Background: an optimization exercise with open tools, aiming at small area, a short achievable clock period and few clock cycles. Do not read the settings as production practice.
RTL that was checked went through simulation tests only; none was proved equivalent to the original.
Some runs may be left out. An edit can pass the tests and still lose a function that they never use.
The RTL of run 2 was laid out without a check of its function.
Power figures rest on the tool's default switching activity, not on a simulated workload.

===== config.mk =====
export PLATFORM = sky130hd
export DESIGN_NAME = fadd
export DESIGN_NICKNAME = fadd
export VERILOG_FILES = /design/flow/design.v
export SDC_FILE = /design/flow/constraint.sdc
export NUM_CORES = 8
export LEC_CHECK = 0
export CAP_MARGIN = 20
export CORE_MARGIN = 2
export CORE_UTILIZATION = 40
export SLEW_MARGIN = 20

===== constraint.sdc =====
create_clock -name core_clock -period 6.5 [get_ports {CLK}]
set_input_delay 1.3000 -clock core_clock [delete_from_list [all_inputs] [get_ports {CLK}]]
set_output_delay 1.3000 -clock core_clock [all_outputs]
set_load 0.01 [all_outputs]

===== run.sh =====
#!/bin/bash
# synth_recipe.tcl (not shown) runs the flow's synth.tcl, then flattens the netlist and writes it again
# the make line also repeats each setting of config.mk as NAME=value (left out here)
make -C /OpenROAD-flow-scripts/flow DESIGN_CONFIG=/design/flow/config.mk WORK_HOME=/design/flow/orfs CLKGATE_MAP_FILE= SYNTH_SCRIPT=/design/flow/synth_recipe.tcl finish

===== design.v =====
module recognize_operands #(parameter bit EN_OUT_FF = 1'b0) (
  input                           CLK             ,
  input                           RSTn            ,
  input               [1:0][ 5:0] DI_TYPE         ,  
  input               [1:0][15:0] DI              ,
  input                           DVI             ,
  output logic signed [6:0]       LARGEST_EXPONENT,
  output logic                    LARGEST_SIGN    ,
  output logic        [6:0]       SHIFT           ,
  output logic        [1:0][10:0] SIGNIFICANDS
);
  logic signed [1:0][ 6:0] true_exponent   ;
  logic signed [1:0][ 6:0] foo             ;
  logic signed [6:0]       largest_exponent;
  logic        [1:0][10:0] significand     ;
  logic        [6:0]       shift           ;
  logic                    sign            ;
  always_comb begin
    true_exponent[0] = signed'({1'b0, DI[0][14:10]}) - 15;
    true_exponent[1] = signed'({1'b0, DI[1][14:10]}) - 15;
    foo[0] = signed'({1'b0, DI[0][14:10]}) - 14 - DI_TYPE[0][5];
    foo[1] = signed'({1'b0, DI[1][14:10]}) - 14 - DI_TYPE[1][5];
    if (signed'(true_exponent[0]) < signed'(true_exponent[1])) begin
      if (DI_TYPE[1][5])
        largest_exponent = true_exponent[1] + 1;
      else
        largest_exponent = true_exponent[1] + 2;
      sign = DI[1][15];
      shift          = foo[1] - foo[0];
      significand[0] = {DI_TYPE[1][5], DI[1][9:0]};
      significand[1] = {DI_TYPE[0][5], DI[0][9:0]};
    end else begin
      if (DI_TYPE[0][5])
        largest_exponent = true_exponent[0] + 1;
      else
        largest_exponent = true_exponent[0] + 2;
      sign = DI[0][15];
      shift          = foo[0] - foo[1];
      significand[0] = {DI_TYPE[0][5], DI[0][9:0]};
      significand[1] = {DI_TYPE[1][5], DI[1][9:0]};
    end
  end
  generate
    if (EN_OUT_FF)
      always_ff @( posedge CLK)
 begin
          if (DVI) begin
            LARGEST_EXPONENT <= largest_exponent;
            LARGEST_SIGN     <= sign;
            SHIFT            <= shift;
            SIGNIFICANDS     <= significand;
          end
        end
    else
      always_comb begin
        LARGEST_EXPONENT = largest_exponent;
        LARGEST_SIGN     = sign;
        SHIFT            = shift;
        SIGNIFICANDS     = significand;
      end
  endgenerate
endmodule
module pre_add_norm #(parameter bit EN_OUT_FF = 1'b0) (
  input                           CLK              ,
  input                           RSTn             ,
  input                           DVI              ,
  input               [1:0][10:0] SIGNIFICANDS     ,
  input               [6:0]       SHIFT            ,
  output logic signed [1:0][41:0] TRUE_SIGNIFICANDS
);
  logic signed [1:0][41:0] true_significands;
  always_comb begin
    true_significands[0][41]    = 1'b0;  
    true_significands[0][40]    = 1'b0;  
    true_significands[0][39:29] = SIGNIFICANDS[0];  
    true_significands[0][28:0]  = 'b0;
    true_significands[1][41]   = 1'b0;  
    true_significands[1][40]   = 1'b0;  
    true_significands[1][39:0] = {SIGNIFICANDS[1], 29'd0} >> SHIFT;  
  end
  generate
    if (EN_OUT_FF)
      always_ff @( posedge CLK)
 begin
          if (DVI)
            TRUE_SIGNIFICANDS <= true_significands;
        end
    else
      always_comb
        TRUE_SIGNIFICANDS = true_significands;
  endgenerate
endmodule
module sig_add_abs #(parameter bit EN_OUT_FF = 1'b0) (
  input                            CLK                ,
  input                            RSTn               ,
  input                            DVI                ,
  input                            LARGEST_SIGN       ,
  input               [ 1:0]       OP_SIGNS           ,
  input        signed [ 1:0][41:0] SIGNIFICANDS       ,
  output logic                     SIGN               ,
  output logic signed [41:0]       SUM_OF_SIGNIFICANDS
);
  logic signed [41:0] presum             ;
  logic signed [41:0] sum_of_significands;
  logic               final_sign         ;
  always_comb begin : sig_add_abs
    if (OP_SIGNS[0] ^ OP_SIGNS[1])
      presum = SIGNIFICANDS[0] - SIGNIFICANDS[1];
    else
      presum = SIGNIFICANDS[0] + SIGNIFICANDS[1];
    if (presum[41])
      sum_of_significands = -presum;
    else
      sum_of_significands = presum;
    final_sign = presum[41] ^ LARGEST_SIGN;
  end
  generate
    if (EN_OUT_FF)
      always_ff @( posedge CLK)
 begin
          if (DVI) begin
            SIGN                <= final_sign;
            SUM_OF_SIGNIFICANDS <= sum_of_significands;
          end
        end
    else
      always_comb begin
        SIGN = final_sign;
        SUM_OF_SIGNIFICANDS = sum_of_significands;
      end
  endgenerate
endmodule
module post_add_norm #(parameter bit EN_OUT_FF = 1'b0) (
  input                      CLK                ,
  input                      RSTn               ,
  input                      DVI                ,
  input        signed [ 6:0] LARGEST_EXPONENT   ,
  input        signed [41:0] SUM_OF_SIGNIFICANDS,
  output logic signed [ 6:0] ACTUAL_EXPONENT    ,
  output logic        [10:0] ACTUAL_SIGNIFICAND ,
  output logic        [ 9:0] ACTUAL_OUTPUT_DATA
);
  logic [ 3:0] skip1      ;
  logic [ 5:0] stage1_exp ;
  logic [19:0] stage1_data;
  logic [ 7:0] skip2      ;
  logic [ 5:0] stage2_exp ;
  logic [10:0] stage2_data;
  logic signed [ 6:0] actual_exponent   ;
  logic        [10:0] actual_significand;
  logic        [ 9:0] output_data       ;
  always_comb begin
    for (int i = 0; i < 4; i++)
      if (SUM_OF_SIGNIFICANDS[40 - i*8 -: 8] == {8{SUM_OF_SIGNIFICANDS[41]}})
        skip1[3-i] = 1'b1;
      else
        skip1[3-i] = 1'b0;
    casez (skip1)
      4'b1111: begin
        stage1_data = {SUM_OF_SIGNIFICANDS[9:0], {10{1'b0}}};
        stage1_exp = 6'd32;
      end
      4'b111?: begin
        stage1_data = {SUM_OF_SIGNIFICANDS[17:0], {2{1'b0}}};
        stage1_exp = 6'd24;
      end
      4'b11??: begin
        stage1_data = SUM_OF_SIGNIFICANDS[25 -: 20];
        stage1_exp = 6'd16;
      end
      4'b1???: begin
        stage1_data = SUM_OF_SIGNIFICANDS[33 -: 20];
        stage1_exp = 6'd8;
      end
      default: begin
        stage1_data = SUM_OF_SIGNIFICANDS[41 -: 20];
        stage1_exp = 6'd0;
      end
    endcase
  end
  for (genvar i = 1; i < 9; i++)
    always_comb
      if (stage1_data[18 -: i] == {i{stage1_data[19]}})
        skip2[8-i] = 1'b1;
      else
        skip2[8-i] = 1'b0;
  always_comb begin
    casez (skip2)
      8'b11111111: begin
        stage2_data = stage1_data[10 -: 11];
        stage2_exp = 8;
      end
      8'b1111111?: begin
        stage2_data = stage1_data[11 -: 11];
        stage2_exp = 7;
      end
      8'b111111??: begin
        stage2_data = stage1_data[12 -: 11];
        stage2_exp = 6;
      end
      8'b11111???: begin
        stage2_data = stage1_data[13 -: 11];
        stage2_exp = 5;
      end
      8'b1111????: begin
        stage2_data = stage1_data[14 -: 11];
        stage2_exp = 4;
      end
      8'b111?????: begin
        stage2_data = stage1_data[15 -: 11];
        stage2_exp = 3;
      end
      8'b11??????: begin
        stage2_data = stage1_data[16 -: 11];
        stage2_exp = 2;
      end
      8'b1???????: begin
        stage2_data = stage1_data[17 -: 11];
        stage2_exp = 1;
      end
      default: begin
        stage2_data = stage1_data[18 -: 11];
        stage2_exp = 0;
      end
    endcase
    actual_exponent = LARGEST_EXPONENT - stage1_exp - stage2_exp;
    actual_significand = stage2_data;
    case (actual_exponent)
      -7'd24 : output_data = actual_significand[10:1] >> 9;
      -7'd23 : output_data = actual_significand[10:1] >> 8;
      -7'd22 : output_data = actual_significand[10:1] >> 7;
      -7'd21 : output_data = actual_significand[10:1] >> 6;
      -7'd20 : output_data = actual_significand[10:1] >> 5;
      -7'd19 : output_data = actual_significand[10:1] >> 4;
      -7'd18 : output_data = actual_significand[10:1] >> 3;
      -7'd17 : output_data = actual_significand[10:1] >> 2;
      -7'd16 : output_data = actual_significand[10:1] >> 1;
      -7'd15 : output_data = actual_significand[10:1];
      default: output_data = actual_significand[ 9:0];
    endcase
  end
  generate
    if (EN_OUT_FF)
      always_ff @( posedge CLK)
 begin
          if (DVI) begin
            ACTUAL_EXPONENT    <= actual_exponent;
            ACTUAL_SIGNIFICAND <= actual_significand;
            ACTUAL_OUTPUT_DATA <= output_data;
          end
        end
    else
      always_comb begin
        ACTUAL_EXPONENT    = actual_exponent;
        ACTUAL_SIGNIFICAND = actual_significand;
        ACTUAL_OUTPUT_DATA = output_data;
      end
  endgenerate
endmodule
module final_result #(parameter bit EN_OUT_FF = 1'b0) (
  input                      CLK                ,
  input                      RSTn               ,
  input                      DVI                ,
  input               [ 2:0] EXTREME_TYPE       ,
  input                      EXTREME_SIGN       ,
  input                      ACTUAL_SIGN        ,
  input        signed [41:0] SUM_OF_SIGNIFICANDS,
  input        signed [ 6:0] ACTUAL_EXPONENT    ,
  input               [10:0] ACTUAL_SIGNIFICAND ,
  input               [ 9:0] ACTUAL_OUTPUT_DATA ,
  output logic        [15:0] DO                 ,
  output logic        [ 5:0] DO_TYPE
);
  logic overflow, zero, subnormal;
  logic [15:0] output_data ;
  logic [ 5:0] output_type ;
  always_comb begin
    if (((signed'(ACTUAL_EXPONENT) == 7'sd15) && (&ACTUAL_SIGNIFICAND) && |SUM_OF_SIGNIFICANDS[28:0]) || (signed'(ACTUAL_EXPONENT) > 7'sd15))
      overflow = 1'b1;
    else
      overflow = 1'b0;
    if (((signed'(ACTUAL_EXPONENT) == -7'sd24) && (ACTUAL_OUTPUT_DATA[9:0] == 'b0) && (SUM_OF_SIGNIFICANDS == 'b0)) || (signed'(ACTUAL_EXPONENT) < -7'sd24))
      zero = 1'b1;
    else
      zero = 1'b0;
    if (ACTUAL_EXPONENT < -14)
      subnormal = 1'b1;
    else
      subnormal = 1'b0;
    if (|EXTREME_TYPE)
      output_data[15] = EXTREME_SIGN;
    else
      output_data[15] = ACTUAL_SIGN;
    if (EXTREME_TYPE[0]) begin
      output_data[14:10] = 5'b11111;
      output_data[ 9: 0] = 10'hFFF;
      output_type = 6'b000001;
    end else if (EXTREME_TYPE[1]) begin
      output_data[14:10] = 5'b11111;
      output_data[    9] = 1'b1;
      output_data[ 8: 0] = 10'hFFF;
      output_type = 6'b000010;;
    end else if (overflow || EXTREME_TYPE[2]) begin
      output_data[14:10] = 5'b11111;
      output_data[ 9: 0] = 10'h000;
      output_type = 6'b000100;
    end else if (zero) begin
      output_data[14:0] = 15'h0000;
      output_type = 6'b001000;
    end else if (subnormal) begin
      output_data[14:10] = 5'b00000;
      output_data[ 9: 0] = ACTUAL_OUTPUT_DATA;
      output_type = 6'b010000;
    end else begin
      output_data[14:10] = ACTUAL_EXPONENT + 15;
      output_data[ 9: 0] = ACTUAL_OUTPUT_DATA;
      output_type = 6'b100000;
    end
  end
  generate
    if (EN_OUT_FF)
      always_ff @( posedge CLK)
 begin
          if (DVI) begin
            DO      <= output_data;
            DO_TYPE <= output_type;
          end
        end
    else
      always_comb begin
        DO      = output_data;
        DO_TYPE = output_type;
      end
  endgenerate
endmodule
module add #(parameter SYNC_STAGES = 0) (
  input                     CLK    ,
  input                     RSTn   ,
  input                     DVI    ,
  input        [ 1:0][ 5:0] DI_TYPE,  
  input        [ 1:0][15:0] DI     ,
  output logic              DVO    ,
  output logic [ 5:0]       DO_TYPE,
  output logic [15:0]       DO
);
  localparam EN_FINAL_FF = SYNC_STAGES > 0 ? 1'b1 : 1'b0;
  localparam EN_POST_FF  = SYNC_STAGES > 1 ? 1'b1 : 1'b0;
  localparam EN_ADD_FF   = SYNC_STAGES > 2 ? 1'b1 : 1'b0;
  localparam EN_PRE_FF   = SYNC_STAGES > 3 ? 1'b1 : 1'b0;
  localparam EN_RECON_FF = SYNC_STAGES > 4 ? 1'b1 : 1'b0;
  logic signed [ 6:0]       largest_exponent    ;
  logic        [ 1:0][10:0] significand         ;
  logic        [ 6:0]       shift               ;
  logic signed [ 1:0][41:0] true_significands   ;
  logic signed [41:0]       sum_of_significands ;
  logic signed [41:0]       sum_of_significands_;
  logic signed [ 6:0] actual_exponent   ;
  logic        [10:0] actual_significand;
  logic [1:0][1:0] op_signs ;
  logic [1:0]      op_signs_;
  logic sign_pp     ;
  logic sign        ;
  logic largest_sign;
  logic [9:0] output_data;
  logic       actual_sign;
  logic       final_sign ;
  logic [2:0]      extreme_type   ;
  logic [2:0]      extreme_type_  ;
  logic [3:0][2:0] extreme_type_pp;
  logic            extreme_sign   ;
  logic            extreme_sign_  ;
  logic [3:0]      extreme_sign_pp;
  logic signed [1:0][6:0] largest_exponent_pp;
  logic signed [6:0]      largest_exponent_  ;
  logic recon_dv;
  logic pre_dv  ;
  logic add_dv  ;
  logic post_dv ;
  logic final_dv;
  always_comb begin : extr_val_detect
    if (DI_TYPE[0][0] || DI_TYPE[1][0])
      extreme_type[0] = 1'b1;
    else
      extreme_type[0] = 1'b0;
    if ((DI_TYPE[0][1] || DI_TYPE[1][1]) || (DI_TYPE[0][2] && DI_TYPE[1][2] && (DI[0][15] ^ DI[1][15])))
      extreme_type[1] = 1'b1;
    else
      extreme_type[1] = 1'b0;
    if ((DI_TYPE[0][2] && DI_TYPE[1][2] && (DI[0][15] ~^ DI[1][15])) || (DI_TYPE[0][2] || DI_TYPE[1][2]))
      extreme_type[2] = 1'b1;
    else
      extreme_type[2] = 1'b0;
    if (|DI_TYPE[0][2:0])
      extreme_sign = DI[0][15];
    else
      extreme_sign = DI[1][15];
  end
  always_ff @(posedge CLK) begin
    extreme_type_pp <= {extreme_type_pp[2:0], extreme_type};
    extreme_sign_pp <= {extreme_sign_pp[2:0], extreme_sign};
  end
  always_ff @(posedge CLK)
    op_signs <= {op_signs[0], {DI[1][15], DI[0][15]}};
  recognize_operands #(EN_RECON_FF) op_recon (
    .CLK             (CLK             ),
    .RSTn            (RSTn            ),
    .DI_TYPE         (DI_TYPE         ),
    .DI              (DI              ),
    .DVI             (recon_dv        ),
    .LARGEST_EXPONENT(largest_exponent),
    .LARGEST_SIGN    (sign            ),
    .SHIFT           (shift           ),
    .SIGNIFICANDS    (significand     )
  );
  always_ff @(posedge CLK)
    sign_pp <= sign;
  always_ff @(posedge CLK)
    largest_exponent_pp <= {largest_exponent_pp[0], largest_exponent};
  pre_add_norm #(EN_PRE_FF) pre_norm (
    .CLK              (CLK              ),
    .RSTn             (RSTn             ),
    .DVI              (pre_dv           ),
    .SIGNIFICANDS     (significand      ),
    .SHIFT            (shift            ),
    .TRUE_SIGNIFICANDS(true_significands)
  );
  generate
    if (SYNC_STAGES > 4)
      always_comb begin
        op_signs_    = op_signs[1];
        largest_sign = sign_pp;
      end
    else if (SYNC_STAGES > 3)
      always_comb begin
        op_signs_    = op_signs[0];
        largest_sign = sign_pp;
      end
    else
      always_comb begin
        op_signs_    = {DI[1][15], DI[0][15]};
        largest_sign = sign;
      end
  endgenerate
  sig_add_abs #(EN_ADD_FF) add_abs (
    .CLK                (CLK                ),
    .RSTn               (RSTn               ),
    .DVI                (add_dv             ),
    .LARGEST_SIGN       (largest_sign       ),
    .OP_SIGNS           (op_signs_          ),
    .SIGNIFICANDS       (true_significands  ),
    .SIGN               (final_sign         ),
    .SUM_OF_SIGNIFICANDS(sum_of_significands)
  );
  generate
    if (SYNC_STAGES > 3)
      always_comb
        largest_exponent_ = largest_exponent_pp[1];
    else if (SYNC_STAGES > 2)
      always_comb
        largest_exponent_ = largest_exponent_pp[0];
    else
      always_comb
        largest_exponent_ = largest_exponent;
  endgenerate
  post_add_norm #(EN_POST_FF) post_norm (
    .CLK                (CLK                ),
    .RSTn               (RSTn               ),
    .DVI                (post_dv            ),
    .LARGEST_EXPONENT   (largest_exponent_  ),
    .SUM_OF_SIGNIFICANDS(sum_of_significands),
    .ACTUAL_EXPONENT    (actual_exponent    ),
    .ACTUAL_SIGNIFICAND (actual_significand ),
    .ACTUAL_OUTPUT_DATA (output_data        )
  );
  generate
    if (SYNC_STAGES > 1)
      always_ff @(posedge CLK)
        actual_sign <= final_sign;
    else
      always_comb
        actual_sign = final_sign;
  endgenerate
  generate
    if (SYNC_STAGES > 4)
      always_comb begin
        extreme_type_ = extreme_type_pp[3];
        extreme_sign_ = extreme_sign_pp[3];
      end
    else if (SYNC_STAGES > 3)
      always_comb begin
        extreme_type_ = extreme_type_pp[2];
        extreme_sign_ = extreme_sign_pp[2];
      end
    else if (SYNC_STAGES > 2)
      always_comb begin
        extreme_type_ = extreme_type_pp[1];
        extreme_sign_ = extreme_sign_pp[1];
      end
    else if (SYNC_STAGES > 1)
      always_comb begin
        extreme_type_ = extreme_type_pp[0];
        extreme_sign_ = extreme_sign_pp[0];
      end
    else
      always_comb begin
        extreme_type_ = extreme_type;
        extreme_sign_ = extreme_sign;
      end
  endgenerate
  generate
    if (SYNC_STAGES > 2)
      always_ff @(posedge CLK)
        sum_of_significands_ <= sum_of_significands;
    else
      always_comb
        sum_of_significands_ = sum_of_significands;
  endgenerate
  final_result #(EN_FINAL_FF) final_res (
    .CLK                (CLK                 ),
    .RSTn               (RSTn                ),
    .DVI                (final_dv            ),
    .EXTREME_TYPE       (extreme_type_       ),
    .EXTREME_SIGN       (extreme_sign_       ),
    .ACTUAL_SIGN        (actual_sign         ),
    .SUM_OF_SIGNIFICANDS(sum_of_significands_),
    .ACTUAL_EXPONENT    (actual_exponent     ),
    .ACTUAL_SIGNIFICAND (actual_significand  ),
    .ACTUAL_OUTPUT_DATA (output_data         ),
    .DO                 (DO                  ),
    .DO_TYPE            (DO_TYPE             )
  );
  logic [5:0] dv_pp;
  always_comb
    dv_pp[0] = DVI;
  always_ff @(negedge RSTn, posedge CLK)
    if (!RSTn)
      dv_pp[5:1] <= 'b0;
    else
      dv_pp[5:1] <= dv_pp[4:0];
  generate
    if (SYNC_STAGES > 4)
      always_comb begin
        DVO = dv_pp[5];
        recon_dv = dv_pp[0];
        pre_dv   = dv_pp[1];
        add_dv   = dv_pp[2];
        post_dv  = dv_pp[3];
        final_dv = dv_pp[4];
      end
    else if (SYNC_STAGES > 3)
      always_comb begin
        DVO = dv_pp[4];
        recon_dv = 1'b0;
        pre_dv   = dv_pp[0];
        add_dv   = dv_pp[1];
        post_dv  = dv_pp[2];
        final_dv = dv_pp[3];
      end
    else if (SYNC_STAGES > 2)
      always_comb begin
        DVO = dv_pp[3];
        recon_dv = 1'b0;
        pre_dv   = 1'b0;
        add_dv   = dv_pp[0];
        post_dv  = dv_pp[1];
        final_dv = dv_pp[2];
      end
    else if (SYNC_STAGES > 1)
      always_comb begin
        DVO = dv_pp[2];
        recon_dv = 1'b0;
        pre_dv   = 1'b0;
        add_dv   = 1'b0;
        post_dv  = dv_pp[0];
        final_dv = dv_pp[1];
      end
    else if (SYNC_STAGES > 0)
      always_comb begin
        DVO = dv_pp[1];
        recon_dv = 1'b0;
        pre_dv   = 1'b0;
        add_dv   = 1'b0;
        post_dv  = 1'b0;
        final_dv = dv_pp[0];
      end
    else
      always_comb begin
        DVO = dv_pp[0];
        recon_dv = 1'b0;
        pre_dv   = 1'b0;
        add_dv   = 1'b0;
        post_dv  = 1'b0;
        final_dv = 1'b0;
      end
  endgenerate
endmodule
module fadd (
  input               CLK   ,
  input               RSTn  ,
  input               DVI   ,
  input        [15:0] A     ,
  input        [15:0] B     ,
  output              DVO   ,
  output       [ 5:0] S_TYPE,  
  output       [15:0] S
);
  logic [1:0][15:0] di;
  logic [1:0][ 5:0] di_type;
  always_comb begin
    di[0] = A;
    di[1] = B;
    for (int i = 0; i < 2; i++) begin
      di_type[i][0] =  (&di[i][14:10]) & (|di[i][9:0]) & ~di[i][9];  
      di_type[i][1] =  (&di[i][14:10]) &   di[i][9];                 
      di_type[i][2] =  (&di[i][14:10]) & ~(|di[i][9:0]);             
      di_type[i][3] = ~(|di[i][14:10]) & ~(|di[i][9:0]);             
      di_type[i][4] = ~(|di[i][14:10]) &  (|di[i][9:0]);             
      di_type[i][5] = ~(&di[i][14:10]) &  (|di[i][14:10]);           
    end
  end
  add #(5) core (
    .CLK    (CLK    ),
    .RSTn   (RSTn   ),
    .DVI    (DVI    ),
    .DI_TYPE(di_type),
    .DI     (di     ),
    .DVO    (DVO    ),
    .DO_TYPE(S_TYPE ),
    .DO     (S      )
  );
endmodule

==> run_1/placed.png <==
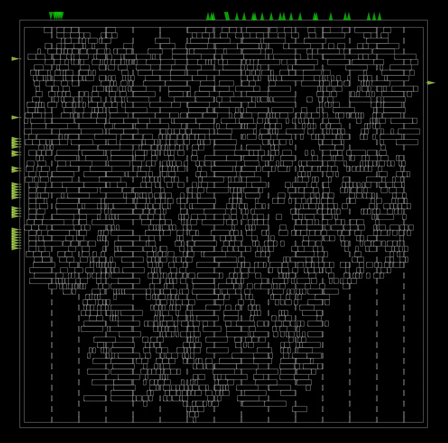
sequential share of cell area: 0.370
Tapcells: 532
core box area: 40,900 µm²
Core Rows: 74

==> run_1/port_trees.png <==
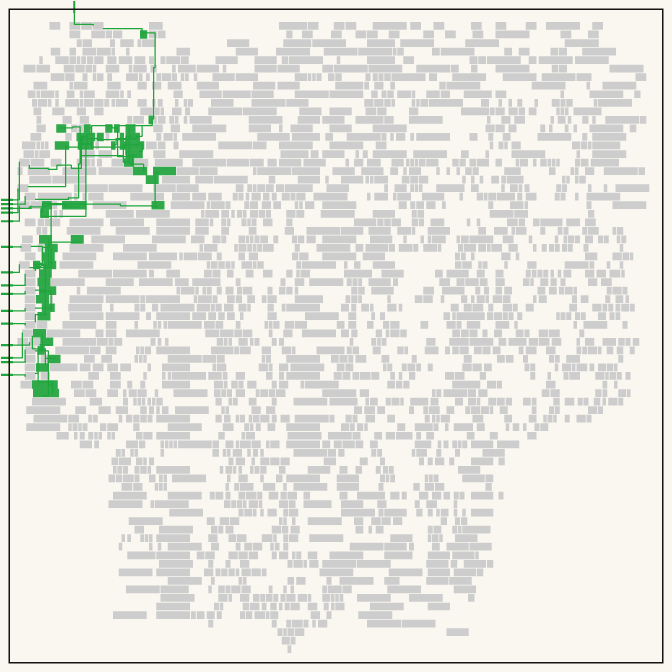
Green marks A, bits 16, direction input, edge 15 left, 1 top, end cells 52, buffers 16, wire 721 µm.

==> run_1/closeup.png <==
Scale bar: 10 µm. Window x 91 to 116, y 50 to 75 µm. Cells in grey, sequential cells in the stronger grey; small squares are vias.
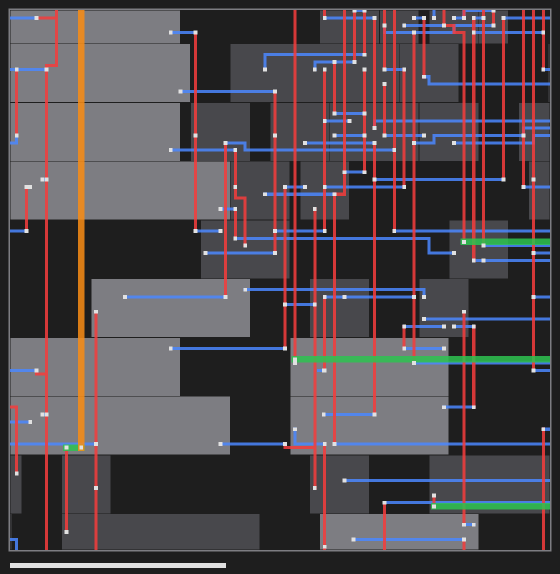
Green marks M3. Orange marks M4. Blue marks M1. Red marks M2.
Most frequent: buf_4 (10), edfxtp_1 (6), dfxtp_1 (4). 32 logic cells have their middle in the window. Sequential cells in the window: 10. Netlist names of flops here include core.add_abs.SUM_OF_SIGNIFICANDS (6), core.sum_of_significands_ (4).

==> summary.txt, run 1 <==
- Most common cell after layout, fill and taps aside: edfxtp_1
- Footprint of the multi-input gates: ~9000 µm²
- Vias per Instance: ~5.8
- Seq pwr: approximately 2500 µW
- Logic inverters: roughly 100
- CP cell instances: or4_4, or4_4, a222oi_1, buf_4, buf_4, a31oi_4, and2_4, nor4_4, o221a_2, inv_2, fa_1, ha_4, a21boi_1, o21ai_1, a21boi_2, or3b_4, a2111o_1, nor4_1, a221oi_1, a31oi_1
- Fraction of layout cells with a size suffix above 1: 0.134
- Post-cts sizing count: 1
- Part of the power in registers: 0.391
- Final hold viol count: 0
- Critical Path Slowest Stage Cell: nor4_1
- Top reg by flops: core.pre_norm.TRUE_SIGNIFICANDS
- Setup Fix Bufs, Post-CTS: 4
- Multi-input combinational gate total: approximately 1,300
- Clk latency of the worst-skew pair: 580 ps
- Largest net degree at the start of global routing: 53
- Top power group: sequential cells
- Combinational cell fraction of total power: 0.343
- Top class by area: multi-input gates
- DR DRC count: 0
- CTS tree: yes
- Global route total overflow: 0
- P per Cell Area: roughly 330 nW/µm²
- Clk network pwr share: 0.266
- HPWL after DPL: between 30,000 and 40,000 µm
- Unrepaired setup endpoints after global routing: no
- Logic power comb: between 2000 and 2500 µW
- Met3 routed WL: approximately 2500 µm
- Flops & latches, synth: ~260
- Multi-input combinational area share: 0.457
- Relative slew slack: 0.221
- Die Area: about 43,000 µm²
- Routed Antenna Nets: 0
- Mux cell area share after synthesis: 0.0510
- CP Class: reg2reg
- Clock buffer count in the final layout: 40
- GR Util met3: 0.0275
- Post-Route Utilization: 0.470
- Top Registers: core.pre_norm.TRUE_SIGNIFICANDS: 51 flops, core.add_abs.SUM_OF_SIGNIFICANDS: 42 flops, core.sum_of_significands_: 42 flops
- Path depth of the worst reg2reg path: 20
- Cell family with most CP delay: simple AND/OR/NAND/NOR gates
- Final setup vio count: 0
- Syn Nets: between 1,500 and 2,000
- Fillcell total: approximately 3,900
- CP Launch Point: core.add_abs.SUM_OF_SIGNIFICANDS[22]
- Seq/Total Area, Yosys: 0.429
- Clock Sinks: around 260
- FMAX: between 150 and 200 MHz
- # diodes: 0
- Design area: 19,200 µm²
- Period utilisation layout: 0.961
- Max layer used: met5
- NetSw: roughly 2300 µW
- Post-synthesis cell area: ~17,000 µm²
- Hold_buf cts: 0
- Initial antenna violation count: 1
- Die X-Extent: a little over 200 µm
- Worst-path clk slew: about 60 ps
- LEAKAGE: ~0.0073 µW
- Peak supply drop: 0.189 mV
- Max incr delay on CP: around 590 ps
- I/O pin count: 58
- H-tree depth: 1
- Reg area: between 7000 and 8000 µm²
- Clock network area share: 0.0521
- Worst-path fanout max: 7
- Outcome: finished clean
- Post-Synth Simple-Gate Area: 0.174
- Buffering overhead: 0.0665
- Gr usage total: 0.204
- Met2 WL: approximately 22,000 µm
- P_clk: between 1500 and 2000 µW
- Clock Path Buffers: 3
- Worst Hold Launch: core.extreme_type_pp[6]
- Post-Synth XOR/XNOR Area: 0.0596
- WHS Path Cells: 0
- First-pass GRT wire length: ~70,000 µm
- Synth Warn #: 9
- Layout area overhead: 15.9%
- Most frequent cells in the layout: edfxtp_1, nor2_1, nand2_1, a21oi_1
- Gate Count Post-Synth: around 1,700
- Instance area at placement: roughly 18,000 µm²
- GR peak layer: met2
- Post-synthesis compound-gate area fraction: 0.183
- Worst slew pin tran: 1170 ps
- First DRT Iteration DRCs: roughly 960
- Vias in the first global route: ~13,000
- Crit path capture type: register
- Yosys cell types: 102
- Clock Root Buffer: clkbuf_16
- Reg2reg setup slack: ~250 ps
- CP arrival: roughly 6700 ps
- Via count: roughly 14,000
- Stages on the worst setup path: 20
- Met2 Use GR: 0.346
- P_int: around 4000 µW
- Number of buffers and inverters on the critical path: 3
- Slew Limit Fails: 0
- Worst Path Required: just under 7000 ps
- Max Cap Viol: 0
- Worst Hold Class: reg2reg
- Top_reg_cell synth: edfxtp_1
- Number of synthesized flops with an enable pin: about 180
- Worst clock skew: ~16 ps
- Final nets: roughly 1,900
- Mean post-synth cell area: about 9.7 µm²
- Max FFs per register: 51
- Final wirelength: between 40,000 and 50,000 µm
- CP Capture Point: core.post_norm.ACTUAL_OUTPUT_DATA[0]
- FF-to-FF Start: core.add_abs.SUM_OF_SIGNIFICANDS[22]
- Met1 WL: 19,300 µm
- Adder-Cell Fraction of Synth Area: 0.0573
- Largest family of logic cells by synthesized area: compound AO/OA/AOI/OAI gates
Testbench counts for the RTL of run 1, summed over its fixed seeds: cycles 4,136.
-- run 1: stage by stage --
| step | hold slack [ps] | setup slack, ps | instances |
|---|---|---|---|
| after floorplan | 310 | 1.49 | 1720 |
| after global placement | 311 | 27.7 | 2306 |
| after detailed placement | 312 | -22.0 | 2306 |
| after CTS | 326 | 21.9 | 2364 |
| after global routing | 329 | 31.5 | 2368 |
| final | 326 | 252 | 2368 |
-- run 1: synthesized netlist by cell type, types with 13 or more instances --
master    instances  share of area
a221oi_1         17         0.0090
clkbuf_1         64          0.014
nor2b_1          13         0.0049
nand4_1          20         0.0075
mux2_2           37          0.025
a21o_1           18         0.0081
ha_1             68          0.051
inv_1            93          0.021
and2_1           15         0.0057
nor4_1           35          0.013
a21oi_1         102          0.031
o21ai_0          78          0.024
and3_1           14         0.0053
xnor2_1          72          0.038
nor3_1           77          0.023
dfxtp_1          78          0.094
or3_1            13         0.0049
xor2_1           41          0.022
a31oi_1          15         0.0057
nand3_1          50          0.015
a211oi_1         16         0.0072
nor2_1          149          0.034
o22ai_1          36          0.014
edfxtp_1        181           0.33
mux2i_1          43          0.026
o31ai_1          13         0.0059
nand2_1         117          0.026
==> run 2: a larger rewrite; changed files in full <==
==> design.v <==
module fadd (
  input               CLK   ,
  input               RSTn  ,
  input               DVI   ,
  input        [15:0] A     ,
  input        [15:0] B     ,
  output logic        DVO   ,
  output logic [ 5:0] S_TYPE,  
  output logic [15:0] S
);
  logic        ea_max, eb_max, a_nan, b_nan, a_snan, b_snan, a_inf, b_inf;
  logic [ 1:0] spec;        
  logic        swap;        
  logic [ 4:0] eff_a, eff_b, d_ab, d_ba, sh, eff_l;
  logic [10:0] sig_a, sig_b, sig_l, sig_s;
  logic [11:0] ys;
  logic        sticky, esub, sign;
  logic [13:0] x;
  always_comb begin
    ea_max = &A[14:10];
    eb_max = &B[14:10];
    a_nan  = ea_max & (|A[9:0]);
    b_nan  = eb_max & (|B[9:0]);
    a_snan = a_nan & ~A[9];
    b_snan = b_nan & ~B[9];
    a_inf  = ea_max & ~(|A[9:0]);
    b_inf  = eb_max & ~(|B[9:0]);
    if (a_snan | b_snan)
      spec = 2'b01;
    else if (a_nan | b_nan | (a_inf & b_inf & (A[15] ^ B[15])))
      spec = 2'b10;
    else if (a_inf | b_inf)
      spec = 2'b11;
    else
      spec = 2'b00;
    swap  = B[14:0] > A[14:0];
    eff_a = {A[14:11], A[10] | ~(|A[14:10])};
    eff_b = {B[14:11], B[10] | ~(|B[14:10])};
    d_ab  = eff_a - eff_b;
    d_ba  = eff_b - eff_a;
    sig_a = {|A[14:10], A[9:0]};
    sig_b = {|B[14:10], B[9:0]};
    if (swap) begin
      sh    = d_ba;
      eff_l = eff_b;
      sig_l = sig_b;
      sig_s = sig_a;
      sign  = B[15];
    end else begin
      sh    = d_ab;
      eff_l = eff_a;
      sig_l = sig_a;
      sig_s = sig_b;
      sign  = A[15];
    end
    if (spec != 2'b00)
      sign = ea_max ? A[15] : B[15];
    esub = A[15] ^ B[15];
    ys     = {sig_s, 1'b0} >> sh;
    sticky = 1'b0;
    for (int i = 0; i < 12; i++)
      if (i < sh)
        sticky = sticky | (i == 0 ? 1'b0 : sig_s[i-1]);
    if (esub)
      x = {1'b0, sig_l, 2'b00} - {1'b0, ys, sticky};
    else
      x = {1'b0, sig_l, 2'b00} + {1'b0, ys, sticky};
  end
  logic [13:0] x_r;
  logic [ 4:0] eff_r;
  logic [ 1:0] spec_r;
  logic        sign_r;
  always_ff @(posedge CLK) begin
    x_r    <= x;
    eff_r  <= eff_l;
    spec_r <= spec;
    sign_r <= sign;
  end
  always_ff @(negedge RSTn, posedge CLK)
    if (!RSTn)
      DVO <= 1'b0;
    else
      DVO <= DVI;
  logic [12:0] w, wm, n;
  logic [ 3:0] k;
  logic [ 4:0] e_n;
  logic        ovf, rem;
  always_comb begin
    w  = x_r[13:1];
    wm = w;
    for (int i = 0; i < 13; i++)
      if (eff_r == 5'(12 - i))
        wm[i] = 1'b1;
    k = 4'd13;
    for (int i = 0; i < 13; i++)
      if (wm[i])
        k = 4'(12 - i);
    n   = w << k;
    e_n = n[12] ? eff_r + 5'd1 - 5'(k) : 5'd0;
    rem = (|n[1:0]) | x_r[0];
    ovf = (eff_r == 5'd30 && x_r[13]) || (e_n == 5'd30 && (&n[11:2]) && rem);
    S[15] = sign_r;
    case (spec_r)
      2'b01: begin S[14:0] = 15'h7FFF; S_TYPE = 6'b000001; end
      2'b10: begin S[14:0] = 15'h7FFF; S_TYPE = 6'b000010; end
      2'b11: begin S[14:0] = 15'h7C00; S_TYPE = 6'b000100; end
      default:
        if (ovf) begin
          S[14:0] = 15'h7C00; S_TYPE = 6'b000100;
        end else begin
          S[14:0] = {e_n, n[11:2]};
          if (n[12])
            S_TYPE = 6'b100000;
          else if (|n[11:2])
            S_TYPE = 6'b010000;
          else
            S_TYPE = 6'b001000;
        end
    endcase
  end
endmodule
==> run_2/closeup.png <==
Scale bar: 10 µm. Window x 45 to 70, y 22 to 47 µm. Cells in grey, sequential cells in the stronger grey; small squares are vias.
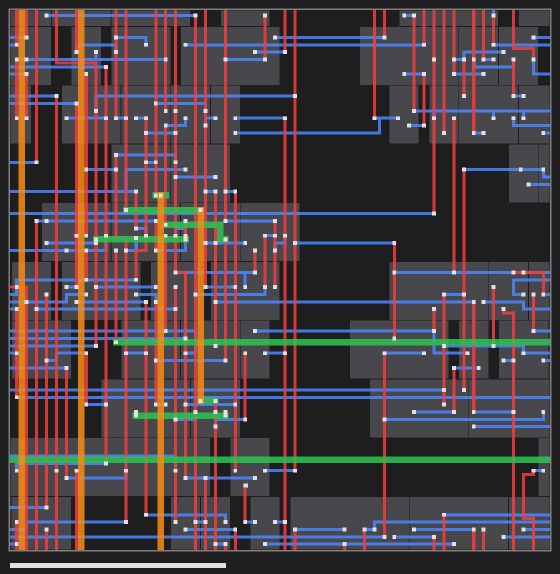
Orange marks M4. Red marks M2. Blue marks M1. Green marks M3.
50 logic cells have their middle in the window. Most frequent: buf_4 (10), nand2_1 (8), ha_1 (7). Sequential cells in the window: 0.

==> run_2/pinout.png <==
Scale bar: 20 µm. Pins as bars across the die edge, other pins in grey.
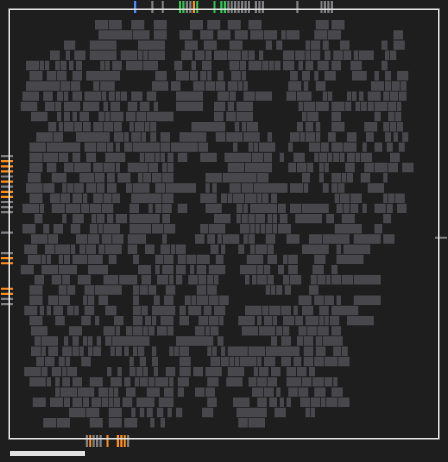
Blue marks DVI, pins 1, direction input, edge top. Green marks S_TYPE, pins 6, direction output, edge top. Orange marks A, pins 16, direction input, edge 10 left, 5 bottom, 1 top.
Die Ht: 114 µm
IO Port Bufs: 57
Die X-Extent: 114 µm

==> run_2/port_trees.png <==
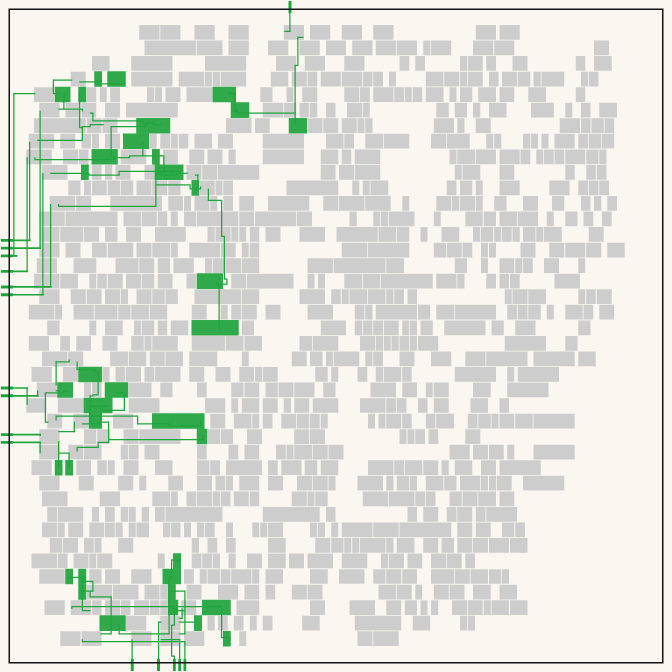
Green marks A, bits 16, direction input, edge 10 left, 5 bottom, 1 top, end cells 41, buffers 26, wire 680 µm.
I/O pin count: 58

==> run 2 against run 1 <==
  * Hold slack better by 860 ps
  * Worst setup slack worse by 130 ps
  * Flip-flop and latch count fell by 241
  * Highest routed layer is now met4
  * Global-route usage up 3.6 points
  * Sequential power fell by 89%
  * Sequential share of layout area shrank 30 points
  * Maximum frequency down 2.0%
  * Synthesized cell count fell by 59%
  * Still clean on timing, DRC and antenna
  * Clock-buffer cell count shrank 37
==> summary.txt, run 2 <==
- Core Rows: 40
- Clock buffer count in the final layout: 3
- Core box area: 11,900 µm²
- # diodes: 0
- Yosys cell types: slightly below 80
- GR Util met3: 0.0191
- Multi-input combinational area share: 0.632
- Max layer used: met4
- Top post-synthesis cells by area: ha_1, dfxtp_1, a21oi_1
- Instance area at placement: between 6000 and 7000 µm²
- Worst Path Required: 6640 ps
- Critical Path Slowest Stage Cell: or4_4
- Routed Antenna Nets: 0
- Vias per Instance: about 5.7
- Stages on the worst setup path: 31
- Worst slew pin tran: 728 ps
- Flops & latches, synth: 23
- Max incr delay on CP: 570 ps
- Met2 WL: slightly below 8000 µm
- Gr usage total: 0.240
- Tapcells: between 100 and 150
- Seq/Total Area, Yosys: 0.0960
- Top_reg_cell synth: dfxtp_1
- Count leader, synth: nand2_1
- Seq cells: 23
- Most common cell after layout, fill and taps aside: buf_4
- Syn Nets: approximately 790
- Global route total overflow: 0
- Top reg by flops: x_r
- CTS tree: yes
- HPWL after DPL: roughly 14,000 µm
- Slew Limit Fails: 0
- Relative slew slack: 0.514
- Outcome: finished clean
- Unrepaired setup endpoints after global routing: yes
- FMAX: 157 MHz
- CP Class: in2reg
- Via count: ~5,700
- Crit path capture type: register
- Met2 Use GR: 0.428
- Max Cap Viol: 0
- Top-area cell type share of the netlist area: 0.142
- GR peak layer: met2
- Clock network area share: 0.0122
- Fillcell total: roughly 1,100
- Clock Sinks: 23
- Mean post-synth cell area: around 7 µm²
- First DRT Iteration DRCs: between 300 and 400
- Period utilisation layout: 0.981
- Footprint of the multi-input gates: 4270 µm²
- Final setup vio count: 0
- Most frequent cells in the layout: buf_4, nand2_1, inv_1, nor2_1, clkdlybuf4s50_1
- H-tree depth: 1
- Worst Hold Margin: 1180 ps
- Pre-CTS WS: -236 ps
- Vias in the first global route: ~5,400
- Area leader, netlist: ha_1
- Cell family with most CP delay: compound AO/OA/AOI/OAI gates
- Layout area overhead: 39.3%
- P per Cell Area: slightly above 300 nW/µm²
- Top Registers: x_r: 14 flops, eff_r: 5 flops, spec_r: 2 flops
- Number of buffers and inverters on the critical path: 5
- Multi-input combinational gate total: between 500 and 600
- Sequential share of cell area: 0.0689
- Logic inverters: 62
- LEAKAGE: slightly above 0.003 µW
- Met3 routed WL: slightly below 600 µm
- Buffering overhead: 0.225
- Clock Root Buffer: clkbuf_16
- Die Area: about 13,000 µm²
- Non-filler cells in the finished layout: between 900 and 1,000
- CP Launch Point: B[13]
- Fraction of layout cells with a size suffix above 1: 0.237
- Gate Count Post-Synth: 697
- CP arrival: 6510 ps
- Worst-path clk slew: 60 ps
- Met1 WL: between 7000 and 8000 µm
- Commonest cells post-synth: nand2_1, inv_1, a21oi_1
- DR DRC count: 0
- First-pass GRT wire length: about 26,000 µm
- Worst-path fanout max: 3
- WL/cell: 16.2 µm
- Final hold viol count: 0
- Post-Route Utilization: 0.567
- Final nets: between 900 and 1,000
- Reg area: 465 µm²
- Number of synthesized flops with an enable pin: 0
- Worst Hold Class: in2async
- Setup WS post-layout: between 100 and 150 ps
- CP Capture Point: x_r[12]
- Max FFs per register: 14
- Design area: between 6000 and 7000 µm²
- DP Cell Count: 989
- Clock Path Buffers: 2
- Synth Warn #: 1
- Post-synthesis cell area: between 4000 and 5000 µm²
- Peak supply drop: about 0.12 mV
## run 2: cell types whose count changed in the layout (fill, tap and decap cells not counted), sizes merged, moves of 32 or more
cell	previous run	this run
edfxtp	181	0
nor2	149	55
nor3	77	15
xnor2	72	15
dfxtp	78	22
nand2	119	74
a21oi	103	60
inv	100	61
clkbuf	40	3
xor2	41	5
nor4	42	7
o22ai	38	5
nand3	53	21
## run 2: timing repair
| action | 4_1_cts | 5_1_grt |
|---|---|---|
| buffers inserted | 1 | 4 |
| setup endpoints to repair | 1 | 21 |
| hold buffers | 0 | 0 |
| gates resized for setup | 2 | 65 |
| pin swaps | 1 | 32 |
## run 2: cells by family after synthesis
family | after synthesis | share of synthesized area
simple gates | 242 | 0.245
compound gates | 230 | 0.317
mux | 32 | 0.0712
xor+xnor | 20 | 0.0377
buf+inv | 91 | 0.0741
fa+ha+maj | 59 | 0.158
flops | 23 | 0.0960
## run 2: power by group
part	leakage (µW)	switching, µW	total, µW	internal (µW)
logic	0.00285	843	1650	807
registers	0.000196	86.5	276	190
clock network	0.0000371	49.1	132	83.2
==> run 3: a larger rewrite; changed files in full <==
removed: run.sh
==> design.v <==
module fadd (
  input               CLK   ,
  input               RSTn  ,
  input               DVI   ,
  input        [15:0] A     ,
  input        [15:0] B     ,
  output logic        DVO   ,
  output logic [ 5:0] S_TYPE,  
  output logic [15:0] S
);
  localparam logic [4:0] CUTS = 5'b10110;
  logic        ea_max, eb_max, a_nan, b_nan, a_inf, b_inf, swap;
  logic [ 1:0] s0_spec;       
  logic        s0_sign, s0_esub;
  logic [ 4:0] eff_a, eff_b, d_ab, d_ba, s0_sh, s0_eff;
  logic [10:0] sig_a, sig_b, s0_sigl, s0_sigs;
  always_comb begin
    ea_max = &A[14:10];
    eb_max = &B[14:10];
    a_nan  = ea_max & (|A[9:0]);
    b_nan  = eb_max & (|B[9:0]);
    a_inf  = ea_max & ~(|A[9:0]);
    b_inf  = eb_max & ~(|B[9:0]);
    if ((a_nan & ~A[9]) | (b_nan & ~B[9]))
      s0_spec = 2'b01;
    else if (a_nan | b_nan | (a_inf & b_inf & (A[15] ^ B[15])))
      s0_spec = 2'b10;
    else if (a_inf | b_inf)
      s0_spec = 2'b11;
    else
      s0_spec = 2'b00;
    swap  = B[14:0] > A[14:0];
    eff_a = {A[14:11], A[10] | ~(|A[14:10])};
    eff_b = {B[14:11], B[10] | ~(|B[14:10])};
    d_ab  = eff_a - eff_b;
    d_ba  = eff_b - eff_a;
    sig_a = {|A[14:10], A[9:0]};
    sig_b = {|B[14:10], B[9:0]};
    s0_sh   = swap ? d_ba  : d_ab;
    s0_eff  = swap ? eff_b : eff_a;
    s0_sigl = swap ? sig_b : sig_a;
    s0_sigs = swap ? sig_a : sig_b;
    if (s0_spec != 2'b00)
      s0_sign = ea_max ? A[15] : B[15];
    else
      s0_sign = swap ? B[15] : A[15];
    s0_esub = A[15] ^ B[15];
  end
  logic [ 1:0] c1_spec;
  logic        c1_sign, c1_esub;
  logic [ 4:0] c1_sh, c1_eff;
  logic [10:0] c1_sigl, c1_sigs;
  if (CUTS[0]) begin : g_c1
    always_ff @(posedge CLK) begin
      c1_spec <= s0_spec; c1_sign <= s0_sign; c1_esub <= s0_esub;
      c1_sh   <= s0_sh;   c1_eff  <= s0_eff;
      c1_sigl <= s0_sigl; c1_sigs <= s0_sigs;
    end
  end else begin : g_n1
    always_comb begin
      c1_spec = s0_spec; c1_sign = s0_sign; c1_esub = s0_esub;
      c1_sh   = s0_sh;   c1_eff  = s0_eff;
      c1_sigl = s0_sigl; c1_sigs = s0_sigs;
    end
  end
  logic [11:0] s1_ys;
  logic        s1_sticky;
  always_comb begin
    s1_ys     = {c1_sigs, 1'b0} >> c1_sh;
    s1_sticky = 1'b0;
    for (int i = 0; i < 11; i++)
      if (5'(i + 1) < c1_sh)
        s1_sticky = s1_sticky | c1_sigs[i];
  end
  logic [ 1:0] c2_spec;
  logic        c2_sign, c2_esub, c2_sticky;
  logic [ 4:0] c2_eff;
  logic [10:0] c2_sigl;
  logic [11:0] c2_ys;
  if (CUTS[1]) begin : g_c2
    always_ff @(posedge CLK) begin
      c2_spec <= c1_spec; c2_sign <= c1_sign; c2_esub <= c1_esub;
      c2_eff  <= c1_eff;  c2_sigl <= c1_sigl;
      c2_ys   <= s1_ys;   c2_sticky <= s1_sticky;
    end
  end else begin : g_n2
    always_comb begin
      c2_spec = c1_spec; c2_sign = c1_sign; c2_esub = c1_esub;
      c2_eff  = c1_eff;  c2_sigl = c1_sigl;
      c2_ys   = s1_ys;   c2_sticky = s1_sticky;
    end
  end
  logic [13:0] s2_x;
  always_comb
    if (c2_esub)
      s2_x = {1'b0, c2_sigl, 2'b00} - {1'b0, c2_ys, c2_sticky};
    else
      s2_x = {1'b0, c2_sigl, 2'b00} + {1'b0, c2_ys, c2_sticky};
  logic [ 1:0] c3_spec;
  logic        c3_sign;
  logic [ 4:0] c3_eff;
  logic [13:0] c3_x;
  if (CUTS[2]) begin : g_c3
    always_ff @(posedge CLK) begin
      c3_spec <= c2_spec; c3_sign <= c2_sign; c3_eff <= c2_eff; c3_x <= s2_x;
    end
  end else begin : g_n3
    always_comb begin
      c3_spec = c2_spec; c3_sign = c2_sign; c3_eff = c2_eff; c3_x = s2_x;
    end
  end
  logic [12:0] wm;
  logic [ 3:0] s3_k;
  always_comb begin
    wm = c3_x[13:1];
    for (int i = 0; i < 13; i++)
      if (c3_eff == 5'(12 - i))
        wm[i] = 1'b1;
    s3_k = 4'd13;
    for (int i = 0; i < 13; i++)
      if (wm[i])
        s3_k = 4'(12 - i);
  end
  logic [ 1:0] c4_spec;
  logic        c4_sign;
  logic [ 4:0] c4_eff;
  logic [13:0] c4_x;
  logic [ 3:0] c4_k;
  if (CUTS[3]) begin : g_c4
    always_ff @(posedge CLK) begin
      c4_spec <= c3_spec; c4_sign <= c3_sign; c4_eff <= c3_eff; c4_x <= c3_x; c4_k <= s3_k;
    end
  end else begin : g_n4
    always_comb begin
      c4_spec = c3_spec; c4_sign = c3_sign; c4_eff = c3_eff; c4_x = c3_x; c4_k = s3_k;
    end
  end
  logic [12:0] n;
  logic [ 4:0] e_n;
  logic        ovf;
  logic [15:0] s4_s;
  logic [ 5:0] s4_t;
  always_comb begin
    n   = c4_x[13:1] << c4_k;
    e_n = n[12] ? c4_eff + 5'd1 - 5'(c4_k) : 5'd0;
    ovf = (c4_eff == 5'd30 && c4_x[13]) ||
          (e_n == 5'd30 && (&n[11:2]) && ((|n[1:0]) | c4_x[0]));
    s4_s[15] = c4_sign;
    case (c4_spec)
      2'b01: begin s4_s[14:0] = 15'h7FFF; s4_t = 6'b000001; end
      2'b10: begin s4_s[14:0] = 15'h7FFF; s4_t = 6'b000010; end
      2'b11: begin s4_s[14:0] = 15'h7C00; s4_t = 6'b000100; end
      default:
        if (ovf) begin
          s4_s[14:0] = 15'h7C00; s4_t = 6'b000100;
        end else begin
          s4_s[14:0] = {e_n, n[11:2]};
          if (n[12])
            s4_t = 6'b100000;
          else if (|n[11:2])
            s4_t = 6'b010000;
          else
            s4_t = 6'b001000;
        end
    endcase
  end
  if (CUTS[4]) begin : g_c5
    always_ff @(posedge CLK) begin
      S <= s4_s; S_TYPE <= s4_t;
    end
  end else begin : g_n5
    always_comb begin
      S = s4_s; S_TYPE = s4_t;
    end
  end
  localparam int LAT = int'(CUTS[0]) + int'(CUTS[1]) + int'(CUTS[2]) + int'(CUTS[3]) + int'(CUTS[4]);
  logic [LAT:0] dv;
  always_comb dv[0] = DVI;
  always_ff @(negedge RSTn, posedge CLK)
    if (!RSTn)
      dv[LAT:1] <= '0;
    else
      dv[LAT:1] <= dv[LAT-1:0];
  always_comb DVO = dv[LAT];
endmodule
==> flow/run.sh <==
#!/bin/bash
# The standard layout, with smaller, faster buffers (buf_2) on the ports.
set -o pipefail
bash standard.sh "BUFFER_PORTS_ARGS=-buffer_cell sky130_fd_sc_hd__buf_2" finish > orfs_flow.log 2>&1
==> standard.sh <==
#!/bin/bash
# synth_recipe.tcl (not shown) runs the flow's synth.tcl, then flattens the netlist and writes it again
# the make line also repeats each setting of config.mk as NAME=value (left out here)
make -C /OpenROAD-flow-scripts/flow DESIGN_CONFIG=/design/flow/config.mk WORK_HOME=/design/flow/orfs CLKGATE_MAP_FILE= SYNTH_SCRIPT=/design/flow/synth_recipe.tcl "${@:-finish}"
==> config.mk <==
export PLATFORM = sky130hd
export DESIGN_NAME = fadd
export DESIGN_NICKNAME = fadd
export VERILOG_FILES = /design/flow/design.v
export SDC_FILE = /design/flow/constraint.sdc
export NUM_CORES = 8
export LEC_CHECK = 0
export ABC_AREA = 1
export CAP_MARGIN = 20
export CORE_MARGIN = 2
export CORE_UTILIZATION = 60
export GPL_TIMING_DRIVEN = 0
export SETUP_SLACK_MARGIN = 2.5
export SLEW_MARGIN = 20
==> run_3/port_trees.png <==
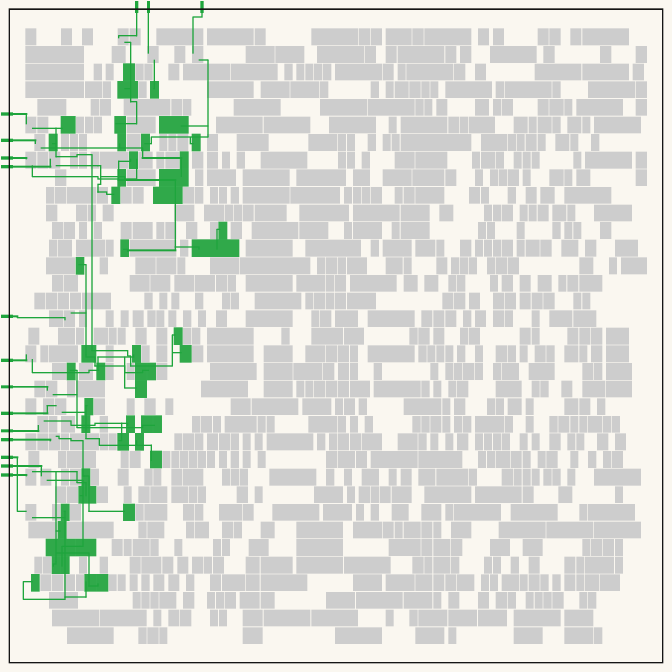
Green marks A, bits 16, direction input, edge 13 left, 3 top, end cells 50, buffers 16, wire 561 µm.

==> run_3/closeup.png <==
Scale bar: 10 µm. Window x 38 to 63, y 18 to 43 µm. Cells in grey, sequential cells in the stronger grey; small squares are vias.
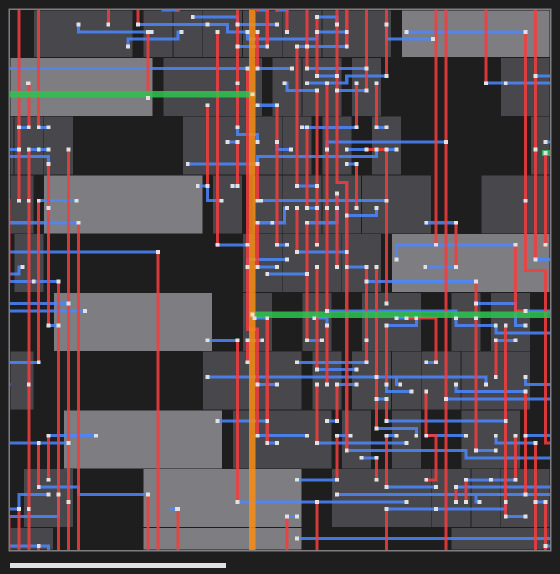
Green marks M3. Orange marks M4. Blue marks M1. Red marks M2.
Sequential cells in the window: 7. Most frequent: inv_1 (12), nor2_1 (7), dfxtp_1 (7). Netlist names of flops here include c2_ys (4), c3_x (2). 57 logic cells have their middle in the window.

==> run_3/m4.png <==
Supply wires on this layer in grey.
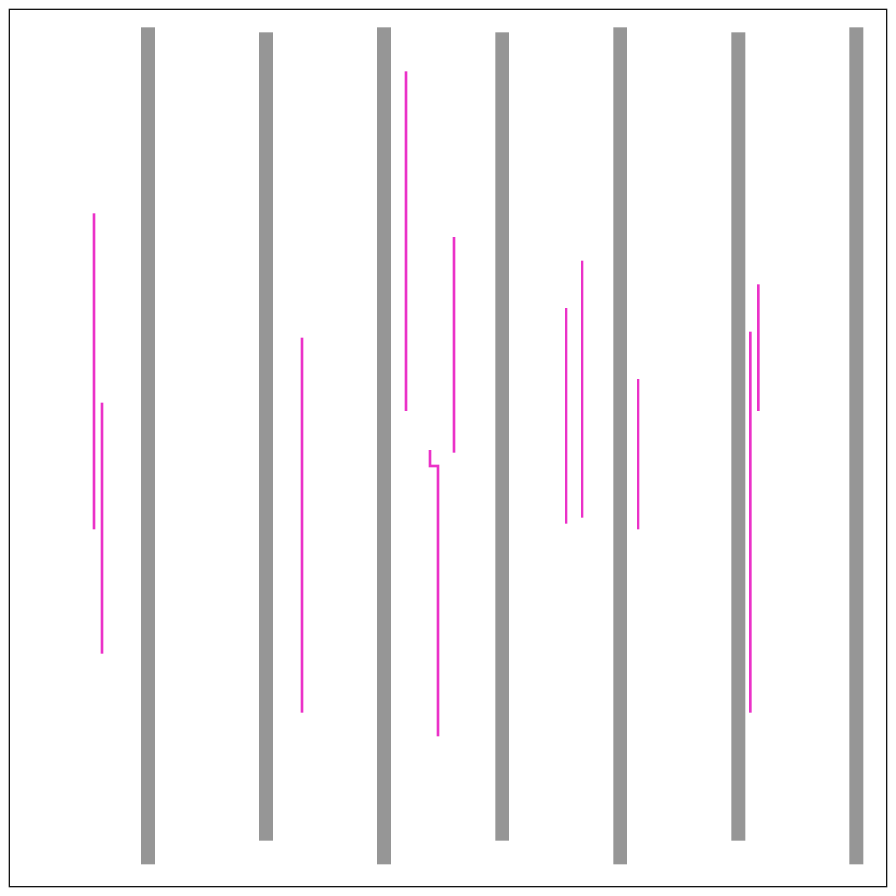
The layer holds 2.5% of the routed length. The wires run mostly vertical. 10 nets have wire on it. The layer carries 333 µm of wire.

==> run 3 against run 2 <==
  * First-iteration DRC count is 37% lower
  * Synthesized area is 16% higher
  * Sequential share of layout area is 19 points higher
  * Maximum frequency is 67% higher
  * Final area is 6.8% lower
  * Non-clock buffer count is 101 lower
  * Critical path depth is 13 lower
  * Total power is 21% higher
  * Clock-buffer cell count is 7 higher
  * Clock power grew to 3.1 times the previous value
  * Critical endpoint is now c2_ys[1]
  * Highest routed layer unchanged
==> summary.txt, run 3 <==
- Post-synthesis compound-gate area fraction: 0.155
- First DRT Iteration DRCs: 202
- Buffering overhead: 0.0634
- FF-to-FF Start: c3_eff[4]
- P per Cell Area: 397 nW/µm²
- Top class by area: multi-input gates
- Logic inverters: approximately 140
- Number of synthesized flops with an enable pin: 0
- DR DRC count: 0
- Worst-path fanout max: 10
- Mux cell area share after synthesis: 0.00713
- Vias in the first global route: 5,099
- # diodes: 0
- Outcome: finished clean
- LEAKAGE: roughly 0.0033 µW
- Max Cap Viol: 0
- Instance area at placement: 6040 µm²
- Tapcells: roughly 110
- Clock network area share: 0.0346
- Post-Route Utilization: 0.688
- Footprint of the multi-input gates: 3410 µm²
- Die X-Extent: 101 µm
- Mean post-synth cell area: about 6.9 µm²
- Worst Path Required: roughly 6800 ps
- Setup WS post-layout: 2680 ps
- Period utilisation layout: 0.588
- CP arrival: about 4000 ps
- Post-synthesis cell area: around 5600 µm²
- Crit path capture type: register
- Top_reg_cell synth: dfxtp_1
- Clock buffer count in the final layout: 10
- Largest net degree at the start of global routing: 16
- Worst Hold Class: reg2reg
- Final setup vio count: 0
- H-tree depth: 3
- Syn Nets: roughly 910
- Relative slew slack: 0.583
- Layout area overhead: 12.2%
- Multi-input combinational area share: 0.541
- Multi-input combinational gate total: approximately 580
- CTS tree: yes
- Via count: around 5,400
- Final nets: slightly below 1,000
- Most frequent cells in the layout: nand2_1, inv_1, dfxtp_1, o21ai_0, buf_2
- Critical Path Slowest Stage Cell: ha_1
- IO Port Bufs: 57
- Clock Path Buffers: 2
- Max FFs per register: 16
- CP Class: in2reg
- Core box area: 9150 µm²
- Gr usage total: 0.274
- Top reg by flops: S
- Clock Root Buffer: clkbuf_8
- Routed Antenna Nets: 0
- Yosys cell types: 46
- Top-area cell type share of the netlist area: 0.275
- Cell family with most CP delay: compound AO/OA/AOI/OAI gates
- First-pass GRT wire length: between 20,000 and 25,000 µm
- Hold_buf cts: 0
- CP Launch Point: A[2]
- Reg area: between 1500 and 2000 µm²
- Worst clock skew: a little over 20 ps
- HPWL after DPL: 11,000 µm
- Pre-CTS WS: around 2100 ps
- Gate Count Post-Synth: between 800 and 900
- Synth Warn #: 1
- Peak supply drop: 0.171 mV
- Non-filler cells in the finished layout: roughly 1,000
- Worst slew pin tran: 620 ps
- Seq cells: 80
Testbench counts for the RTL of run 3, summed over its fixed seeds: cycles 4,120.
run 3: cell count changes in the layout (fill, tap and decap cells not counted), sizes merged, moves of 21 or more:
cell           delta
dfxtp            +55
buf              -58
mux2i            -21
inv              +74
nand2           +111
clkdlybuf4s50    -51
nand3            +39
clkbuf           +21
o21ai            +22
run 3: worst paths after layout:
| kind | cells after the start | slack [ps] | endpoint |
|---|---|---|---|
| worst max register to register | 22 | 2740 | S[8] |
| worst max-delay path | 18 | 2680 | c2_ys[1] |
| worst min-delay path | 0 | 310 | c3_eff[0] |
| max in group asynchronous | 1 | 5690 | dv[3] |
| min in group asynchronous | 1 | 710 | dv[1] |
| worst min register to register | 0 | 310 | c3_eff[0] |
run 3: per-layer routing:
layer / share of wire / GRT usage / up-vias
li1: - / - / 2772
met1: 0.44 / 0.331 / 2436
met2: 0.49 / 0.487 / 128
met3: 0.038 / 0.0451 / 25
met4: 0.025 / 0.100 / 0
met5: 0 / 0 / -
run 3: repair_timing:
action | 4_1_cts | 5_1_grt
resized for setup | 1 | 24
setup endpoints to repair | 1 | 40
pin swaps | 0 | 1
run 3: power breakdown:
part / internal, µW / switching [µW]
clock: 219 / 187
combinational: 510 / 872
sequential: 639 / 74.7
## Run 4: what changed since run 3
--- a/design.v
+++ b/design.v
@@ -9,5 +9,5 @@
   output logic [15:0] S
 );
-  localparam logic [4:0] CUTS = 5'b10110;
+  localparam logic [4:0] CUTS = 5'b11111;
   logic        ea_max, eb_max, a_nan, b_nan, a_inf, b_inf, swap;
   logic [ 1:0] s0_spec;       
@@ -93,8 +93,5 @@
   logic [13:0] s2_x;
   always_comb
-    if (c2_esub)
-      s2_x = {1'b0, c2_sigl, 2'b00} - {1'b0, c2_ys, c2_sticky};
-    else
-      s2_x = {1'b0, c2_sigl, 2'b00} + {1'b0, c2_ys, c2_sticky};
+    s2_x = {1'b0, c2_sigl, 2'b00} + ({1'b0, c2_ys, c2_sticky} ^ {14{c2_esub}}) + 14'(c2_esub);
   logic [ 1:0] c3_spec;
   logic        c3_sign;
@@ -110,7 +107,13 @@
     end
   end
-  logic [12:0] wm;
+  logic [12:0] wm, lim;
   logic [ 3:0] s3_k;
+  logic        s3_sub, s3_ovf;
   always_comb begin
+    lim = '0;
+    for (int i = 0; i < 13; i++)
+      if (c3_eff >= 5'(12 - i))
+        lim[i] = 1'b1;
+    s3_sub = ~(|(c3_x[13:1] & lim));
     wm = c3_x[13:1];
     for (int i = 0; i < 13; i++)
@@ -121,29 +124,31 @@
       if (wm[i])
         s3_k = 4'(12 - i);
+    s3_ovf = (c3_x[13] & (c3_eff == 5'd30)) |
+             (c3_x[13] & (c3_eff == 5'd29) & (&c3_x[12:3]) & (|c3_x[2:0])) |
+             (~c3_x[13] & c3_x[12] & (c3_eff == 5'd30) & (&c3_x[11:2]) & (|c3_x[1:0]));
   end
   logic [ 1:0] c4_spec;
-  logic        c4_sign;
+  logic        c4_sign, c4_sub, c4_ovf;
   logic [ 4:0] c4_eff;
-  logic [13:0] c4_x;
+  logic [12:0] c4_w;
   logic [ 3:0] c4_k;
   if (CUTS[3]) begin : g_c4
     always_ff @(posedge CLK) begin
-      c4_spec <= c3_spec; c4_sign <= c3_sign; c4_eff <= c3_eff; c4_x <= c3_x; c4_k <= s3_k;
+      c4_spec <= c3_spec; c4_sign <= c3_sign; c4_eff <= c3_eff; c4_w <= c3_x[13:1];
+      c4_k <= s3_k; c4_sub <= s3_sub; c4_ovf <= s3_ovf;
     end
   end else begin : g_n4
     always_comb begin
-      c4_spec = c3_spec; c4_sign = c3_sign; c4_eff = c3_eff; c4_x = c3_x; c4_k = s3_k;
+      c4_spec = c3_spec; c4_sign = c3_sign; c4_eff = c3_eff; c4_w = c3_x[13:1];
+      c4_k = s3_k; c4_sub = s3_sub; c4_ovf = s3_ovf;
     end
   end
   logic [12:0] n;
   logic [ 4:0] e_n;
-  logic        ovf;
   logic [15:0] s4_s;
   logic [ 5:0] s4_t;
   always_comb begin
-    n   = c4_x[13:1] << c4_k;
-    e_n = n[12] ? c4_eff + 5'd1 - 5'(c4_k) : 5'd0;
-    ovf = (c4_eff == 5'd30 && c4_x[13]) ||
-          (e_n == 5'd30 && (&n[11:2]) && ((|n[1:0]) | c4_x[0]));
+    n   = c4_w << c4_k;
+    e_n = c4_sub ? 5'd0 : c4_eff + 5'd1 - {1'b0, c4_k};
     s4_s[15] = c4_sign;
     case (c4_spec)
@@ -152,9 +157,9 @@
       2'b11: begin s4_s[14:0] = 15'h7C00; s4_t = 6'b000100; end
       default:
-        if (ovf) begin
+        if (c4_ovf) begin
           s4_s[14:0] = 15'h7C00; s4_t = 6'b000100;
         end else begin
           s4_s[14:0] = {e_n, n[11:2]};
-          if (n[12])
+          if (!c4_sub)
             s4_t = 6'b100000;
           else if (|n[11:2])
==> flow/run.sh (replaced) <==
#!/bin/bash
# The standard layout, except: no full/half-adder cell extraction before ABC
# (ADDER_MAP_FILE empty), smaller, faster buffers (buf_2) on the ports, and
# a clock tree of clkbuf_8 without dummy loads.
set -o pipefail
bash standard.sh ADDER_MAP_FILE= \
  "BUFFER_PORTS_ARGS=-buffer_cell sky130_fd_sc_hd__buf_2" \
  "CTS_ARGS=-sink_clustering_enable -repair_clock_nets -buf_list sky130_fd_sc_hd__clkbuf_8 -dont_use_dummy_load" \
  finish > orfs_flow.log 2>&1
--- a/config.mk
+++ b/config.mk
@@ -10,5 +10,5 @@
 export CORE_MARGIN = 2
 export CORE_UTILIZATION = 60
+export CTS_BUF_LIST = sky130_fd_sc_hd__clkbuf_8
 export GPL_TIMING_DRIVEN = 0
-export SETUP_SLACK_MARGIN = 2.5
 export SLEW_MARGIN = 20
==> run_4/m4.png <==
Supply wires on this layer in grey.
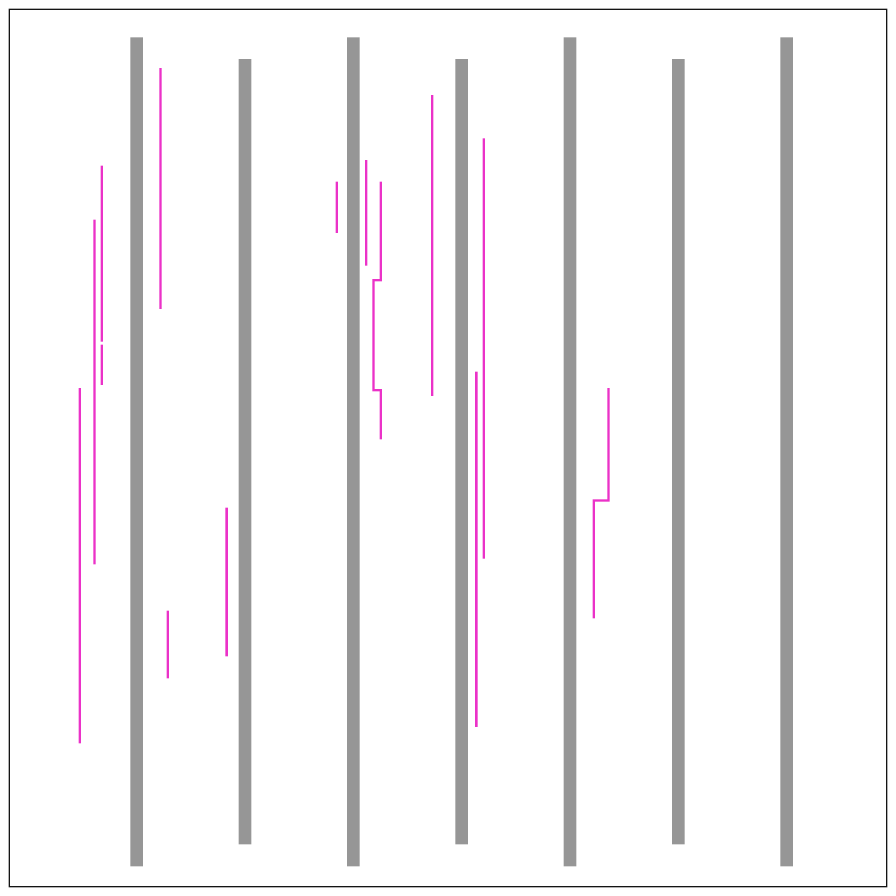
11 nets have wire on it. The wires run mostly vertical. The layer carries 387 µm of wire.
via count: 5,898
final wirelength: 14,800 µm

==> run_4/closeup.png <==
Scale bar: 10 µm. Window x 42 to 67, y 20 to 45 µm. Cells in grey, sequential cells in the stronger grey; small squares are vias.
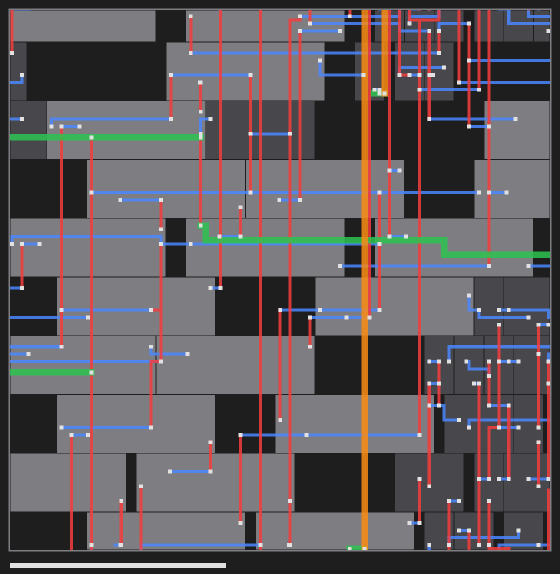
Blue marks M1. Green marks M3. Orange marks M4. Red marks M2.
Netlist names of flops here include c2_eff (5), c3_eff (5), c4_eff (4). Sequential cells in the window: 19. 44 logic cells have their middle in the window. Most frequent: dfxtp_1 (19), nand2_1 (10), nor2_1 (4).

==> run_4/pinout.png <==
Scale bar: 20 µm. Pins as bars across the die edge, other pins in grey.
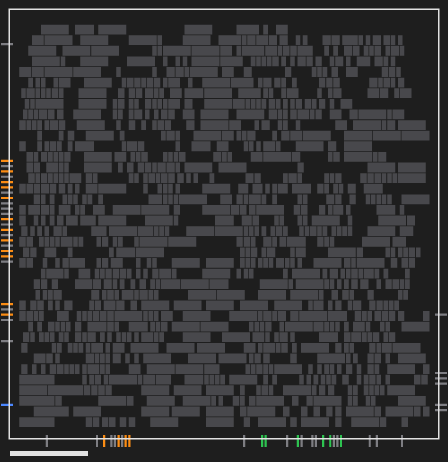
Green marks S_TYPE, pins 6, direction output, edge bottom. Orange marks A, pins 16, direction input, edge 12 left, 4 bottom. Blue marks DVI, pins 1, direction input, edge left.

==> run 4 against run 3 <==
  * Synthesized area rose by 20%
  * First-iteration DRC count increased by 100%
  * Hold slack worse by 5.2 ps
  * Core utilization is 0.78 points lower
  * Critical path type unchanged
  * Largest cell class unchanged
  * Largest power group is now sequential cells
==> summary.txt, run 4 <==
- Fraction of layout cells with a size suffix above 1: 0.169
- Unrepaired setup endpoints after global routing: no
- Core box area: 10,900 µm²
- Slew Limit Fails: 0
- Most frequent cells in the layout: nand2_1, dfxtp_1, inv_1, nor2_1, o21ai_0
- Clock Root Buffer: clkbuf_8
- Tmin final: between 2000 and 3000 ps
- Max Cap Viol: 0
- DP Cell Count: 1,114
- Hold_buf cts: 0
- Max layer used: met4
- Met2 Use GR: 0.461
- Core Rows: 38
- Number of synthesized flops with an enable pin: 0
- Clock Sinks: around 140
- Final hold viol count: 0
- IO Port Bufs: 57
- CP Class: in2reg
- Routed Antenna Nets: 0
- Vias in the first global route: ~5,600
- Die Ht: around 110 µm
- Flops & latches, synth: around 140
- I/O pin count: between 50 and 60
- Post-Route Utilization: 0.680
- Starting density of the core: 0.616
- Area leader, netlist: dfxtp_1
- Worst Hold Launch: c1_eff[2]
- Top reg by flops: S
- Count leader, synth: nand2_1
- Met3 routed WL: roughly 700 µm
- Max FFs per register: 16
- Fillcell total: 924
- Met1 usage: 0.326
- CP arrival: around 2900 ps
- Syn Nets: between 900 and 1,000
- WHS Path Cells: 0
- Reg2reg setup slack: approximately 4600 ps
- Design area: roughly 7400 µm²
- Met2 WL: between 7000 and 8000 µm
- Cell family with most CP delay: simple AND/OR/NAND/NOR gates
- Non-filler cells in the finished layout: between 1,000 and 1,500
- H-tree depth: 4
- Final nets: a little over 1,000
- Stages on the worst setup path: 14
- Setup Fix Bufs, Post-CTS: 0
- Pre-CTS WS: around 3500 ps
- Reg-to-Reg End: c3_x[13]
- Worst Hold Class: reg2reg
- Yosys cell types: 50
- DR DRC count: 0
- Detailed Routing Iterations Pass 1: 8
- Period utilisation layout: 0.396
- Initial antenna violation count: 0
- WL/cell: ~13 µm
- Clk latency of the worst-skew pair: roughly 450 ps
- Final setup vio count: 0
- Worst Path Required: roughly 6800 ps
- Top-area cell type share of the netlist area: 0.415
- Max incr delay on CP: 420 ps
- Peak supply drop: between 0.2 and 0.25 mV
- FMAX: 388 MHz
- Clock Path Buffers: 2
- Commonest cells post-synth: nand2_1, dfxtp_1, inv_1
- Relative slew slack: 0.589
- # diodes: 0
- Number of buffers and inverters on the critical path: 4
- Gate Count Post-Synth: 917
- CP cell instances: buf_2, inv_1, nand2_1, nand2_1, nor3_1, nand2_1, nand2_1, nand2_1, nand2_1, nand2_2, buf_6, buf_6, nand2_1, o21ai_2
- LEAKAGE: 0.00362 µW
- GR Util met3: 0.0551
- Instance area at placement: between 7000 and 8000 µm²
- Path depth of the worst reg2reg path: 9
- Synth Warn #: 1
- Top_reg_cell synth: dfxtp_1
- Largest net degree at the start of global routing: 17
- HPWL after DPL: ~12,000 µm
- Met1 WL: roughly 6600 µm
- GR peak layer: met2
- Number of buffers created by CTS: 17
- Critical Path Slowest Stage Cell: nor3_1
- Post-synthesis cell area: 6710 µm²
- Top Registers: S: 16 flops, c3_x: 14 flops
- Worst-path clk slew: around 80 ps
- Most frequent CP cell: nand2_1
- Worst slew pin tran: roughly 610 ps
- First DRT Iteration DRCs: slightly above 400
- Die X-Extent: approximately 110 µm
- FF-to-FF Start: c2_esub
- Setup WS post-layout: about 4000 ps
- Gr usage total: 0.268
- CTS tree: yes
- GP Congestion: between 0.9 and 1
- Crit path capture type: register
- Layout area overhead: 10.4%
- First-pass GRT wire length: 24,900 µm
- Worst-case hold path end point: c2_eff[2]
- Seq/Total Area, Yosys: 0.434
- Outcome: finished clean
- Post-cts sizing count: 0
- Fraction of registers with async set/reset: 0.0347
- Worst-path fanout max: 10
- Global route total overflow: 0
- Top post-synthesis cells by area: dfxtp_1, nand2_1, inv_1
- Setup TNS: 0 ps
- Die Area: about 12,000 µm²
- CP Launch Type: input pin
- CP Capture Point: c1_sigs[9]
- CP Launch Point: A[6]
- P per Cell Area: approximately 380 nW/µm²
- Vias per Instance: between 5 and 6
- Mean post-synth cell area: 7.31 µm²
- Worst clock skew: roughly 25 ps
- Most common cell after layout, fill and taps aside: nand2_1
Testbench counts for the RTL of run 4, summed over its fixed seeds: cycles 4,136.
run 4: cells by family (layout without fill, tap and decap cells):
logic type / after synthesis / after routing / share of synthesized area
xor+xnor: 31 / 31 / 0.0472
compound gates: 160 / 160 / 0.143
simple gates: 435 / 435 / 0.280
buf+inv: 145 / 219 / 0.0933
mux: 2 / 2 / 0.00298
flops: 144 / 144 / 0.434
run 4: final cells by class:
type | count | area [µm²] | area share
multi-input combinational | 628 | 3170 | 0.429
sequential | 144 | 2910 | 0.393
inverter | 123 | 469 | 0.0634
timing repair buffer | 57 | 285 | 0.0385
clock buffer | 17 | 234 | 0.0316
tap | 140 | 175 | 0.0237
buffer | 22 | 156 | 0.0211
run 4: power by group:
| part | switching [µW] | internal (µW) |
|---|---|---|
| combinational | 686 | 417 |
| clock | 270 | 229 |
| sequential | 130 | 1110 |
run 4: metrics by stage:
stage | hold WS (ps) | total power (µW)
global placement | 310 | 2340
detailed placement | 312 | 2360
CTS | 309 | 2850
global route | 320 | 3070
floorplan | 310 | 2060
finish | 304 | 2850
==> run 5: a larger rewrite; changed files in full <==
==> design.v <==
module fadd (
  input               CLK   ,
  input               RSTn  ,
  input               DVI   ,
  input        [15:0] A     ,
  input        [15:0] B     ,
  output logic        DVO   ,
  output logic [ 5:0] S_TYPE,  
  output logic [15:0] S
);
  localparam logic [4:0] CUTS = 5'b11111;
  logic        ea_max, eb_max, a_nan, b_nan, a_inf, b_inf;
  logic [ 1:0] s0_spec;       
  logic        s0_swap;       
  logic        s0_sign, s0_esub;
  always_comb begin
    ea_max = &A[14:10];
    eb_max = &B[14:10];
    a_nan  = ea_max & (|A[9:0]);
    b_nan  = eb_max & (|B[9:0]);
    a_inf  = ea_max & ~(|A[9:0]);
    b_inf  = eb_max & ~(|B[9:0]);
    if ((a_nan & ~A[9]) | (b_nan & ~B[9]))
      s0_spec = 2'b01;
    else if (a_nan | b_nan | (a_inf & b_inf & (A[15] ^ B[15])))
      s0_spec = 2'b10;
    else if (a_inf | b_inf)
      s0_spec = 2'b11;
    else
      s0_spec = 2'b00;
    s0_swap = B[14:0] > A[14:0];
    if (s0_spec != 2'b00)
      s0_sign = ea_max ? A[15] : B[15];
    else
      s0_sign = s0_swap ? B[15] : A[15];
    s0_esub = A[15] ^ B[15];
  end
  logic [ 1:0] c1_spec;
  logic        c1_sign, c1_esub, c1_swap;
  logic [14:0] c1_a, c1_b;
  if (CUTS[0]) begin : g_c1
    always_ff @(posedge CLK) begin
      c1_spec <= s0_spec; c1_sign <= s0_sign; c1_esub <= s0_esub;
      c1_swap <= s0_swap; c1_a <= A[14:0]; c1_b <= B[14:0];
    end
  end else begin : g_n1
    always_comb begin
      c1_spec = s0_spec; c1_sign = s0_sign; c1_esub = s0_esub;
      c1_swap = s0_swap; c1_a = A[14:0]; c1_b = B[14:0];
    end
  end
  logic [ 4:0] eff_a, eff_b, d_ab, d_ba, d_l, s1_eff;
  logic [ 3:0] sh;            
  logic [10:0] sig_a, sig_b, s1_sigl, sigs;
  logic [11:0] s1_ys;
  logic        s1_sticky;
  always_comb begin
    eff_a = {c1_a[14:11], c1_a[10] | ~(|c1_a[14:10])};
    eff_b = {c1_b[14:11], c1_b[10] | ~(|c1_b[14:10])};
    d_ab  = eff_a - eff_b;
    d_ba  = eff_b - eff_a;
    sig_a = {|c1_a[14:10], c1_a[9:0]};
    sig_b = {|c1_b[14:10], c1_b[9:0]};
    d_l     = c1_swap ? d_ba  : d_ab;
    sh      = d_l[3:0] | {4{d_l[4]}};
    s1_eff  = c1_swap ? eff_b : eff_a;
    s1_sigl = c1_swap ? sig_b : sig_a;
    sigs    = c1_swap ? sig_a : sig_b;
    s1_ys     = {sigs, 1'b0} >> sh;
    s1_sticky = 1'b0;
    for (int i = 0; i < 11; i++)
      if (4'(i + 1) < sh)
        s1_sticky = s1_sticky | sigs[i];
  end
  logic [ 1:0] c2_spec;
  logic        c2_sign, c2_esub, c2_sticky;
  logic [ 4:0] c2_eff;
  logic [10:0] c2_sigl;
  logic [11:0] c2_ys;
  if (CUTS[1]) begin : g_c2
    always_ff @(posedge CLK) begin
      c2_spec <= c1_spec; c2_sign <= c1_sign; c2_esub <= c1_esub;
      c2_eff  <= s1_eff;  c2_sigl <= s1_sigl;
      c2_ys   <= s1_ys;   c2_sticky <= s1_sticky;
    end
  end else begin : g_n2
    always_comb begin
      c2_spec = c1_spec; c2_sign = c1_sign; c2_esub = c1_esub;
      c2_eff  = s1_eff;  c2_sigl = s1_sigl;
      c2_ys   = s1_ys;   c2_sticky = s1_sticky;
    end
  end
  logic [14:0] s2_sum;
  logic [13:0] s2_x;
  logic [ 4:0] s2_effp1;
  always_comb begin
    s2_sum   = {1'b0, c2_sigl, 2'b00, 1'b1} + {c2_esub, {c2_ys, c2_sticky} ^ {13{c2_esub}}, c2_esub};
    s2_x     = s2_sum[14:1];
    s2_effp1 = c2_eff + 5'd1;
  end
  logic [ 1:0] c3_spec;
  logic        c3_sign;
  logic [ 4:0] c3_effp1;      
  logic [13:0] c3_x;
  if (CUTS[2]) begin : g_c3
    always_ff @(posedge CLK) begin
      c3_spec <= c2_spec; c3_sign <= c2_sign; c3_effp1 <= s2_effp1; c3_x <= s2_x;
    end
  end else begin : g_n3
    always_comb begin
      c3_spec = c2_spec; c3_sign = c2_sign; c3_effp1 = s2_effp1; c3_x = s2_x;
    end
  end
  logic [12:0] wm, lim;
  logic [ 3:0] s3_k;
  logic        s3_sub, s3_ovf, s3_zero;
  always_comb begin
    lim = '0;
    for (int i = 0; i < 13; i++)
      if (c3_effp1 >= 5'(13 - i))
        lim[i] = 1'b1;
    s3_sub = ~(|(c3_x[13:1] & lim));
    wm = c3_x[13:1];
    for (int i = 0; i < 13; i++)
      if (c3_effp1 == 5'(13 - i))
        wm[i] = 1'b1;
    s3_k = 4'd13;
    for (int i = 0; i < 13; i++)
      if (wm[i])
        s3_k = 4'(12 - i);
    s3_ovf = (c3_x[13] & (c3_effp1 == 5'd31)) |
             (c3_x[13] & (c3_effp1 == 5'd30) & (&c3_x[12:3]) & (|c3_x[2:0])) |
             (~c3_x[13] & c3_x[12] & (c3_effp1 == 5'd31) & (&c3_x[11:2]) & (|c3_x[1:0]));
    s3_zero = ~(|c3_x[13:1]);
  end
  logic [ 1:0] c4_spec;
  logic        c4_sign, c4_sub, c4_ovf, c4_zero;
  logic [ 4:0] c4_effp1;
  logic [12:0] c4_w;
  logic [ 3:0] c4_k;
  if (CUTS[3]) begin : g_c4
    always_ff @(posedge CLK) begin
      c4_spec <= c3_spec; c4_sign <= c3_sign; c4_effp1 <= c3_effp1; c4_w <= c3_x[13:1];
      c4_k <= s3_k; c4_sub <= s3_sub; c4_ovf <= s3_ovf; c4_zero <= s3_zero;
    end
  end else begin : g_n4
    always_comb begin
      c4_spec = c3_spec; c4_sign = c3_sign; c4_effp1 = c3_effp1; c4_w = c3_x[13:1];
      c4_k = s3_k; c4_sub = s3_sub; c4_ovf = s3_ovf; c4_zero = s3_zero;
    end
  end
  logic [12:0] n;
  logic [ 4:0] e_n;
  logic [15:0] s4_s;
  logic [ 5:0] s4_t;
  always_comb begin
    n   = c4_w << c4_k;
    e_n = c4_sub ? 5'd0 : c4_effp1 - {1'b0, c4_k};
    s4_s[15] = c4_sign;
    case (c4_spec)
      2'b01: begin s4_s[14:0] = 15'h7FFF; s4_t = 6'b000001; end
      2'b10: begin s4_s[14:0] = 15'h7FFF; s4_t = 6'b000010; end
      2'b11: begin s4_s[14:0] = 15'h7C00; s4_t = 6'b000100; end
      default:
        if (c4_ovf) begin
          s4_s[14:0] = 15'h7C00; s4_t = 6'b000100;
        end else begin
          s4_s[14:0] = {e_n, n[11:2]};
          if (!c4_sub)
            s4_t = 6'b100000;
          else if (!c4_zero)
            s4_t = 6'b010000;
          else
            s4_t = 6'b001000;
        end
    endcase
  end
  if (CUTS[4]) begin : g_c5
    always_ff @(posedge CLK) begin
      S <= s4_s; S_TYPE <= s4_t;
    end
  end else begin : g_n5
    always_comb begin
      S = s4_s; S_TYPE = s4_t;
    end
  end
  localparam int LAT = int'(CUTS[0]) + int'(CUTS[1]) + int'(CUTS[2]) + int'(CUTS[3]) + int'(CUTS[4]);
  logic [LAT:0] dv;
  always_comb dv[0] = DVI;
  always_ff @(negedge RSTn, posedge CLK)
    if (!RSTn)
      dv[LAT:1] <= '0;
    else
      dv[LAT:1] <= dv[LAT-1:0];
  always_comb DVO = dv[LAT];
endmodule
==> config.mk <==
export PLATFORM = sky130hd
export DESIGN_NAME = fadd
export DESIGN_NICKNAME = fadd
export VERILOG_FILES = /design/flow/design.v
export SDC_FILE = /design/flow/constraint.sdc
export NUM_CORES = 8
export LEC_CHECK = 0
export ABC_AREA = 1
export CAP_MARGIN = 20
export CORE_MARGIN = 2
export CORE_UTILIZATION = 60
export CTS_BUF_LIST = sky130_fd_sc_hd__clkbuf_8
export GPL_TIMING_DRIVEN = 0
export SETUP_SLACK_MARGIN = 4.2
export SLEW_MARGIN = 20
==> run_5/port_trees.png <==
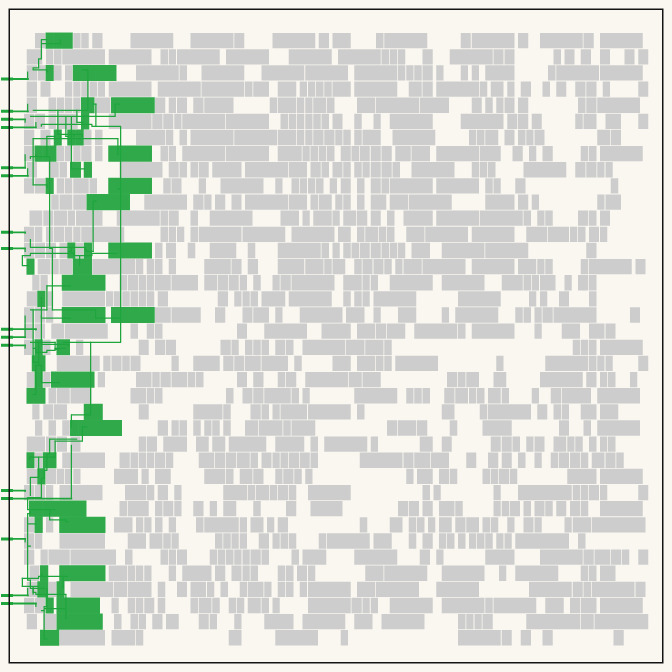
Green marks A, bits 16, direction input, edge left, end cells 51, buffers 16, wire 529 µm.

==> run_5/closeup.png <==
Scale bar: 10 µm. Window x 42 to 67, y 20 to 45 µm. Cells in grey, sequential cells in the stronger grey; small squares are vias.
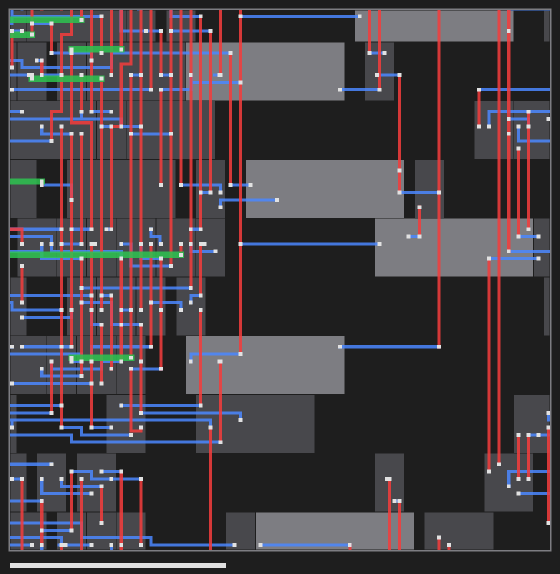
Green marks M3. Blue marks M1. Red marks M2.
48 logic cells have their middle in the window. Netlist names of flops here include c3_x (2). Sequential cells in the window: 6. Most frequent: nand2_1 (10), inv_1 (8).

==> run_5/placed.png <==
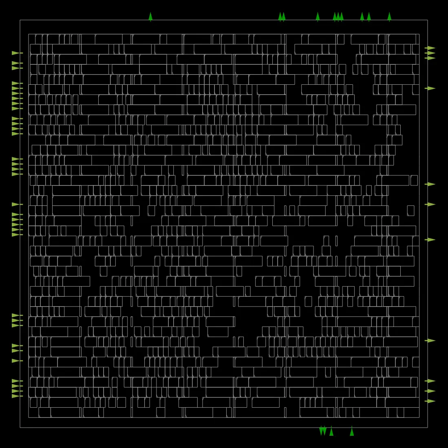
non-filler cells in the finished layout: 1,148
sequential share of cell area: 0.387
Seq cells: 144

==> run 5 against run 4 <==
  * Still clean on timing, DRC and antenna
  * Synthesized cell count grew 1.7%
  * Combinational power down 5%
  * Wire length is 8.7% higher
  * Global-route usage increased by 1.2 points
  * Critical path type unchanged
  * Critical endpoint is now c1_sign
  * Largest cell class unchanged
  * Largest power group unchanged
  * Highest routed layer unchanged
==> summary.txt, run 5 <==
- Core box area: around 11,000 µm²
- Design area: 7540 µm²
- Clock Path Buffers: 2
- Unrepaired setup endpoints after global routing: yes
- Reg2reg setup slack: 4350 ps
- Stages on the worst setup path: 12
- Most common cell after layout, fill and taps aside: nand2_1
- Area leader, netlist: dfxtp_1
- Path depth of the worst reg2reg path: 17
- Clock Root Buffer: clkbuf_8
- Worst Path Required: 6840 ps
- Outcome: finished clean
- CP Class: in2reg
- Vias in the first global route: 5,699
- # diodes: 0
- GP Congestion: between 0.9 and 1
- CP Capture Point: c1_sign
- Critical Path Slowest Stage Cell: nor4_2
- Worst-path fanout max: 3
- Worst Hold Class: reg2reg
- FMAX: roughly 430 MHz
- WHS Path Cells: 0
- Largest net degree at the start of global routing: 17
- Vias per Instance: ~5.4
- GR peak layer: met2
- Top reg by flops: S
- Most frequent CP cell: nand2_1
- Yosys cell types: 50
- DP Cell Count: roughly 1,100
- Max Cap Viol: 0
- Peak supply drop: ~0.25 mV
- Core Rows: 38
- Initial antenna violation count: 0
- Via count: around 6,200
- Fillcell total: between 800 and 900
- Instance area at placement: ~7000 µm²
- Met2 Use GR: 0.504
- CP cell instances: buf_2, inv_1, nand2_1, o21ai_0, nor3b_1, nand2_1, nor4_2, nand4_1, nand2_2, nand2_1, nand2_1, o21bai_1
- Total Power: between 2000 and 3000 µW
- GR Util met3: 0.0474
- Period utilisation layout: 0.355
- Final wirelength: between 15,000 and 20,000 µm
- Routed Antenna Nets: 0
- FF-to-FF Start: c1_b[12]
- Setup Fix Bufs, Post-CTS: 0
- Clock Sinks: around 140
- Synth Warn #: 1
- Pre-CTS WS: around 3600 ps
- Post-synthesis cell area: 6730 µm²
- Footprint of the multi-input gates: roughly 3300 µm²
- Commonest cells post-synth: nand2_1, dfxtp_1, inv_1
- Die X-Extent: roughly 110 µm
- Count leader, synth: nand2_1
- Seq/Total Area, Yosys: 0.432
- P per Cell Area: between 300 and 400 nW/µm²
- Most frequent cells in the layout: nand2_1, dfxtp_1, inv_1, nor2_1, o21ai_0
- Final nets: approximately 1,000
- Number of synthesized flops with an enable pin: 0
- Worst Hold Launch: c4_sign
- Relative slew slack: 0.514
- Die Area: about 12,000 µm²
- Tmin final: between 2000 and 2500 ps
- Hold_buf cts: 0
- CP Launch Point: A[3]
- Gr usage total: 0.280
- Setup TNS: 0 ps
- IO Port Bufs: 57
- Final hold viol count: 0
- Syn Nets: between 900 and 1,000
- Met1 usage: 0.307
- Top post-synthesis cells by area: dfxtp_1, nand2_1, inv_1
- CP arrival: roughly 2700 ps
- Crit path capture type: register
- Top Registers: S: 16 flops, c1_a: 15 flops, c1_b: 15 flops
- Worst-case hold path end point: S[15]
- HPWL after DPL: 12,600 µm
- Reg area: ~2900 µm²
- Slew Limit Fails: 0
- First DRT Iteration DRCs: approximately 420
- Setup WS post-layout: between 4000 and 5000 ps
- Number of buffers and inverters on the critical path: 2
- Max FFs per register: 16
- Post-Route Utilization: 0.692
- CTS tree: yes
- Clk latency of the worst-skew pair: 460 ps
- Cell family with most CP delay: simple AND/OR/NAND/NOR gates
- CP Launch Type: input pin
- Layout area overhead: 12.0%
- Flops & latches, synth: ~140
- Worst-path clk slew: ~80 ps
- H-tree depth: 4
- Final setup vio count: 0
- Worst Hold Margin: approximately 330 ps
- Die Ht: 110 µm
- Number of buffers created by CTS: 17
- Post-cts sizing count: 2
- First-pass GRT wire length: ~26,000 µm
- Top-area cell type share of the netlist area: 0.414
- Fraction of registers with async set/reset: 0.0347
Testbench counts for the RTL of run 5, summed over its fixed seeds: cycles 4,136.
run 5: changes by cell type after synthesis, sizes merged, moves of 4 or more:
cell and delta:
a21oi +5, inv +15, nand2 -23, nand3 +25, nor4 +4, o211ai +15, o21ai -27, o221ai -4
o22ai -5, or2 -5, xnor2 +11
run 5: layout make-up:
cell class	count	area share
Sequential cell	144	0.387
Inverter	136	0.0677
Multi-Input combinational cell	631	0.435
Buffer	22	0.0178
Timing Repair Buffer	58	0.0388
Clock buffer	17	0.0310
Tap cell	140	0.0232
run 5: cells by family after synthesis:
logic type	Yosys count	synth area share
and+or+nand+nor	440	0.283
buffers and inverters	158	0.0952
AOI/OAI and AO/OA	148	0.133
DFF	144	0.432
xor gates and xnor gates	39	0.0508
muxes	4	0.00595
run 5: report_power, final:
group	total, µW	leakage, µW	switching, µW	internal [µW]
Combinational	1050	0.00238	667	383
Sequential	1210	0.00122	119	1090
Clock	505	0.000122	275	230
Total	2760	0.00372	1060	1700
run 5: routing by layer:
layer | wire, µm | up-vias
li1 | - | 3142
met1 | 6310 | 2778
met2 | 8230 | 234
met3 | 864 | 44
met4 | 717 | 0
met5 | 0 | -
## Run 6: what changed since run 5
--- a/design.v
+++ b/design.v
@@ -10,44 +10,21 @@
 );
   localparam logic [4:0] CUTS = 5'b11111;
-  logic        ea_max, eb_max, a_nan, b_nan, a_inf, b_inf;
-  logic [ 1:0] s0_spec;       
   logic        s0_swap;       
-  logic        s0_sign, s0_esub;
-  always_comb begin
-    ea_max = &A[14:10];
-    eb_max = &B[14:10];
-    a_nan  = ea_max & (|A[9:0]);
-    b_nan  = eb_max & (|B[9:0]);
-    a_inf  = ea_max & ~(|A[9:0]);
-    b_inf  = eb_max & ~(|B[9:0]);
-    if ((a_nan & ~A[9]) | (b_nan & ~B[9]))
-      s0_spec = 2'b01;
-    else if (a_nan | b_nan | (a_inf & b_inf & (A[15] ^ B[15])))
-      s0_spec = 2'b10;
-    else if (a_inf | b_inf)
-      s0_spec = 2'b11;
-    else
-      s0_spec = 2'b00;
+  always_comb
     s0_swap = B[14:0] > A[14:0];
-    if (s0_spec != 2'b00)
-      s0_sign = ea_max ? A[15] : B[15];
-    else
-      s0_sign = s0_swap ? B[15] : A[15];
-    s0_esub = A[15] ^ B[15];
-  end
-  logic [ 1:0] c1_spec;
-  logic        c1_sign, c1_esub, c1_swap;
-  logic [14:0] c1_a, c1_b;
+  logic        c1_swap;
+  logic [15:0] c1_a, c1_b;
   if (CUTS[0]) begin : g_c1
     always_ff @(posedge CLK) begin
-      c1_spec <= s0_spec; c1_sign <= s0_sign; c1_esub <= s0_esub;
-      c1_swap <= s0_swap; c1_a <= A[14:0]; c1_b <= B[14:0];
+      c1_swap <= s0_swap; c1_a <= A; c1_b <= B;
     end
   end else begin : g_n1
     always_comb begin
-      c1_spec = s0_spec; c1_sign = s0_sign; c1_esub = s0_esub;
-      c1_swap = s0_swap; c1_a = A[14:0]; c1_b = B[14:0];
+      c1_swap = s0_swap; c1_a = A; c1_b = B;
     end
   end
+  logic        ea_max, eb_max, a_nan, b_nan, a_inf, b_inf;
+  logic [ 1:0] s1_spec;       
+  logic        s1_sign, s1_esub;
   logic [ 4:0] eff_a, eff_b, d_ab, d_ba, d_l, s1_eff;
   logic [ 3:0] sh;            
@@ -56,4 +33,23 @@
   logic        s1_sticky;
   always_comb begin
+    ea_max = &c1_a[14:10];
+    eb_max = &c1_b[14:10];
+    a_nan  = ea_max & (|c1_a[9:0]);
+    b_nan  = eb_max & (|c1_b[9:0]);
+    a_inf  = ea_max & ~(|c1_a[9:0]);
+    b_inf  = eb_max & ~(|c1_b[9:0]);
+    if ((a_nan & ~c1_a[9]) | (b_nan & ~c1_b[9]))
+      s1_spec = 2'b01;
+    else if (a_nan | b_nan | (a_inf & b_inf & (c1_a[15] ^ c1_b[15])))
+      s1_spec = 2'b10;
+    else if (a_inf | b_inf)
+      s1_spec = 2'b11;
+    else
+      s1_spec = 2'b00;
+    if (s1_spec != 2'b00)
+      s1_sign = ea_max ? c1_a[15] : c1_b[15];
+    else
+      s1_sign = c1_swap ? c1_b[15] : c1_a[15];
+    s1_esub = c1_a[15] ^ c1_b[15];
     eff_a = {c1_a[14:11], c1_a[10] | ~(|c1_a[14:10])};
     eff_b = {c1_b[14:11], c1_b[10] | ~(|c1_b[14:10])};
@@ -80,5 +76,5 @@
   if (CUTS[1]) begin : g_c2
     always_ff @(posedge CLK) begin
-      c2_spec <= c1_spec; c2_sign <= c1_sign; c2_esub <= c1_esub;
+      c2_spec <= s1_spec; c2_sign <= s1_sign; c2_esub <= s1_esub;
       c2_eff  <= s1_eff;  c2_sigl <= s1_sigl;
       c2_ys   <= s1_ys;   c2_sticky <= s1_sticky;
@@ -86,5 +82,5 @@
   end else begin : g_n2
     always_comb begin
-      c2_spec = c1_spec; c2_sign = c1_sign; c2_esub = c1_esub;
+      c2_spec = s1_spec; c2_sign = s1_sign; c2_esub = s1_esub;
       c2_eff  = s1_eff;  c2_sigl = s1_sigl;
       c2_ys   = s1_ys;   c2_sticky = s1_sticky;
==> run_6/pinout.png <==
Scale bar: 20 µm. Pins as bars across the die edge, other pins in grey.
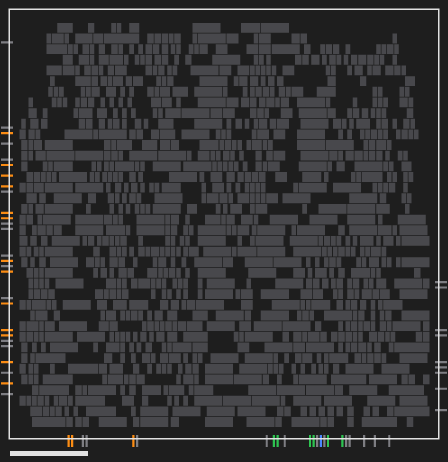
Green marks S_TYPE, pins 6, direction output, edge bottom. Orange marks A, pins 16, direction input, edge 13 left, 3 bottom. Blue marks DVI, pins 1, direction input, edge bottom.
Die Ht: 109 µm
Die X-Extent: 109 µm

==> run_6/closeup.png <==
Scale bar: 10 µm. Window x 42 to 67, y 20 to 45 µm. Cells in grey, sequential cells in the stronger grey; small squares are vias.
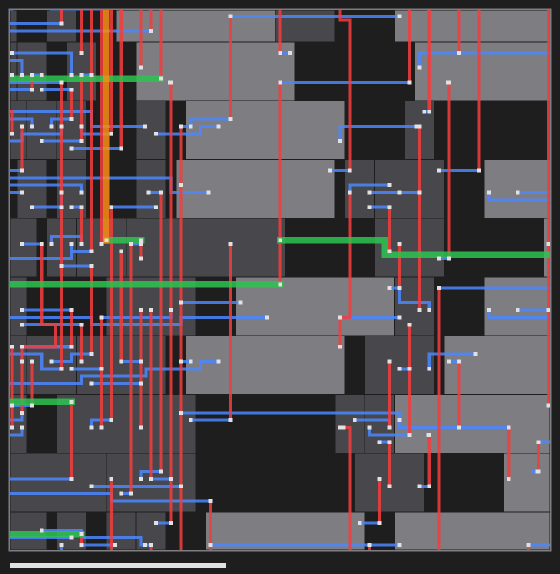
Orange marks M4. Blue marks M1. Red marks M2. Green marks M3.
Most frequent: dfxtp_1 (12), nand2_1 (9), inv_1 (7). 47 logic cells have their middle in the window. Netlist names of flops here include c2_eff (4), c3_effp1 (4), c2_sigl (2). Sequential cells in the window: 12.

==> run_6/m4.png <==
Supply wires on this layer in grey.
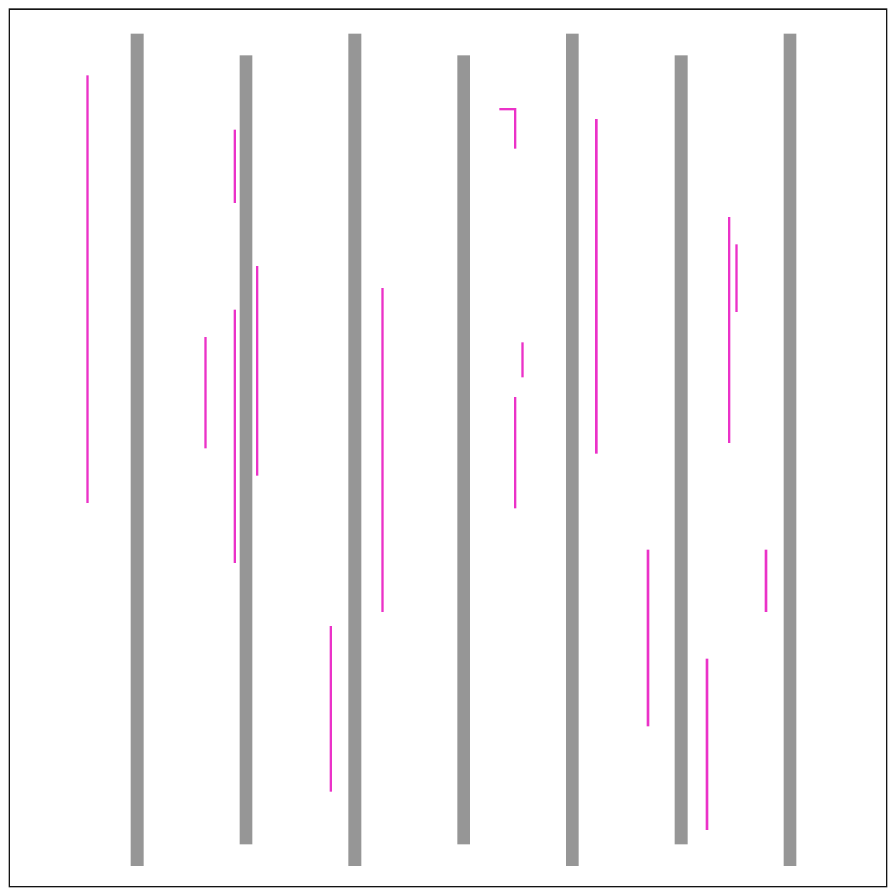
The layer holds 2.2% of the routed length. 11 nets have wire on it. The longest straight run is 53.0 µm. The layer carries 345 µm of wire.

==> run 6 against run 5 <==
  * Still clean on timing, DRC and antenna
  * Clock skew grew 1.1 ps
  * Synthesized cell count shrank 0.86%
  * Critical path depth grew 7
  * Global-route usage shrank 0.67 points
  * Via count shrank 1.0%
  * Clock power shrank 2%
  * First-iteration DRC count grew 10%
  * Critical endpoint is now c2_ys[1]
  * Largest power group unchanged
  * Highest routed layer unchanged
==> summary.txt, run 6 <==
- Outcome: finished clean
- LEAKAGE: 0.00372 µW
- Worst Hold Class: reg2reg
- Top power group: sequential cells
- Clock Root Buffer: clkbuf_8
- Worst-path fanout max: 6
- Hold_buf cts: 0
- Starting density of the core: 0.613
- Post-Synth Simple-Gate Area: 0.306
- Pre-CTS WS: ~4000 ps
- Logic power comb: roughly 1100 µW
- Design area: 7570 µm²
- Max incr delay on CP: approximately 360 ps
- First-pass GRT wire length: 25,100 µm
- CP arrival: about 2500 ps
- Post-synthesis compound-gate area fraction: 0.117
- Setup TNS: 0 ps
- Part of the power in registers: 0.430
- Max Cap Viol: 0
- Top_reg_cell synth: dfxtp_1
- Number of buffers and inverters on the critical path: 1
- Switching Share: 0.385
- Count leader, synth: nand2_1
- P_int: 1700 µW
- Post-Route Utilization: 0.698
- Period utilisation layout: 0.343
- Slew Limit Fails: 0
- Detailed Routing Iterations Pass 1: 5
- Worst Path Required: 6810 ps
- Largest family of logic cells by synthesized area: simple AND/OR/NAND/NOR gates
- Syn Nets: between 900 and 1,000
- Most frequent CP cell: nand2_4
- # diodes: 0
- Commonest cells post-synth: nand2_1, dfxtp_1, inv_1
- I/O pin count: between 50 and 60
- DP Cell Count: roughly 1,100
- HPWL after DPL: around 12,000 µm
- Combinational cell fraction of total power: 0.392
- CTS tree: yes
- First DRT Iteration DRCs: roughly 460
- Seq pwr: ~1200 µW
- Instance area at placement: 7110 µm²
- Adder-Cell Fraction of Synth Area: 0
- Non-filler cells in the finished layout: ~1,200
- Worst slew pin tran: roughly 870 ps
- Top post-synthesis cells by area: dfxtp_1, nand2_1, inv_1
- Most common cell after layout, fill and taps aside: nand2_1
- Die Area: between 10,000 and 15,000 µm²
- Clock Path Buffers: 2
- Largest net degree at the start of global routing: 17
- Synth Warn #: 1
- WL/cell: 13.4 µm
- Via count: between 6,000 and 7,000
- Core Rows: 38
- Fillcell total: 910
- Routed Antenna Nets: 0
- GP Congestion: between 0.9 and 1
- Vias in the first global route: 5,616
- Post-synthesis cell area: 6650 µm²
- Gate Count Post-Synth: between 900 and 1,000
- Fraction of layout cells with a size suffix above 1: 0.164
- Seq/Total Area, Yosys: 0.431
- Top Registers: S: 16 flops, c1_a: 16 flops, c1_b: 16 flops
- Number of synthesized flops with an enable pin: 0
- DR DRC count: 0
- Tmin final: about 2200 ps
- Total Power: 2770 µW
- Relative slew slack: 0.414
- Fraction of registers with async set/reset: 0.0352
- Clk latency of the worst-skew pair: 450 ps
- Worst clock skew: 28.1 ps
- FMAX: approximately 450 MHz
- Final hold viol count: 0
- P_clk: slightly below 500 µW
- Number of buffers created by CTS: 17
- Layout area overhead: 13.8%
- Area leader, netlist: dfxtp_1
- CP Launch Type: register
- Clock Sinks: between 100 and 150
- Initial antenna violation count: 0
- CP Class: reg2reg
- Cell family with most CP delay: simple AND/OR/NAND/NOR gates
- Global route total overflow: 0
- CP cell instances: nor2_4, nand3_2, nand2_2, nand3_2, nand2_1, nand2_2, nand2_2, nand2_4, nand2_4, nand2_4, nand2_8, nand2_8, buf_8, nand2_4, o21ai_2, nand2_1, o21ai_2, nand2_1, nand3_2
- Setup WS post-layout: between 4000 and 5000 ps
- Worst-path clk slew: about 80 ps
- NetSw: 1070 µW
- Most frequent cells in the layout: nand2_1, dfxtp_1, inv_1, nor2_1, o21ai_0
- Flops & latches, synth: roughly 140
- Core box area: about 11,000 µm²
- IO Port Bufs: 57
- Top-area cell type share of the netlist area: 0.412
- Clk network pwr share: 0.178
- Final wirelength: 15,500 µm
- Unrepaired setup endpoints after global routing: yes
- Yosys cell types: between 40 and 50
- Vias per Instance: between 5 and 6
- Peak supply drop: between 0.2 and 0.25 mV
- Final setup vio count: 0
- Mux cell area share after synthesis: 0.00621
- Crit path capture type: register
- Final nets: around 1,000
- Post-Synth XOR/XNOR Area: 0.0527
- Worst Hold Margin: between 300 and 400 ps
- H-tree depth: 4
- Mean post-synth cell area: 7.19 µm²
- P per Cell Area: between 300 and 400 nW/µm²
- Gr usage total: 0.273
- Critical Path Slowest Stage Cell: dfxtp_2
Testbench counts for the RTL of run 6, summed over its fixed seeds: cycles 4,136.
==> run 6: final cells by class <==
class | count | area, µm² | area share
well taps | 140 | 175 | 0.0231
repair buffers | 69 | 393 | 0.0519
inverters | 123 | 462 | 0.0610
flip-flops and latches | 142 | 2880 | 0.380
multi-input cells | 639 | 3300 | 0.437
plain buffers | 21 | 121 | 0.0160
clock buffers | 17 | 234 | 0.0309
==> run 6: final timing paths <==
kind                       startpoint  endpoint  slack [ps]  cells past startpoint
min reg2reg                   c3_x[3]   c4_w[2]         320                      0
max in group asynchronous        RSTn     dv[4]        5700                      1
max reg2reg                  c1_b[13]  c2_ys[1]        4270                     19
min                           c3_x[3]   c4_w[2]         320                      0
max                          c1_b[13]  c2_ys[1]        4270                     19
min in group asynchronous        RSTn     dv[2]         660                      1
==> run 6: layer usage <==
layer / up-vias / wire length [µm] / GRT usage
li1: 3122 / - / -
met1: 2756 / 6320 / 0.314
met2: 221 / 7960 / 0.496
met3: 37 / 852 / 0.0622
met4: 0 / 345 / 0.0958
met5: - / 0 / 0
==> run 6: timing repair <==
action                                  in CTS  in global routing
pin swaps                                    2                 17
endpoints found under the setup margin       2                 14
buffers inserted                             2                  9
gates resized for setup                      3                 32
cloned                                       0                  1
--- run 7: outline of the changes from run 6 ---
design.v: 192 -> 184 lines; modules unchanged: 0
  fadd: edited, 192 -> 184 lines
==> flow/run.sh (replaced) <==
#!/bin/bash
# The standard layout (standard.sh), except:
#  - no full/half-adder cell extraction before ABC (ADDER_MAP_FILE empty);
#  - the ports are buffered by flow/pre_gpl.tcl at the start of global
#    placement: buf_1 on the inputs, buf_2 on the outputs;
#  - the clock tree is built of clkbuf_8, with a clkbuf_16 at its root and
#    no dummy loads.
set -o pipefail
bash standard.sh ADDER_MAP_FILE= \
  DONT_BUFFER_PORTS=1 "PRE_GLOBAL_PLACE_TCL=$PWD/flow/pre_gpl.tcl" \
  "CTS_ARGS=-sink_clustering_enable -repair_clock_nets -buf_list sky130_fd_sc_hd__clkbuf_8 -root_buf sky130_fd_sc_hd__clkbuf_16 -dont_use_dummy_load" \
  finish > orfs_flow.log 2>&1
==> flow/pre_gpl.tcl (new file) <==
# Buffer every port: the inputs with buf_1, the outputs with buf_2.
buffer_ports -inputs -buffer_cell sky130_fd_sc_hd__buf_1
buffer_ports -outputs -buffer_cell sky130_fd_sc_hd__buf_2
--- a/config.mk
+++ b/config.mk
@@ -12,4 +12,4 @@
 export CTS_BUF_LIST = sky130_fd_sc_hd__clkbuf_8
 export GPL_TIMING_DRIVEN = 0
-export SETUP_SLACK_MARGIN = 4.2
+export SETUP_SLACK_MARGIN = 4.0
 export SLEW_MARGIN = 20
==> run_7/pinout.png <==
Scale bar: 20 µm. Pins as bars across the die edge, other pins in grey.
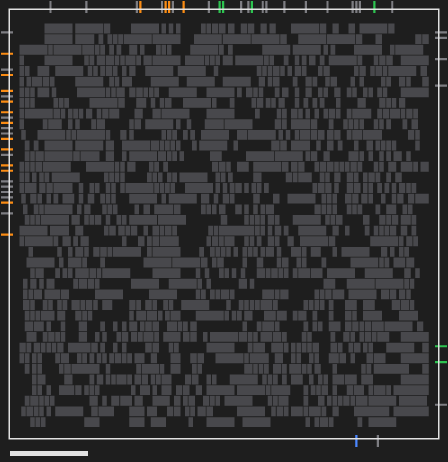
Blue marks DVI, pins 1, direction input, edge bottom. Orange marks A, pins 16, direction input, edge 12 left, 4 top. Green marks S_TYPE, pins 6, direction output, edge 4 top, 2 right.

==> run_7/placed.png <==
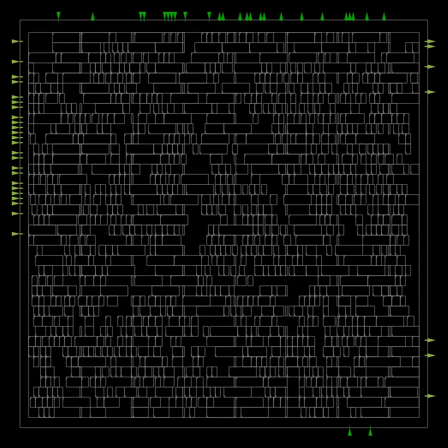
Seq cells: 118
Post-Route Utilization: 0.677

==> run_7/closeup.png <==
Scale bar: 10 µm. Window x 42 to 67, y 20 to 45 µm. Cells in grey, sequential cells in the stronger grey; small squares are vias.
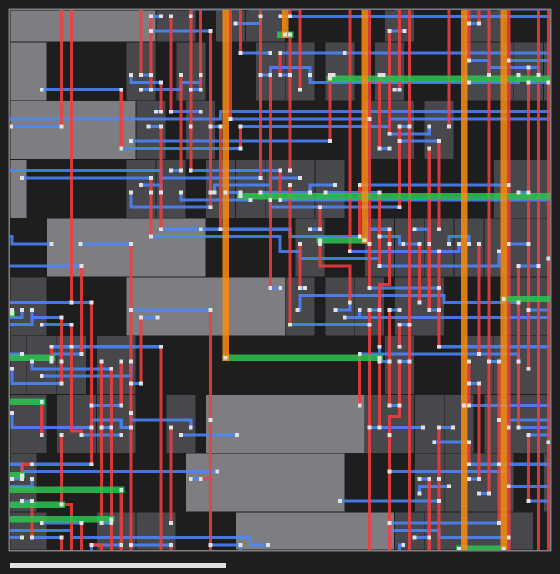
Green marks M3. Red marks M2. Orange marks M4. Blue marks M1.
Netlist names of flops here include c2_ys (4), c2_sigl (3). Sequential cells in the window: 7. 64 logic cells have their middle in the window. Most frequent: inv_1 (13), nor2_1 (11), nand2_1 (10).

==> run 7 against run 6 <==
  * Still clean on timing, DRC and antenna
  * Die area grew 0.32%
  * Combinational power fell by 9%
  * Flip-flop and latch count decreased by 24
  * Maximum frequency increased by 1.1%
  * Core utilization down 2.1 points
  * Total power is 11% lower
  * Critical path depth is 6 lower
  * Non-clock buffer count decreased by 10
  * Wire length increased by 3.2%
  * Critical path type unchanged
==> summary.txt, run 7 <==
- Tmin final: ~2200 ps
- Clock Path Buffers: 2
- Hold_buf cts: 0
- WHS Path Cells: 0
- I/O pin count: between 50 and 60
- Worst Hold Class: reg2reg
- GP Congestion: 0.950
- HPWL after DPL: roughly 13,000 µm
- Seq/Total Area, Yosys: 0.357
- CTS tree: yes
- Via count: around 6,500
- Worst slew pin tran: about 760 ps
- Worst Path Required: 6730 ps
- Most frequent cells in the layout: nand2_1, inv_1, dfxtp_1, nor2_1, o21ai_0
- Core Rows: 38
- Part of the power in registers: 0.401
- Combinational cell fraction of total power: 0.401
- Met2 Use GR: 0.505
- CP Capture Point: c2_ys[0]
- Top power group: combinational logic
- First-pass GRT wire length: 26,600 µm
- Number of buffers and inverters on the critical path: 3
- Max layer used: met4
- Met1 usage: 0.333
- Setup Fix Bufs, Post-CTS: 0
- Cell family with most CP delay: buffers and inverters
- CP Launch Point: c1_swap
- Met3 routed WL: ~730 µm
- FF-to-FF Start: c1_swap
- Unrepaired setup endpoints after global routing: no
- Initial antenna violation count: 0
- Die X-Extent: between 100 and 150 µm
- CP Class: reg2reg
- Commonest cells post-synth: nand2_1, inv_1, dfxtp_1
- Max incr delay on CP: roughly 300 ps
- DR DRC count: 0
- Gate Count Post-Synth: ~1,000
- Synth Warn #: 1
- IO Port Bufs: 57
- Most frequent CP cell: nand2_2
- Clk network pwr share: 0.198
- Worst Hold Launch: c3_sign
- GR Util met3: 0.0605
- P per Cell Area: 335 nW/µm²
- Area leader, netlist: dfxtp_1
- Setup TNS: 0 ps
- DP Cell Count: 1,228
- Routed Antenna Nets: 0
- First DRT Iteration DRCs: 379
- Count leader, synth: nand2_1
- Instance area at placement: about 7100 µm²
- Top-area cell type share of the netlist area: 0.342
- Flops & latches, synth: between 100 and 150
- Non-filler cells in the finished layout: between 1,000 and 1,500
- Slew Limit Fails: 0
- Most common cell after layout, fill and taps aside: nand2_1
- Met2 WL: 7750 µm
- Reg2reg setup slack: between 4000 and 5000 ps
- Clock Sinks: about 120
- NetSw: ~990 µW
- Global route total overflow: 0
- Die Area: ~12,000 µm²
- Critical Path Slowest Stage Cell: dfxtp_1
- LEAKAGE: roughly 0.0037 µW
- Starting density of the core: 0.615
- Crit path capture type: register
- Worst clock skew: around 32 ps
- Outcome: finished clean
- Core box area: about 11,000 µm²
- Clk latency of the worst-skew pair: 370 ps
- H-tree depth: 4
- Met1 WL: ~7000 µm
- Period utilisation layout: 0.339
- Number of buffers created by CTS: 17
- Top Registers: S: 16 flops, c1_a: 16 flops, c1_b: 16 flops
- Total Power: 2460 µW
- Fraction of layout cells with a size suffix above 1: 0.0932
- Design area: approximately 7300 µm²
- Yosys cell types: 51
- Gr usage total: 0.288
- Clock Root Buffer: clkbuf_16
- Stages on the worst setup path: 13
- Layout area overhead: 10.0%
- Vias in the first global route: between 5,000 and 6,000
- Logic power comb: slightly below 1000 µW
- Seq pwr: 985 µW
- Final hold viol count: 0
- Peak supply drop: between 0.2 and 0.25 mV
- P_clk: ~490 µW
- # diodes: 0
- CP cell instances: buf_2, clkinvlp_4, a21oi_1, nand2_2, nand2_1, nand2_2, nand2_4, nand2_4, buf_6, nand2_2, o21ai_0, o21ai_0, nand3_1
- Reg-to-Reg End: c2_ys[0]
- Worst-path clk slew: 70 ps
- Top_reg_cell synth: dfxtp_1
- Fraction of registers with async set/reset: 0.0339
- Worst-case hold path end point: S[15]
Testbench counts for the RTL of run 7, summed over its fixed seeds: cycles 4,128.
[run 7: cell types whose count changed after synthesis, sizes merged, moves of 3 or more]
cell    delta
nand2     +88
inv       +16
o21ai      +8
nor3       +3
nor2       +7
nand3      +6
dfxtp     -23
o22ai      +5
xnor2      -9
buf        +4
o211ai     +7
clkinv     +3
nor4       -3
o31ai      -7
[run 7: cell families after synthesis]
group,after synthesis,share of synthesized area
AO/OA/AOI/OAI,155,0.137
XOR/XNOR,29,0.0392
buffers and inverters,165,0.0996
flip-flops,118,0.357
multiplexers,1,0.00150
AND/OR/NAND/NOR,563,0.365
[run 7: final cells by class]
type	instances	area, µm²
sequential	118	2380
buffer	23	129
fill	1047	3500
clock buffer	17	245
timing repair buffer	57	243
multi-input combinational	748	3620
inverter	142	539
tap	140	175
[run 7: repair_timing]
item                       CTS  global route
resized for setup            0             1
setup endpoints to repair    0             2
hold endpoints to repair     0             0
[run 7: per-stage QoR]
stage          worst slack (ps)  hold slack [ps]
2_1_floorplan              4210              310
3_3_place_gp               3990              310
3_5_place_dp               3970              313
4_1_cts                    4250              329
5_1_grt                    4010              337
6_report                   4300              329
## Run 8: large edit since run 7, in outline
design.v: 184 -> 243 lines; modules unchanged: 0
  fadd_compare: new, 31 lines
  fadd_align: new, 58 lines
  fadd_sum: new, 20 lines
  fadd_lza: new, 19 lines
  fadd_pack: new, 48 lines
  fadd: edited, 184 -> 67 lines
==> module fadd_align as of run 8 <==
module fadd_align (
  input        [15:0] A     ,
  input        [15:0] B     ,
  input               SWAP  ,  
  output logic        SIGN  ,  
  output logic        ESUB  ,  
  output logic [ 4:0] EFF   ,  
  output logic [10:0] SIGL  ,  
  output logic [11:0] YS    ,  
  output logic        STICKY   
);
  logic        ea_max, eb_max, a_nan, b_nan, a_inf, b_inf, special, out, s2, s4, s8;
  logic [11:0] y1, y2, y4, y8;
  logic [ 1:0] spec;
  logic [ 4:0] eff_a, eff_b, d_ab, d_ba, d_l;
  logic [10:0] sig_a, sig_b, sigl, sigs;
  always_comb begin
    ea_max = &A[14:10];
    eb_max = &B[14:10];
    a_nan  = ea_max & (|A[9:0]);
    b_nan  = eb_max & (|B[9:0]);
    a_inf  = ea_max & ~(|A[9:0]);
    b_inf  = eb_max & ~(|B[9:0]);
    special = ea_max | eb_max;
    if ((a_nan & ~A[9]) | (b_nan & ~B[9]))
      spec = 2'b01;
    else if (a_nan | b_nan | (a_inf & b_inf & (A[15] ^ B[15])))
      spec = 2'b10;
    else
      spec = 2'b11;
    if (special)
      SIGN = ea_max ? A[15] : B[15];
    else
      SIGN = SWAP ? B[15] : A[15];
    ESUB = (A[15] ^ B[15]) & ~special;
    eff_a = {A[14:11], A[10] | ~(|A[14:10])};
    eff_b = {B[14:11], B[10] | ~(|B[14:10])};
    d_ab  = eff_a - eff_b;
    d_ba  = eff_b - eff_a;
    sig_a = {|A[14:10], A[9:0]};
    sig_b = {|B[14:10], B[9:0]};
    d_l   = SWAP ? d_ba  : d_ab;
    EFF   = (SWAP ? eff_b : eff_a) | {5{special}};
    sigl  = SWAP ? sig_b : sig_a;
    SIGL  = {special ? spec : sigl[10:9], sigl[8:0]};
    sigs  = SWAP ? sig_a : sig_b;
    out = d_l[4] | special;
    y1  = d_l[0] ? {1'b0, sigs} : {sigs, 1'b0};
    y2  = d_l[1] ? {2'b0, y1[11:2]} : y1;
    s2  = d_l[1] & (|y1[1:0]);
    y4  = d_l[2] ? {4'b0, y2[11:4]} : y2;
    s4  = s2 | (d_l[2] & (|y2[3:0]));
    y8  = d_l[3] ? {8'b0, y4[11:8]} : y4;
    s8  = s4 | (d_l[3] & (|y4[7:0]));
    YS     = y8 & ~{12{out}};
    STICKY = out ? |sigs : s8;
  end
endmodule
--- a/config.mk
+++ b/config.mk
@@ -12,4 +12,4 @@
 export CTS_BUF_LIST = sky130_fd_sc_hd__clkbuf_8
 export GPL_TIMING_DRIVEN = 0
-export SETUP_SLACK_MARGIN = 4.0
+export SETUP_SLACK_MARGIN = 4.2
 export SLEW_MARGIN = 20
==> run_8/port_trees.png <==
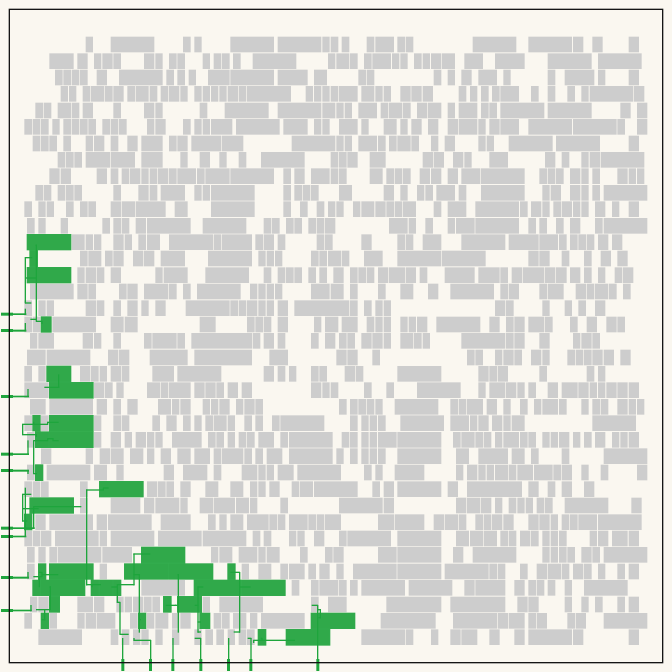
Green marks A, bits 16, direction input, edge 9 left, 7 bottom, end cells 36, buffers 16, wire 260 µm.

==> run_8/pinout.png <==
Scale bar: 20 µm. Pins as bars across the die edge, other pins in grey.
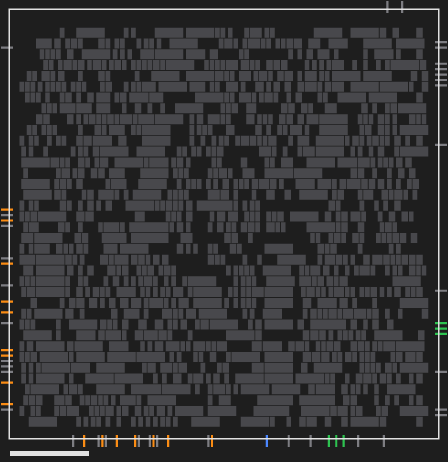
Blue marks DVI, pins 1, direction input, edge bottom. Orange marks A, pins 16, direction input, edge 9 left, 7 bottom. Green marks S_TYPE, pins 6, direction output, edge 3 right, 3 bottom.
All pins by edge: 22 bottom, 19 left, 15 right, 2 top.
Die Ht: 108 µm
Die X-Extent: 108 µm

==> run_8/placed.png <==
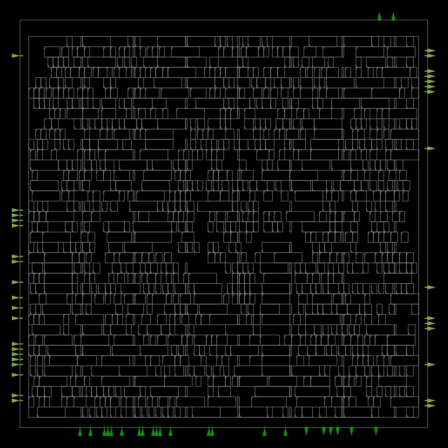
sequential share of cell area: 0.320
Tapcells: 136
Core Rows: 37

==> run 8 against run 7 <==
  * Still clean
  * Total power up 0.87%
  * Core utilization is 1.7 points higher
  * Sequential power is 1% lower
  * Cell count decreased by 3.2%
  * Non-clock buffer count grew 3
  * Hold slack hardly changed
  * Die area is 3.1% lower
  * Synthesized area decreased by 3.3%
  * Global-route usage is 0.54 points higher
  * Clock-buffer cell count is the same
  * Sequential share of layout area fell by 0.47 points
  * Critical endpoint is now DVO
  * Highest routed layer unchanged
==> summary.txt, run 8 <==
- Outcome: finished clean
- Reg area: approximately 2300 µm²
- Syn Nets: around 1,000
- Pre-CTS WS: about 3800 ps
- Top Registers: S: 16 flops, c1_a: 16 flops, c1_b: 16 flops
- GR Util met3: 0.0575
- Yosys cell types: slightly below 50
- Worst slew pin tran: around 700 ps
- Seq/Total Area, Yosys: 0.357
- Number of synthesized flops with an enable pin: 0
- Adder-Cell Fraction of Synth Area: 0
- Gate Count Post-Synth: between 900 and 1,000
- Logic inverters: ~130
- # diodes: 0
- Global route total overflow: 0
- Starting density of the core: 0.622
- HPWL after DPL: 12,800 µm
- Unrepaired setup endpoints after global routing: yes
- Max Cap Viol: 0
- Post-Synth XOR/XNOR Area: 0.0368
- Via count: 6,443
- Vias per Instance: ~5.3
- CP Launch Type: register
- Multi-input combinational area share: 0.496
- Commonest cells post-synth: nand2_1, inv_1, dfxtp_1
- H-tree depth: 4
- Top post-synthesis cells by area: dfxtp_1, nand2_1, inv_1
- Peak supply drop: 0.213 mV
- Flops & latches, synth: about 110
- Most common cell after layout, fill and taps aside: nand2_1
- CTS tree: yes
- Final setup vio count: 0
- Number of buffers created by CTS: 17
- Clk latency of the worst-skew pair: between 300 and 400 ps
- Top-area cell type share of the netlist area: 0.341
- Worst clock skew: about 25 ps
- Max layer used: met4
- Cell family with most CP delay: flip-flops
- Top_reg_cell synth: dfxtp_1
- Mean post-synth cell area: ~6.5 µm²
- Crit path capture type: output pin
- Period utilisation layout: 0.333
- GP Congestion: between 1 and 1.5
- I/O pin count: 58
- Layout area overhead: 11.6%
- Met1 usage: 0.307
- First DRT Iteration DRCs: 370
- Most frequent cells in the layout: nand2_1, inv_1, dfxtp_1, nor2_1, nand3_1
- Final nets: ~1,100
- First-pass GRT wire length: ~27,000 µm
- Detailed Routing Iterations Pass 1: 5
- Final hold viol count: 0
- Post-synthesis cell area: about 6500 µm²
- Number of buffers and inverters on the critical path: 1
Testbench counts for the RTL of run 8, summed over its fixed seeds: cycles 4,128.
-- run 8: changes by cell type in the layout (fill, tap and decap cells not counted), moves of 8 or more --
cell / change
inv_1: -10
nand2_1: -17
nand2_2: -10
o211ai_1: -8
or2_2: -8
-- run 8: cells by family (layout without fill, tap and decap cells) --
| kind of cell | count (synthesis) | after routing |
|---|---|---|
| and+or+nand+nor | 549 | 549 |
| buffers and inverters | 155 | 233 |
| AOI/OAI and AO/OA | 146 | 146 |
| DFF | 114 | 114 |
| xor gates and xnor gates | 25 | 25 |
| muxes | 2 | 2 |
-- run 8: path summary, 6_finish.rpt --
| check | slack, ps | end | from |
|---|---|---|---|
| worst max-delay path | 4330 | DVO | dv[4] |
| worst min-delay path | 330 | c3_sign | c2_sign |
| worst max register to register | 4340 | c2_sticky | c1_a[14] |
| worst min register to register | 330 | c3_sign | c2_sign |
| max in group asynchronous | 5520 | dv[4] | RSTn |
| min in group asynchronous | 760 | dv[1] | RSTn |
-- run 8: through the flow --
stage	hold WS, ps	cells
finish	329	1205
global route	345	1205
CTS	331	1201
detailed placement	314	1184
global placement	311	1184
floorplan	310	991
-- run 8: report_power, final --
part / internal, µW / switching, µW
combinational: 369 / 663
clock: 244 / 231
sequential: 854 / 120

==> layout pictures side by side <==
Nets reached from selected ports.
Plate I
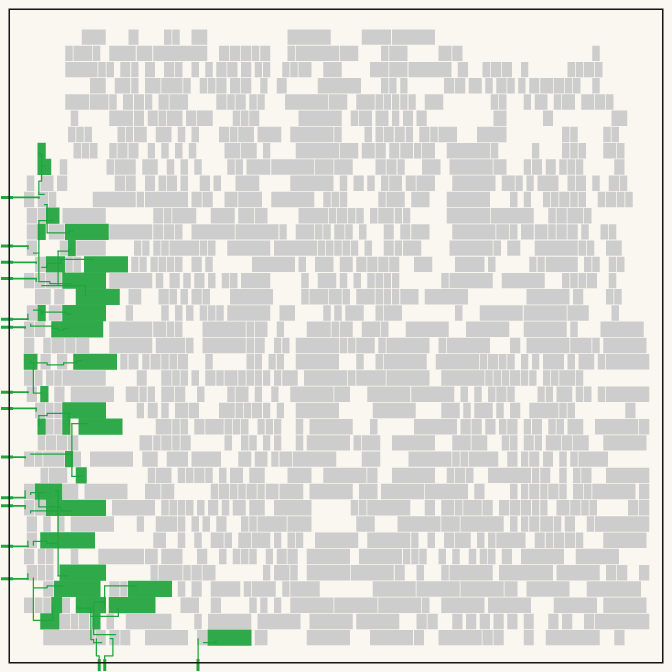
Plate II
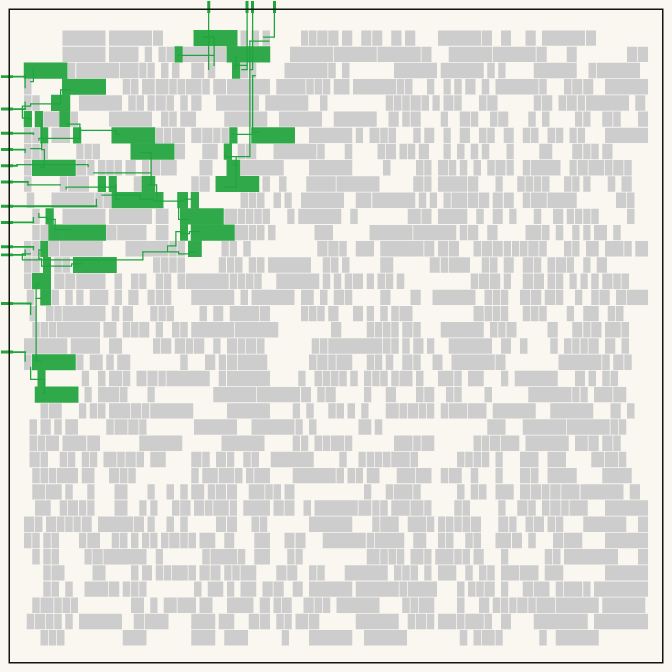
Plate III
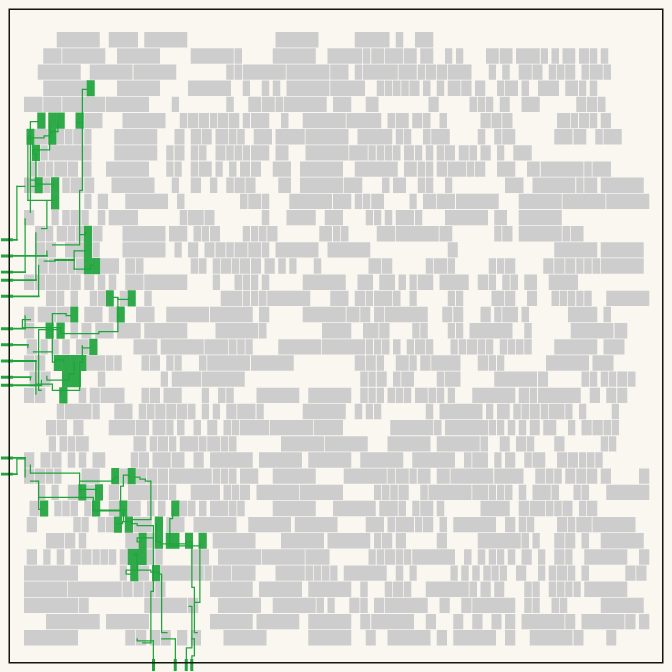
- Plate I = run 6
- Plate III = run 4
- Plate II = run 7

Key to Plate III:
Green marks A, bits 16, direction input, edge 12 left, 4 bottom, end cells 47, buffers 16, wire 489 µm.


## Gallery

Metal 4.
Supply wires on this layer in grey.
picture 1
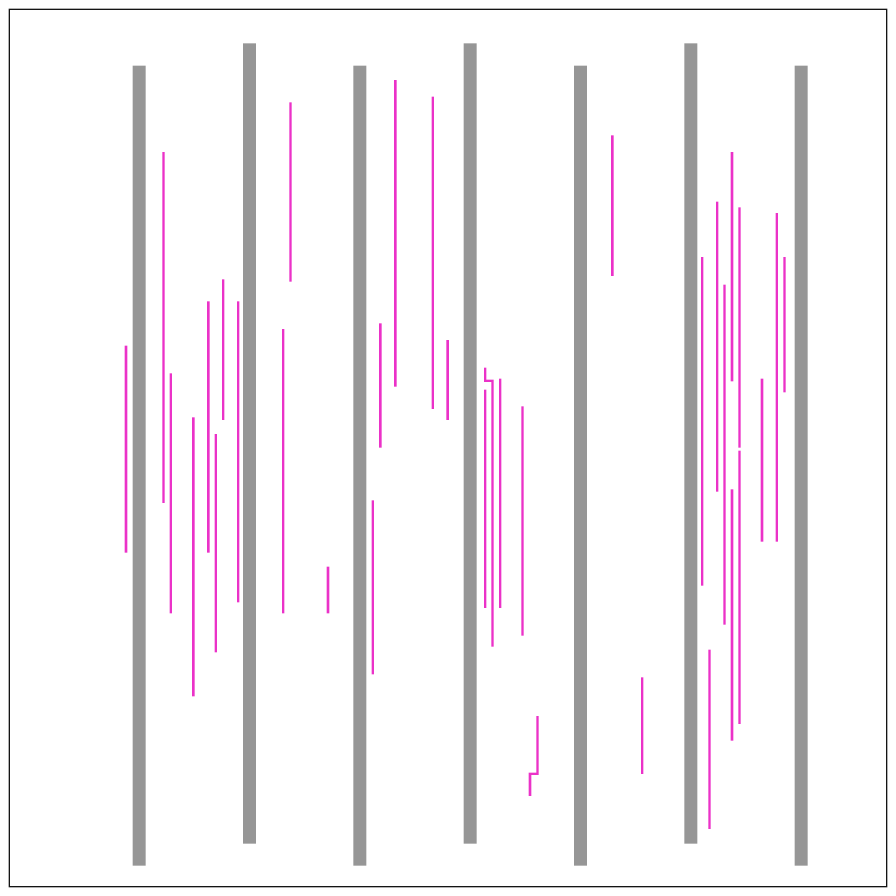
picture 2
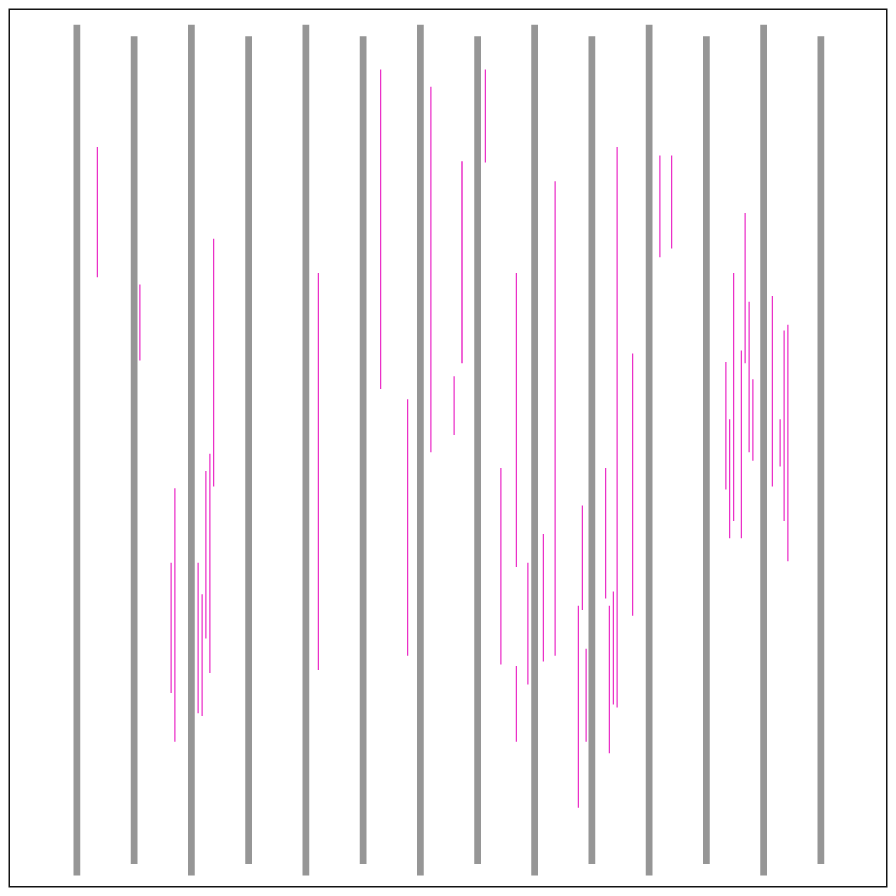
| from | picture |
|---|---|
| run 8 | picture 1 |
| run 1 | picture 2 |

==> what the ideal ports hide <==
In the flow no input, the clock included, has a driving cell. The finished layouts below were timed again as built, in two steps.
Step 1 sets driving cells, clkbuf_16 on the clock port and buf_2 on the other inputs (assumed; they add their load-dependent delay and slew).
Step 2 also shifts input and output timing later by t, the mid clock arrival at the registers, as if the neighbouring blocks saw the same clock.
Three values: ideal ports, drivers, drivers and shift; two values: the first two.
run	shift t [ns]	setup slack, ns
run 1	0.626	0.252 / 0.252 / 0.252
run 2	0.286	0.122 / 0.132 / -0.154
run 3	0.381	2.679 / 2.689 / 2.308
run 4	0.468	3.926 / 3.936 / 3.469
run 5	0.477	4.190 / 4.204 / 3.728
run 6	0.479	4.272 / 4.233 / 3.947
run 7	0.395	4.295 / 4.295 / 3.956
run 8	0.394	4.332 / 4.293 / 3.958
Met with ideal ports but missed after step 2: setup timing in run 2.
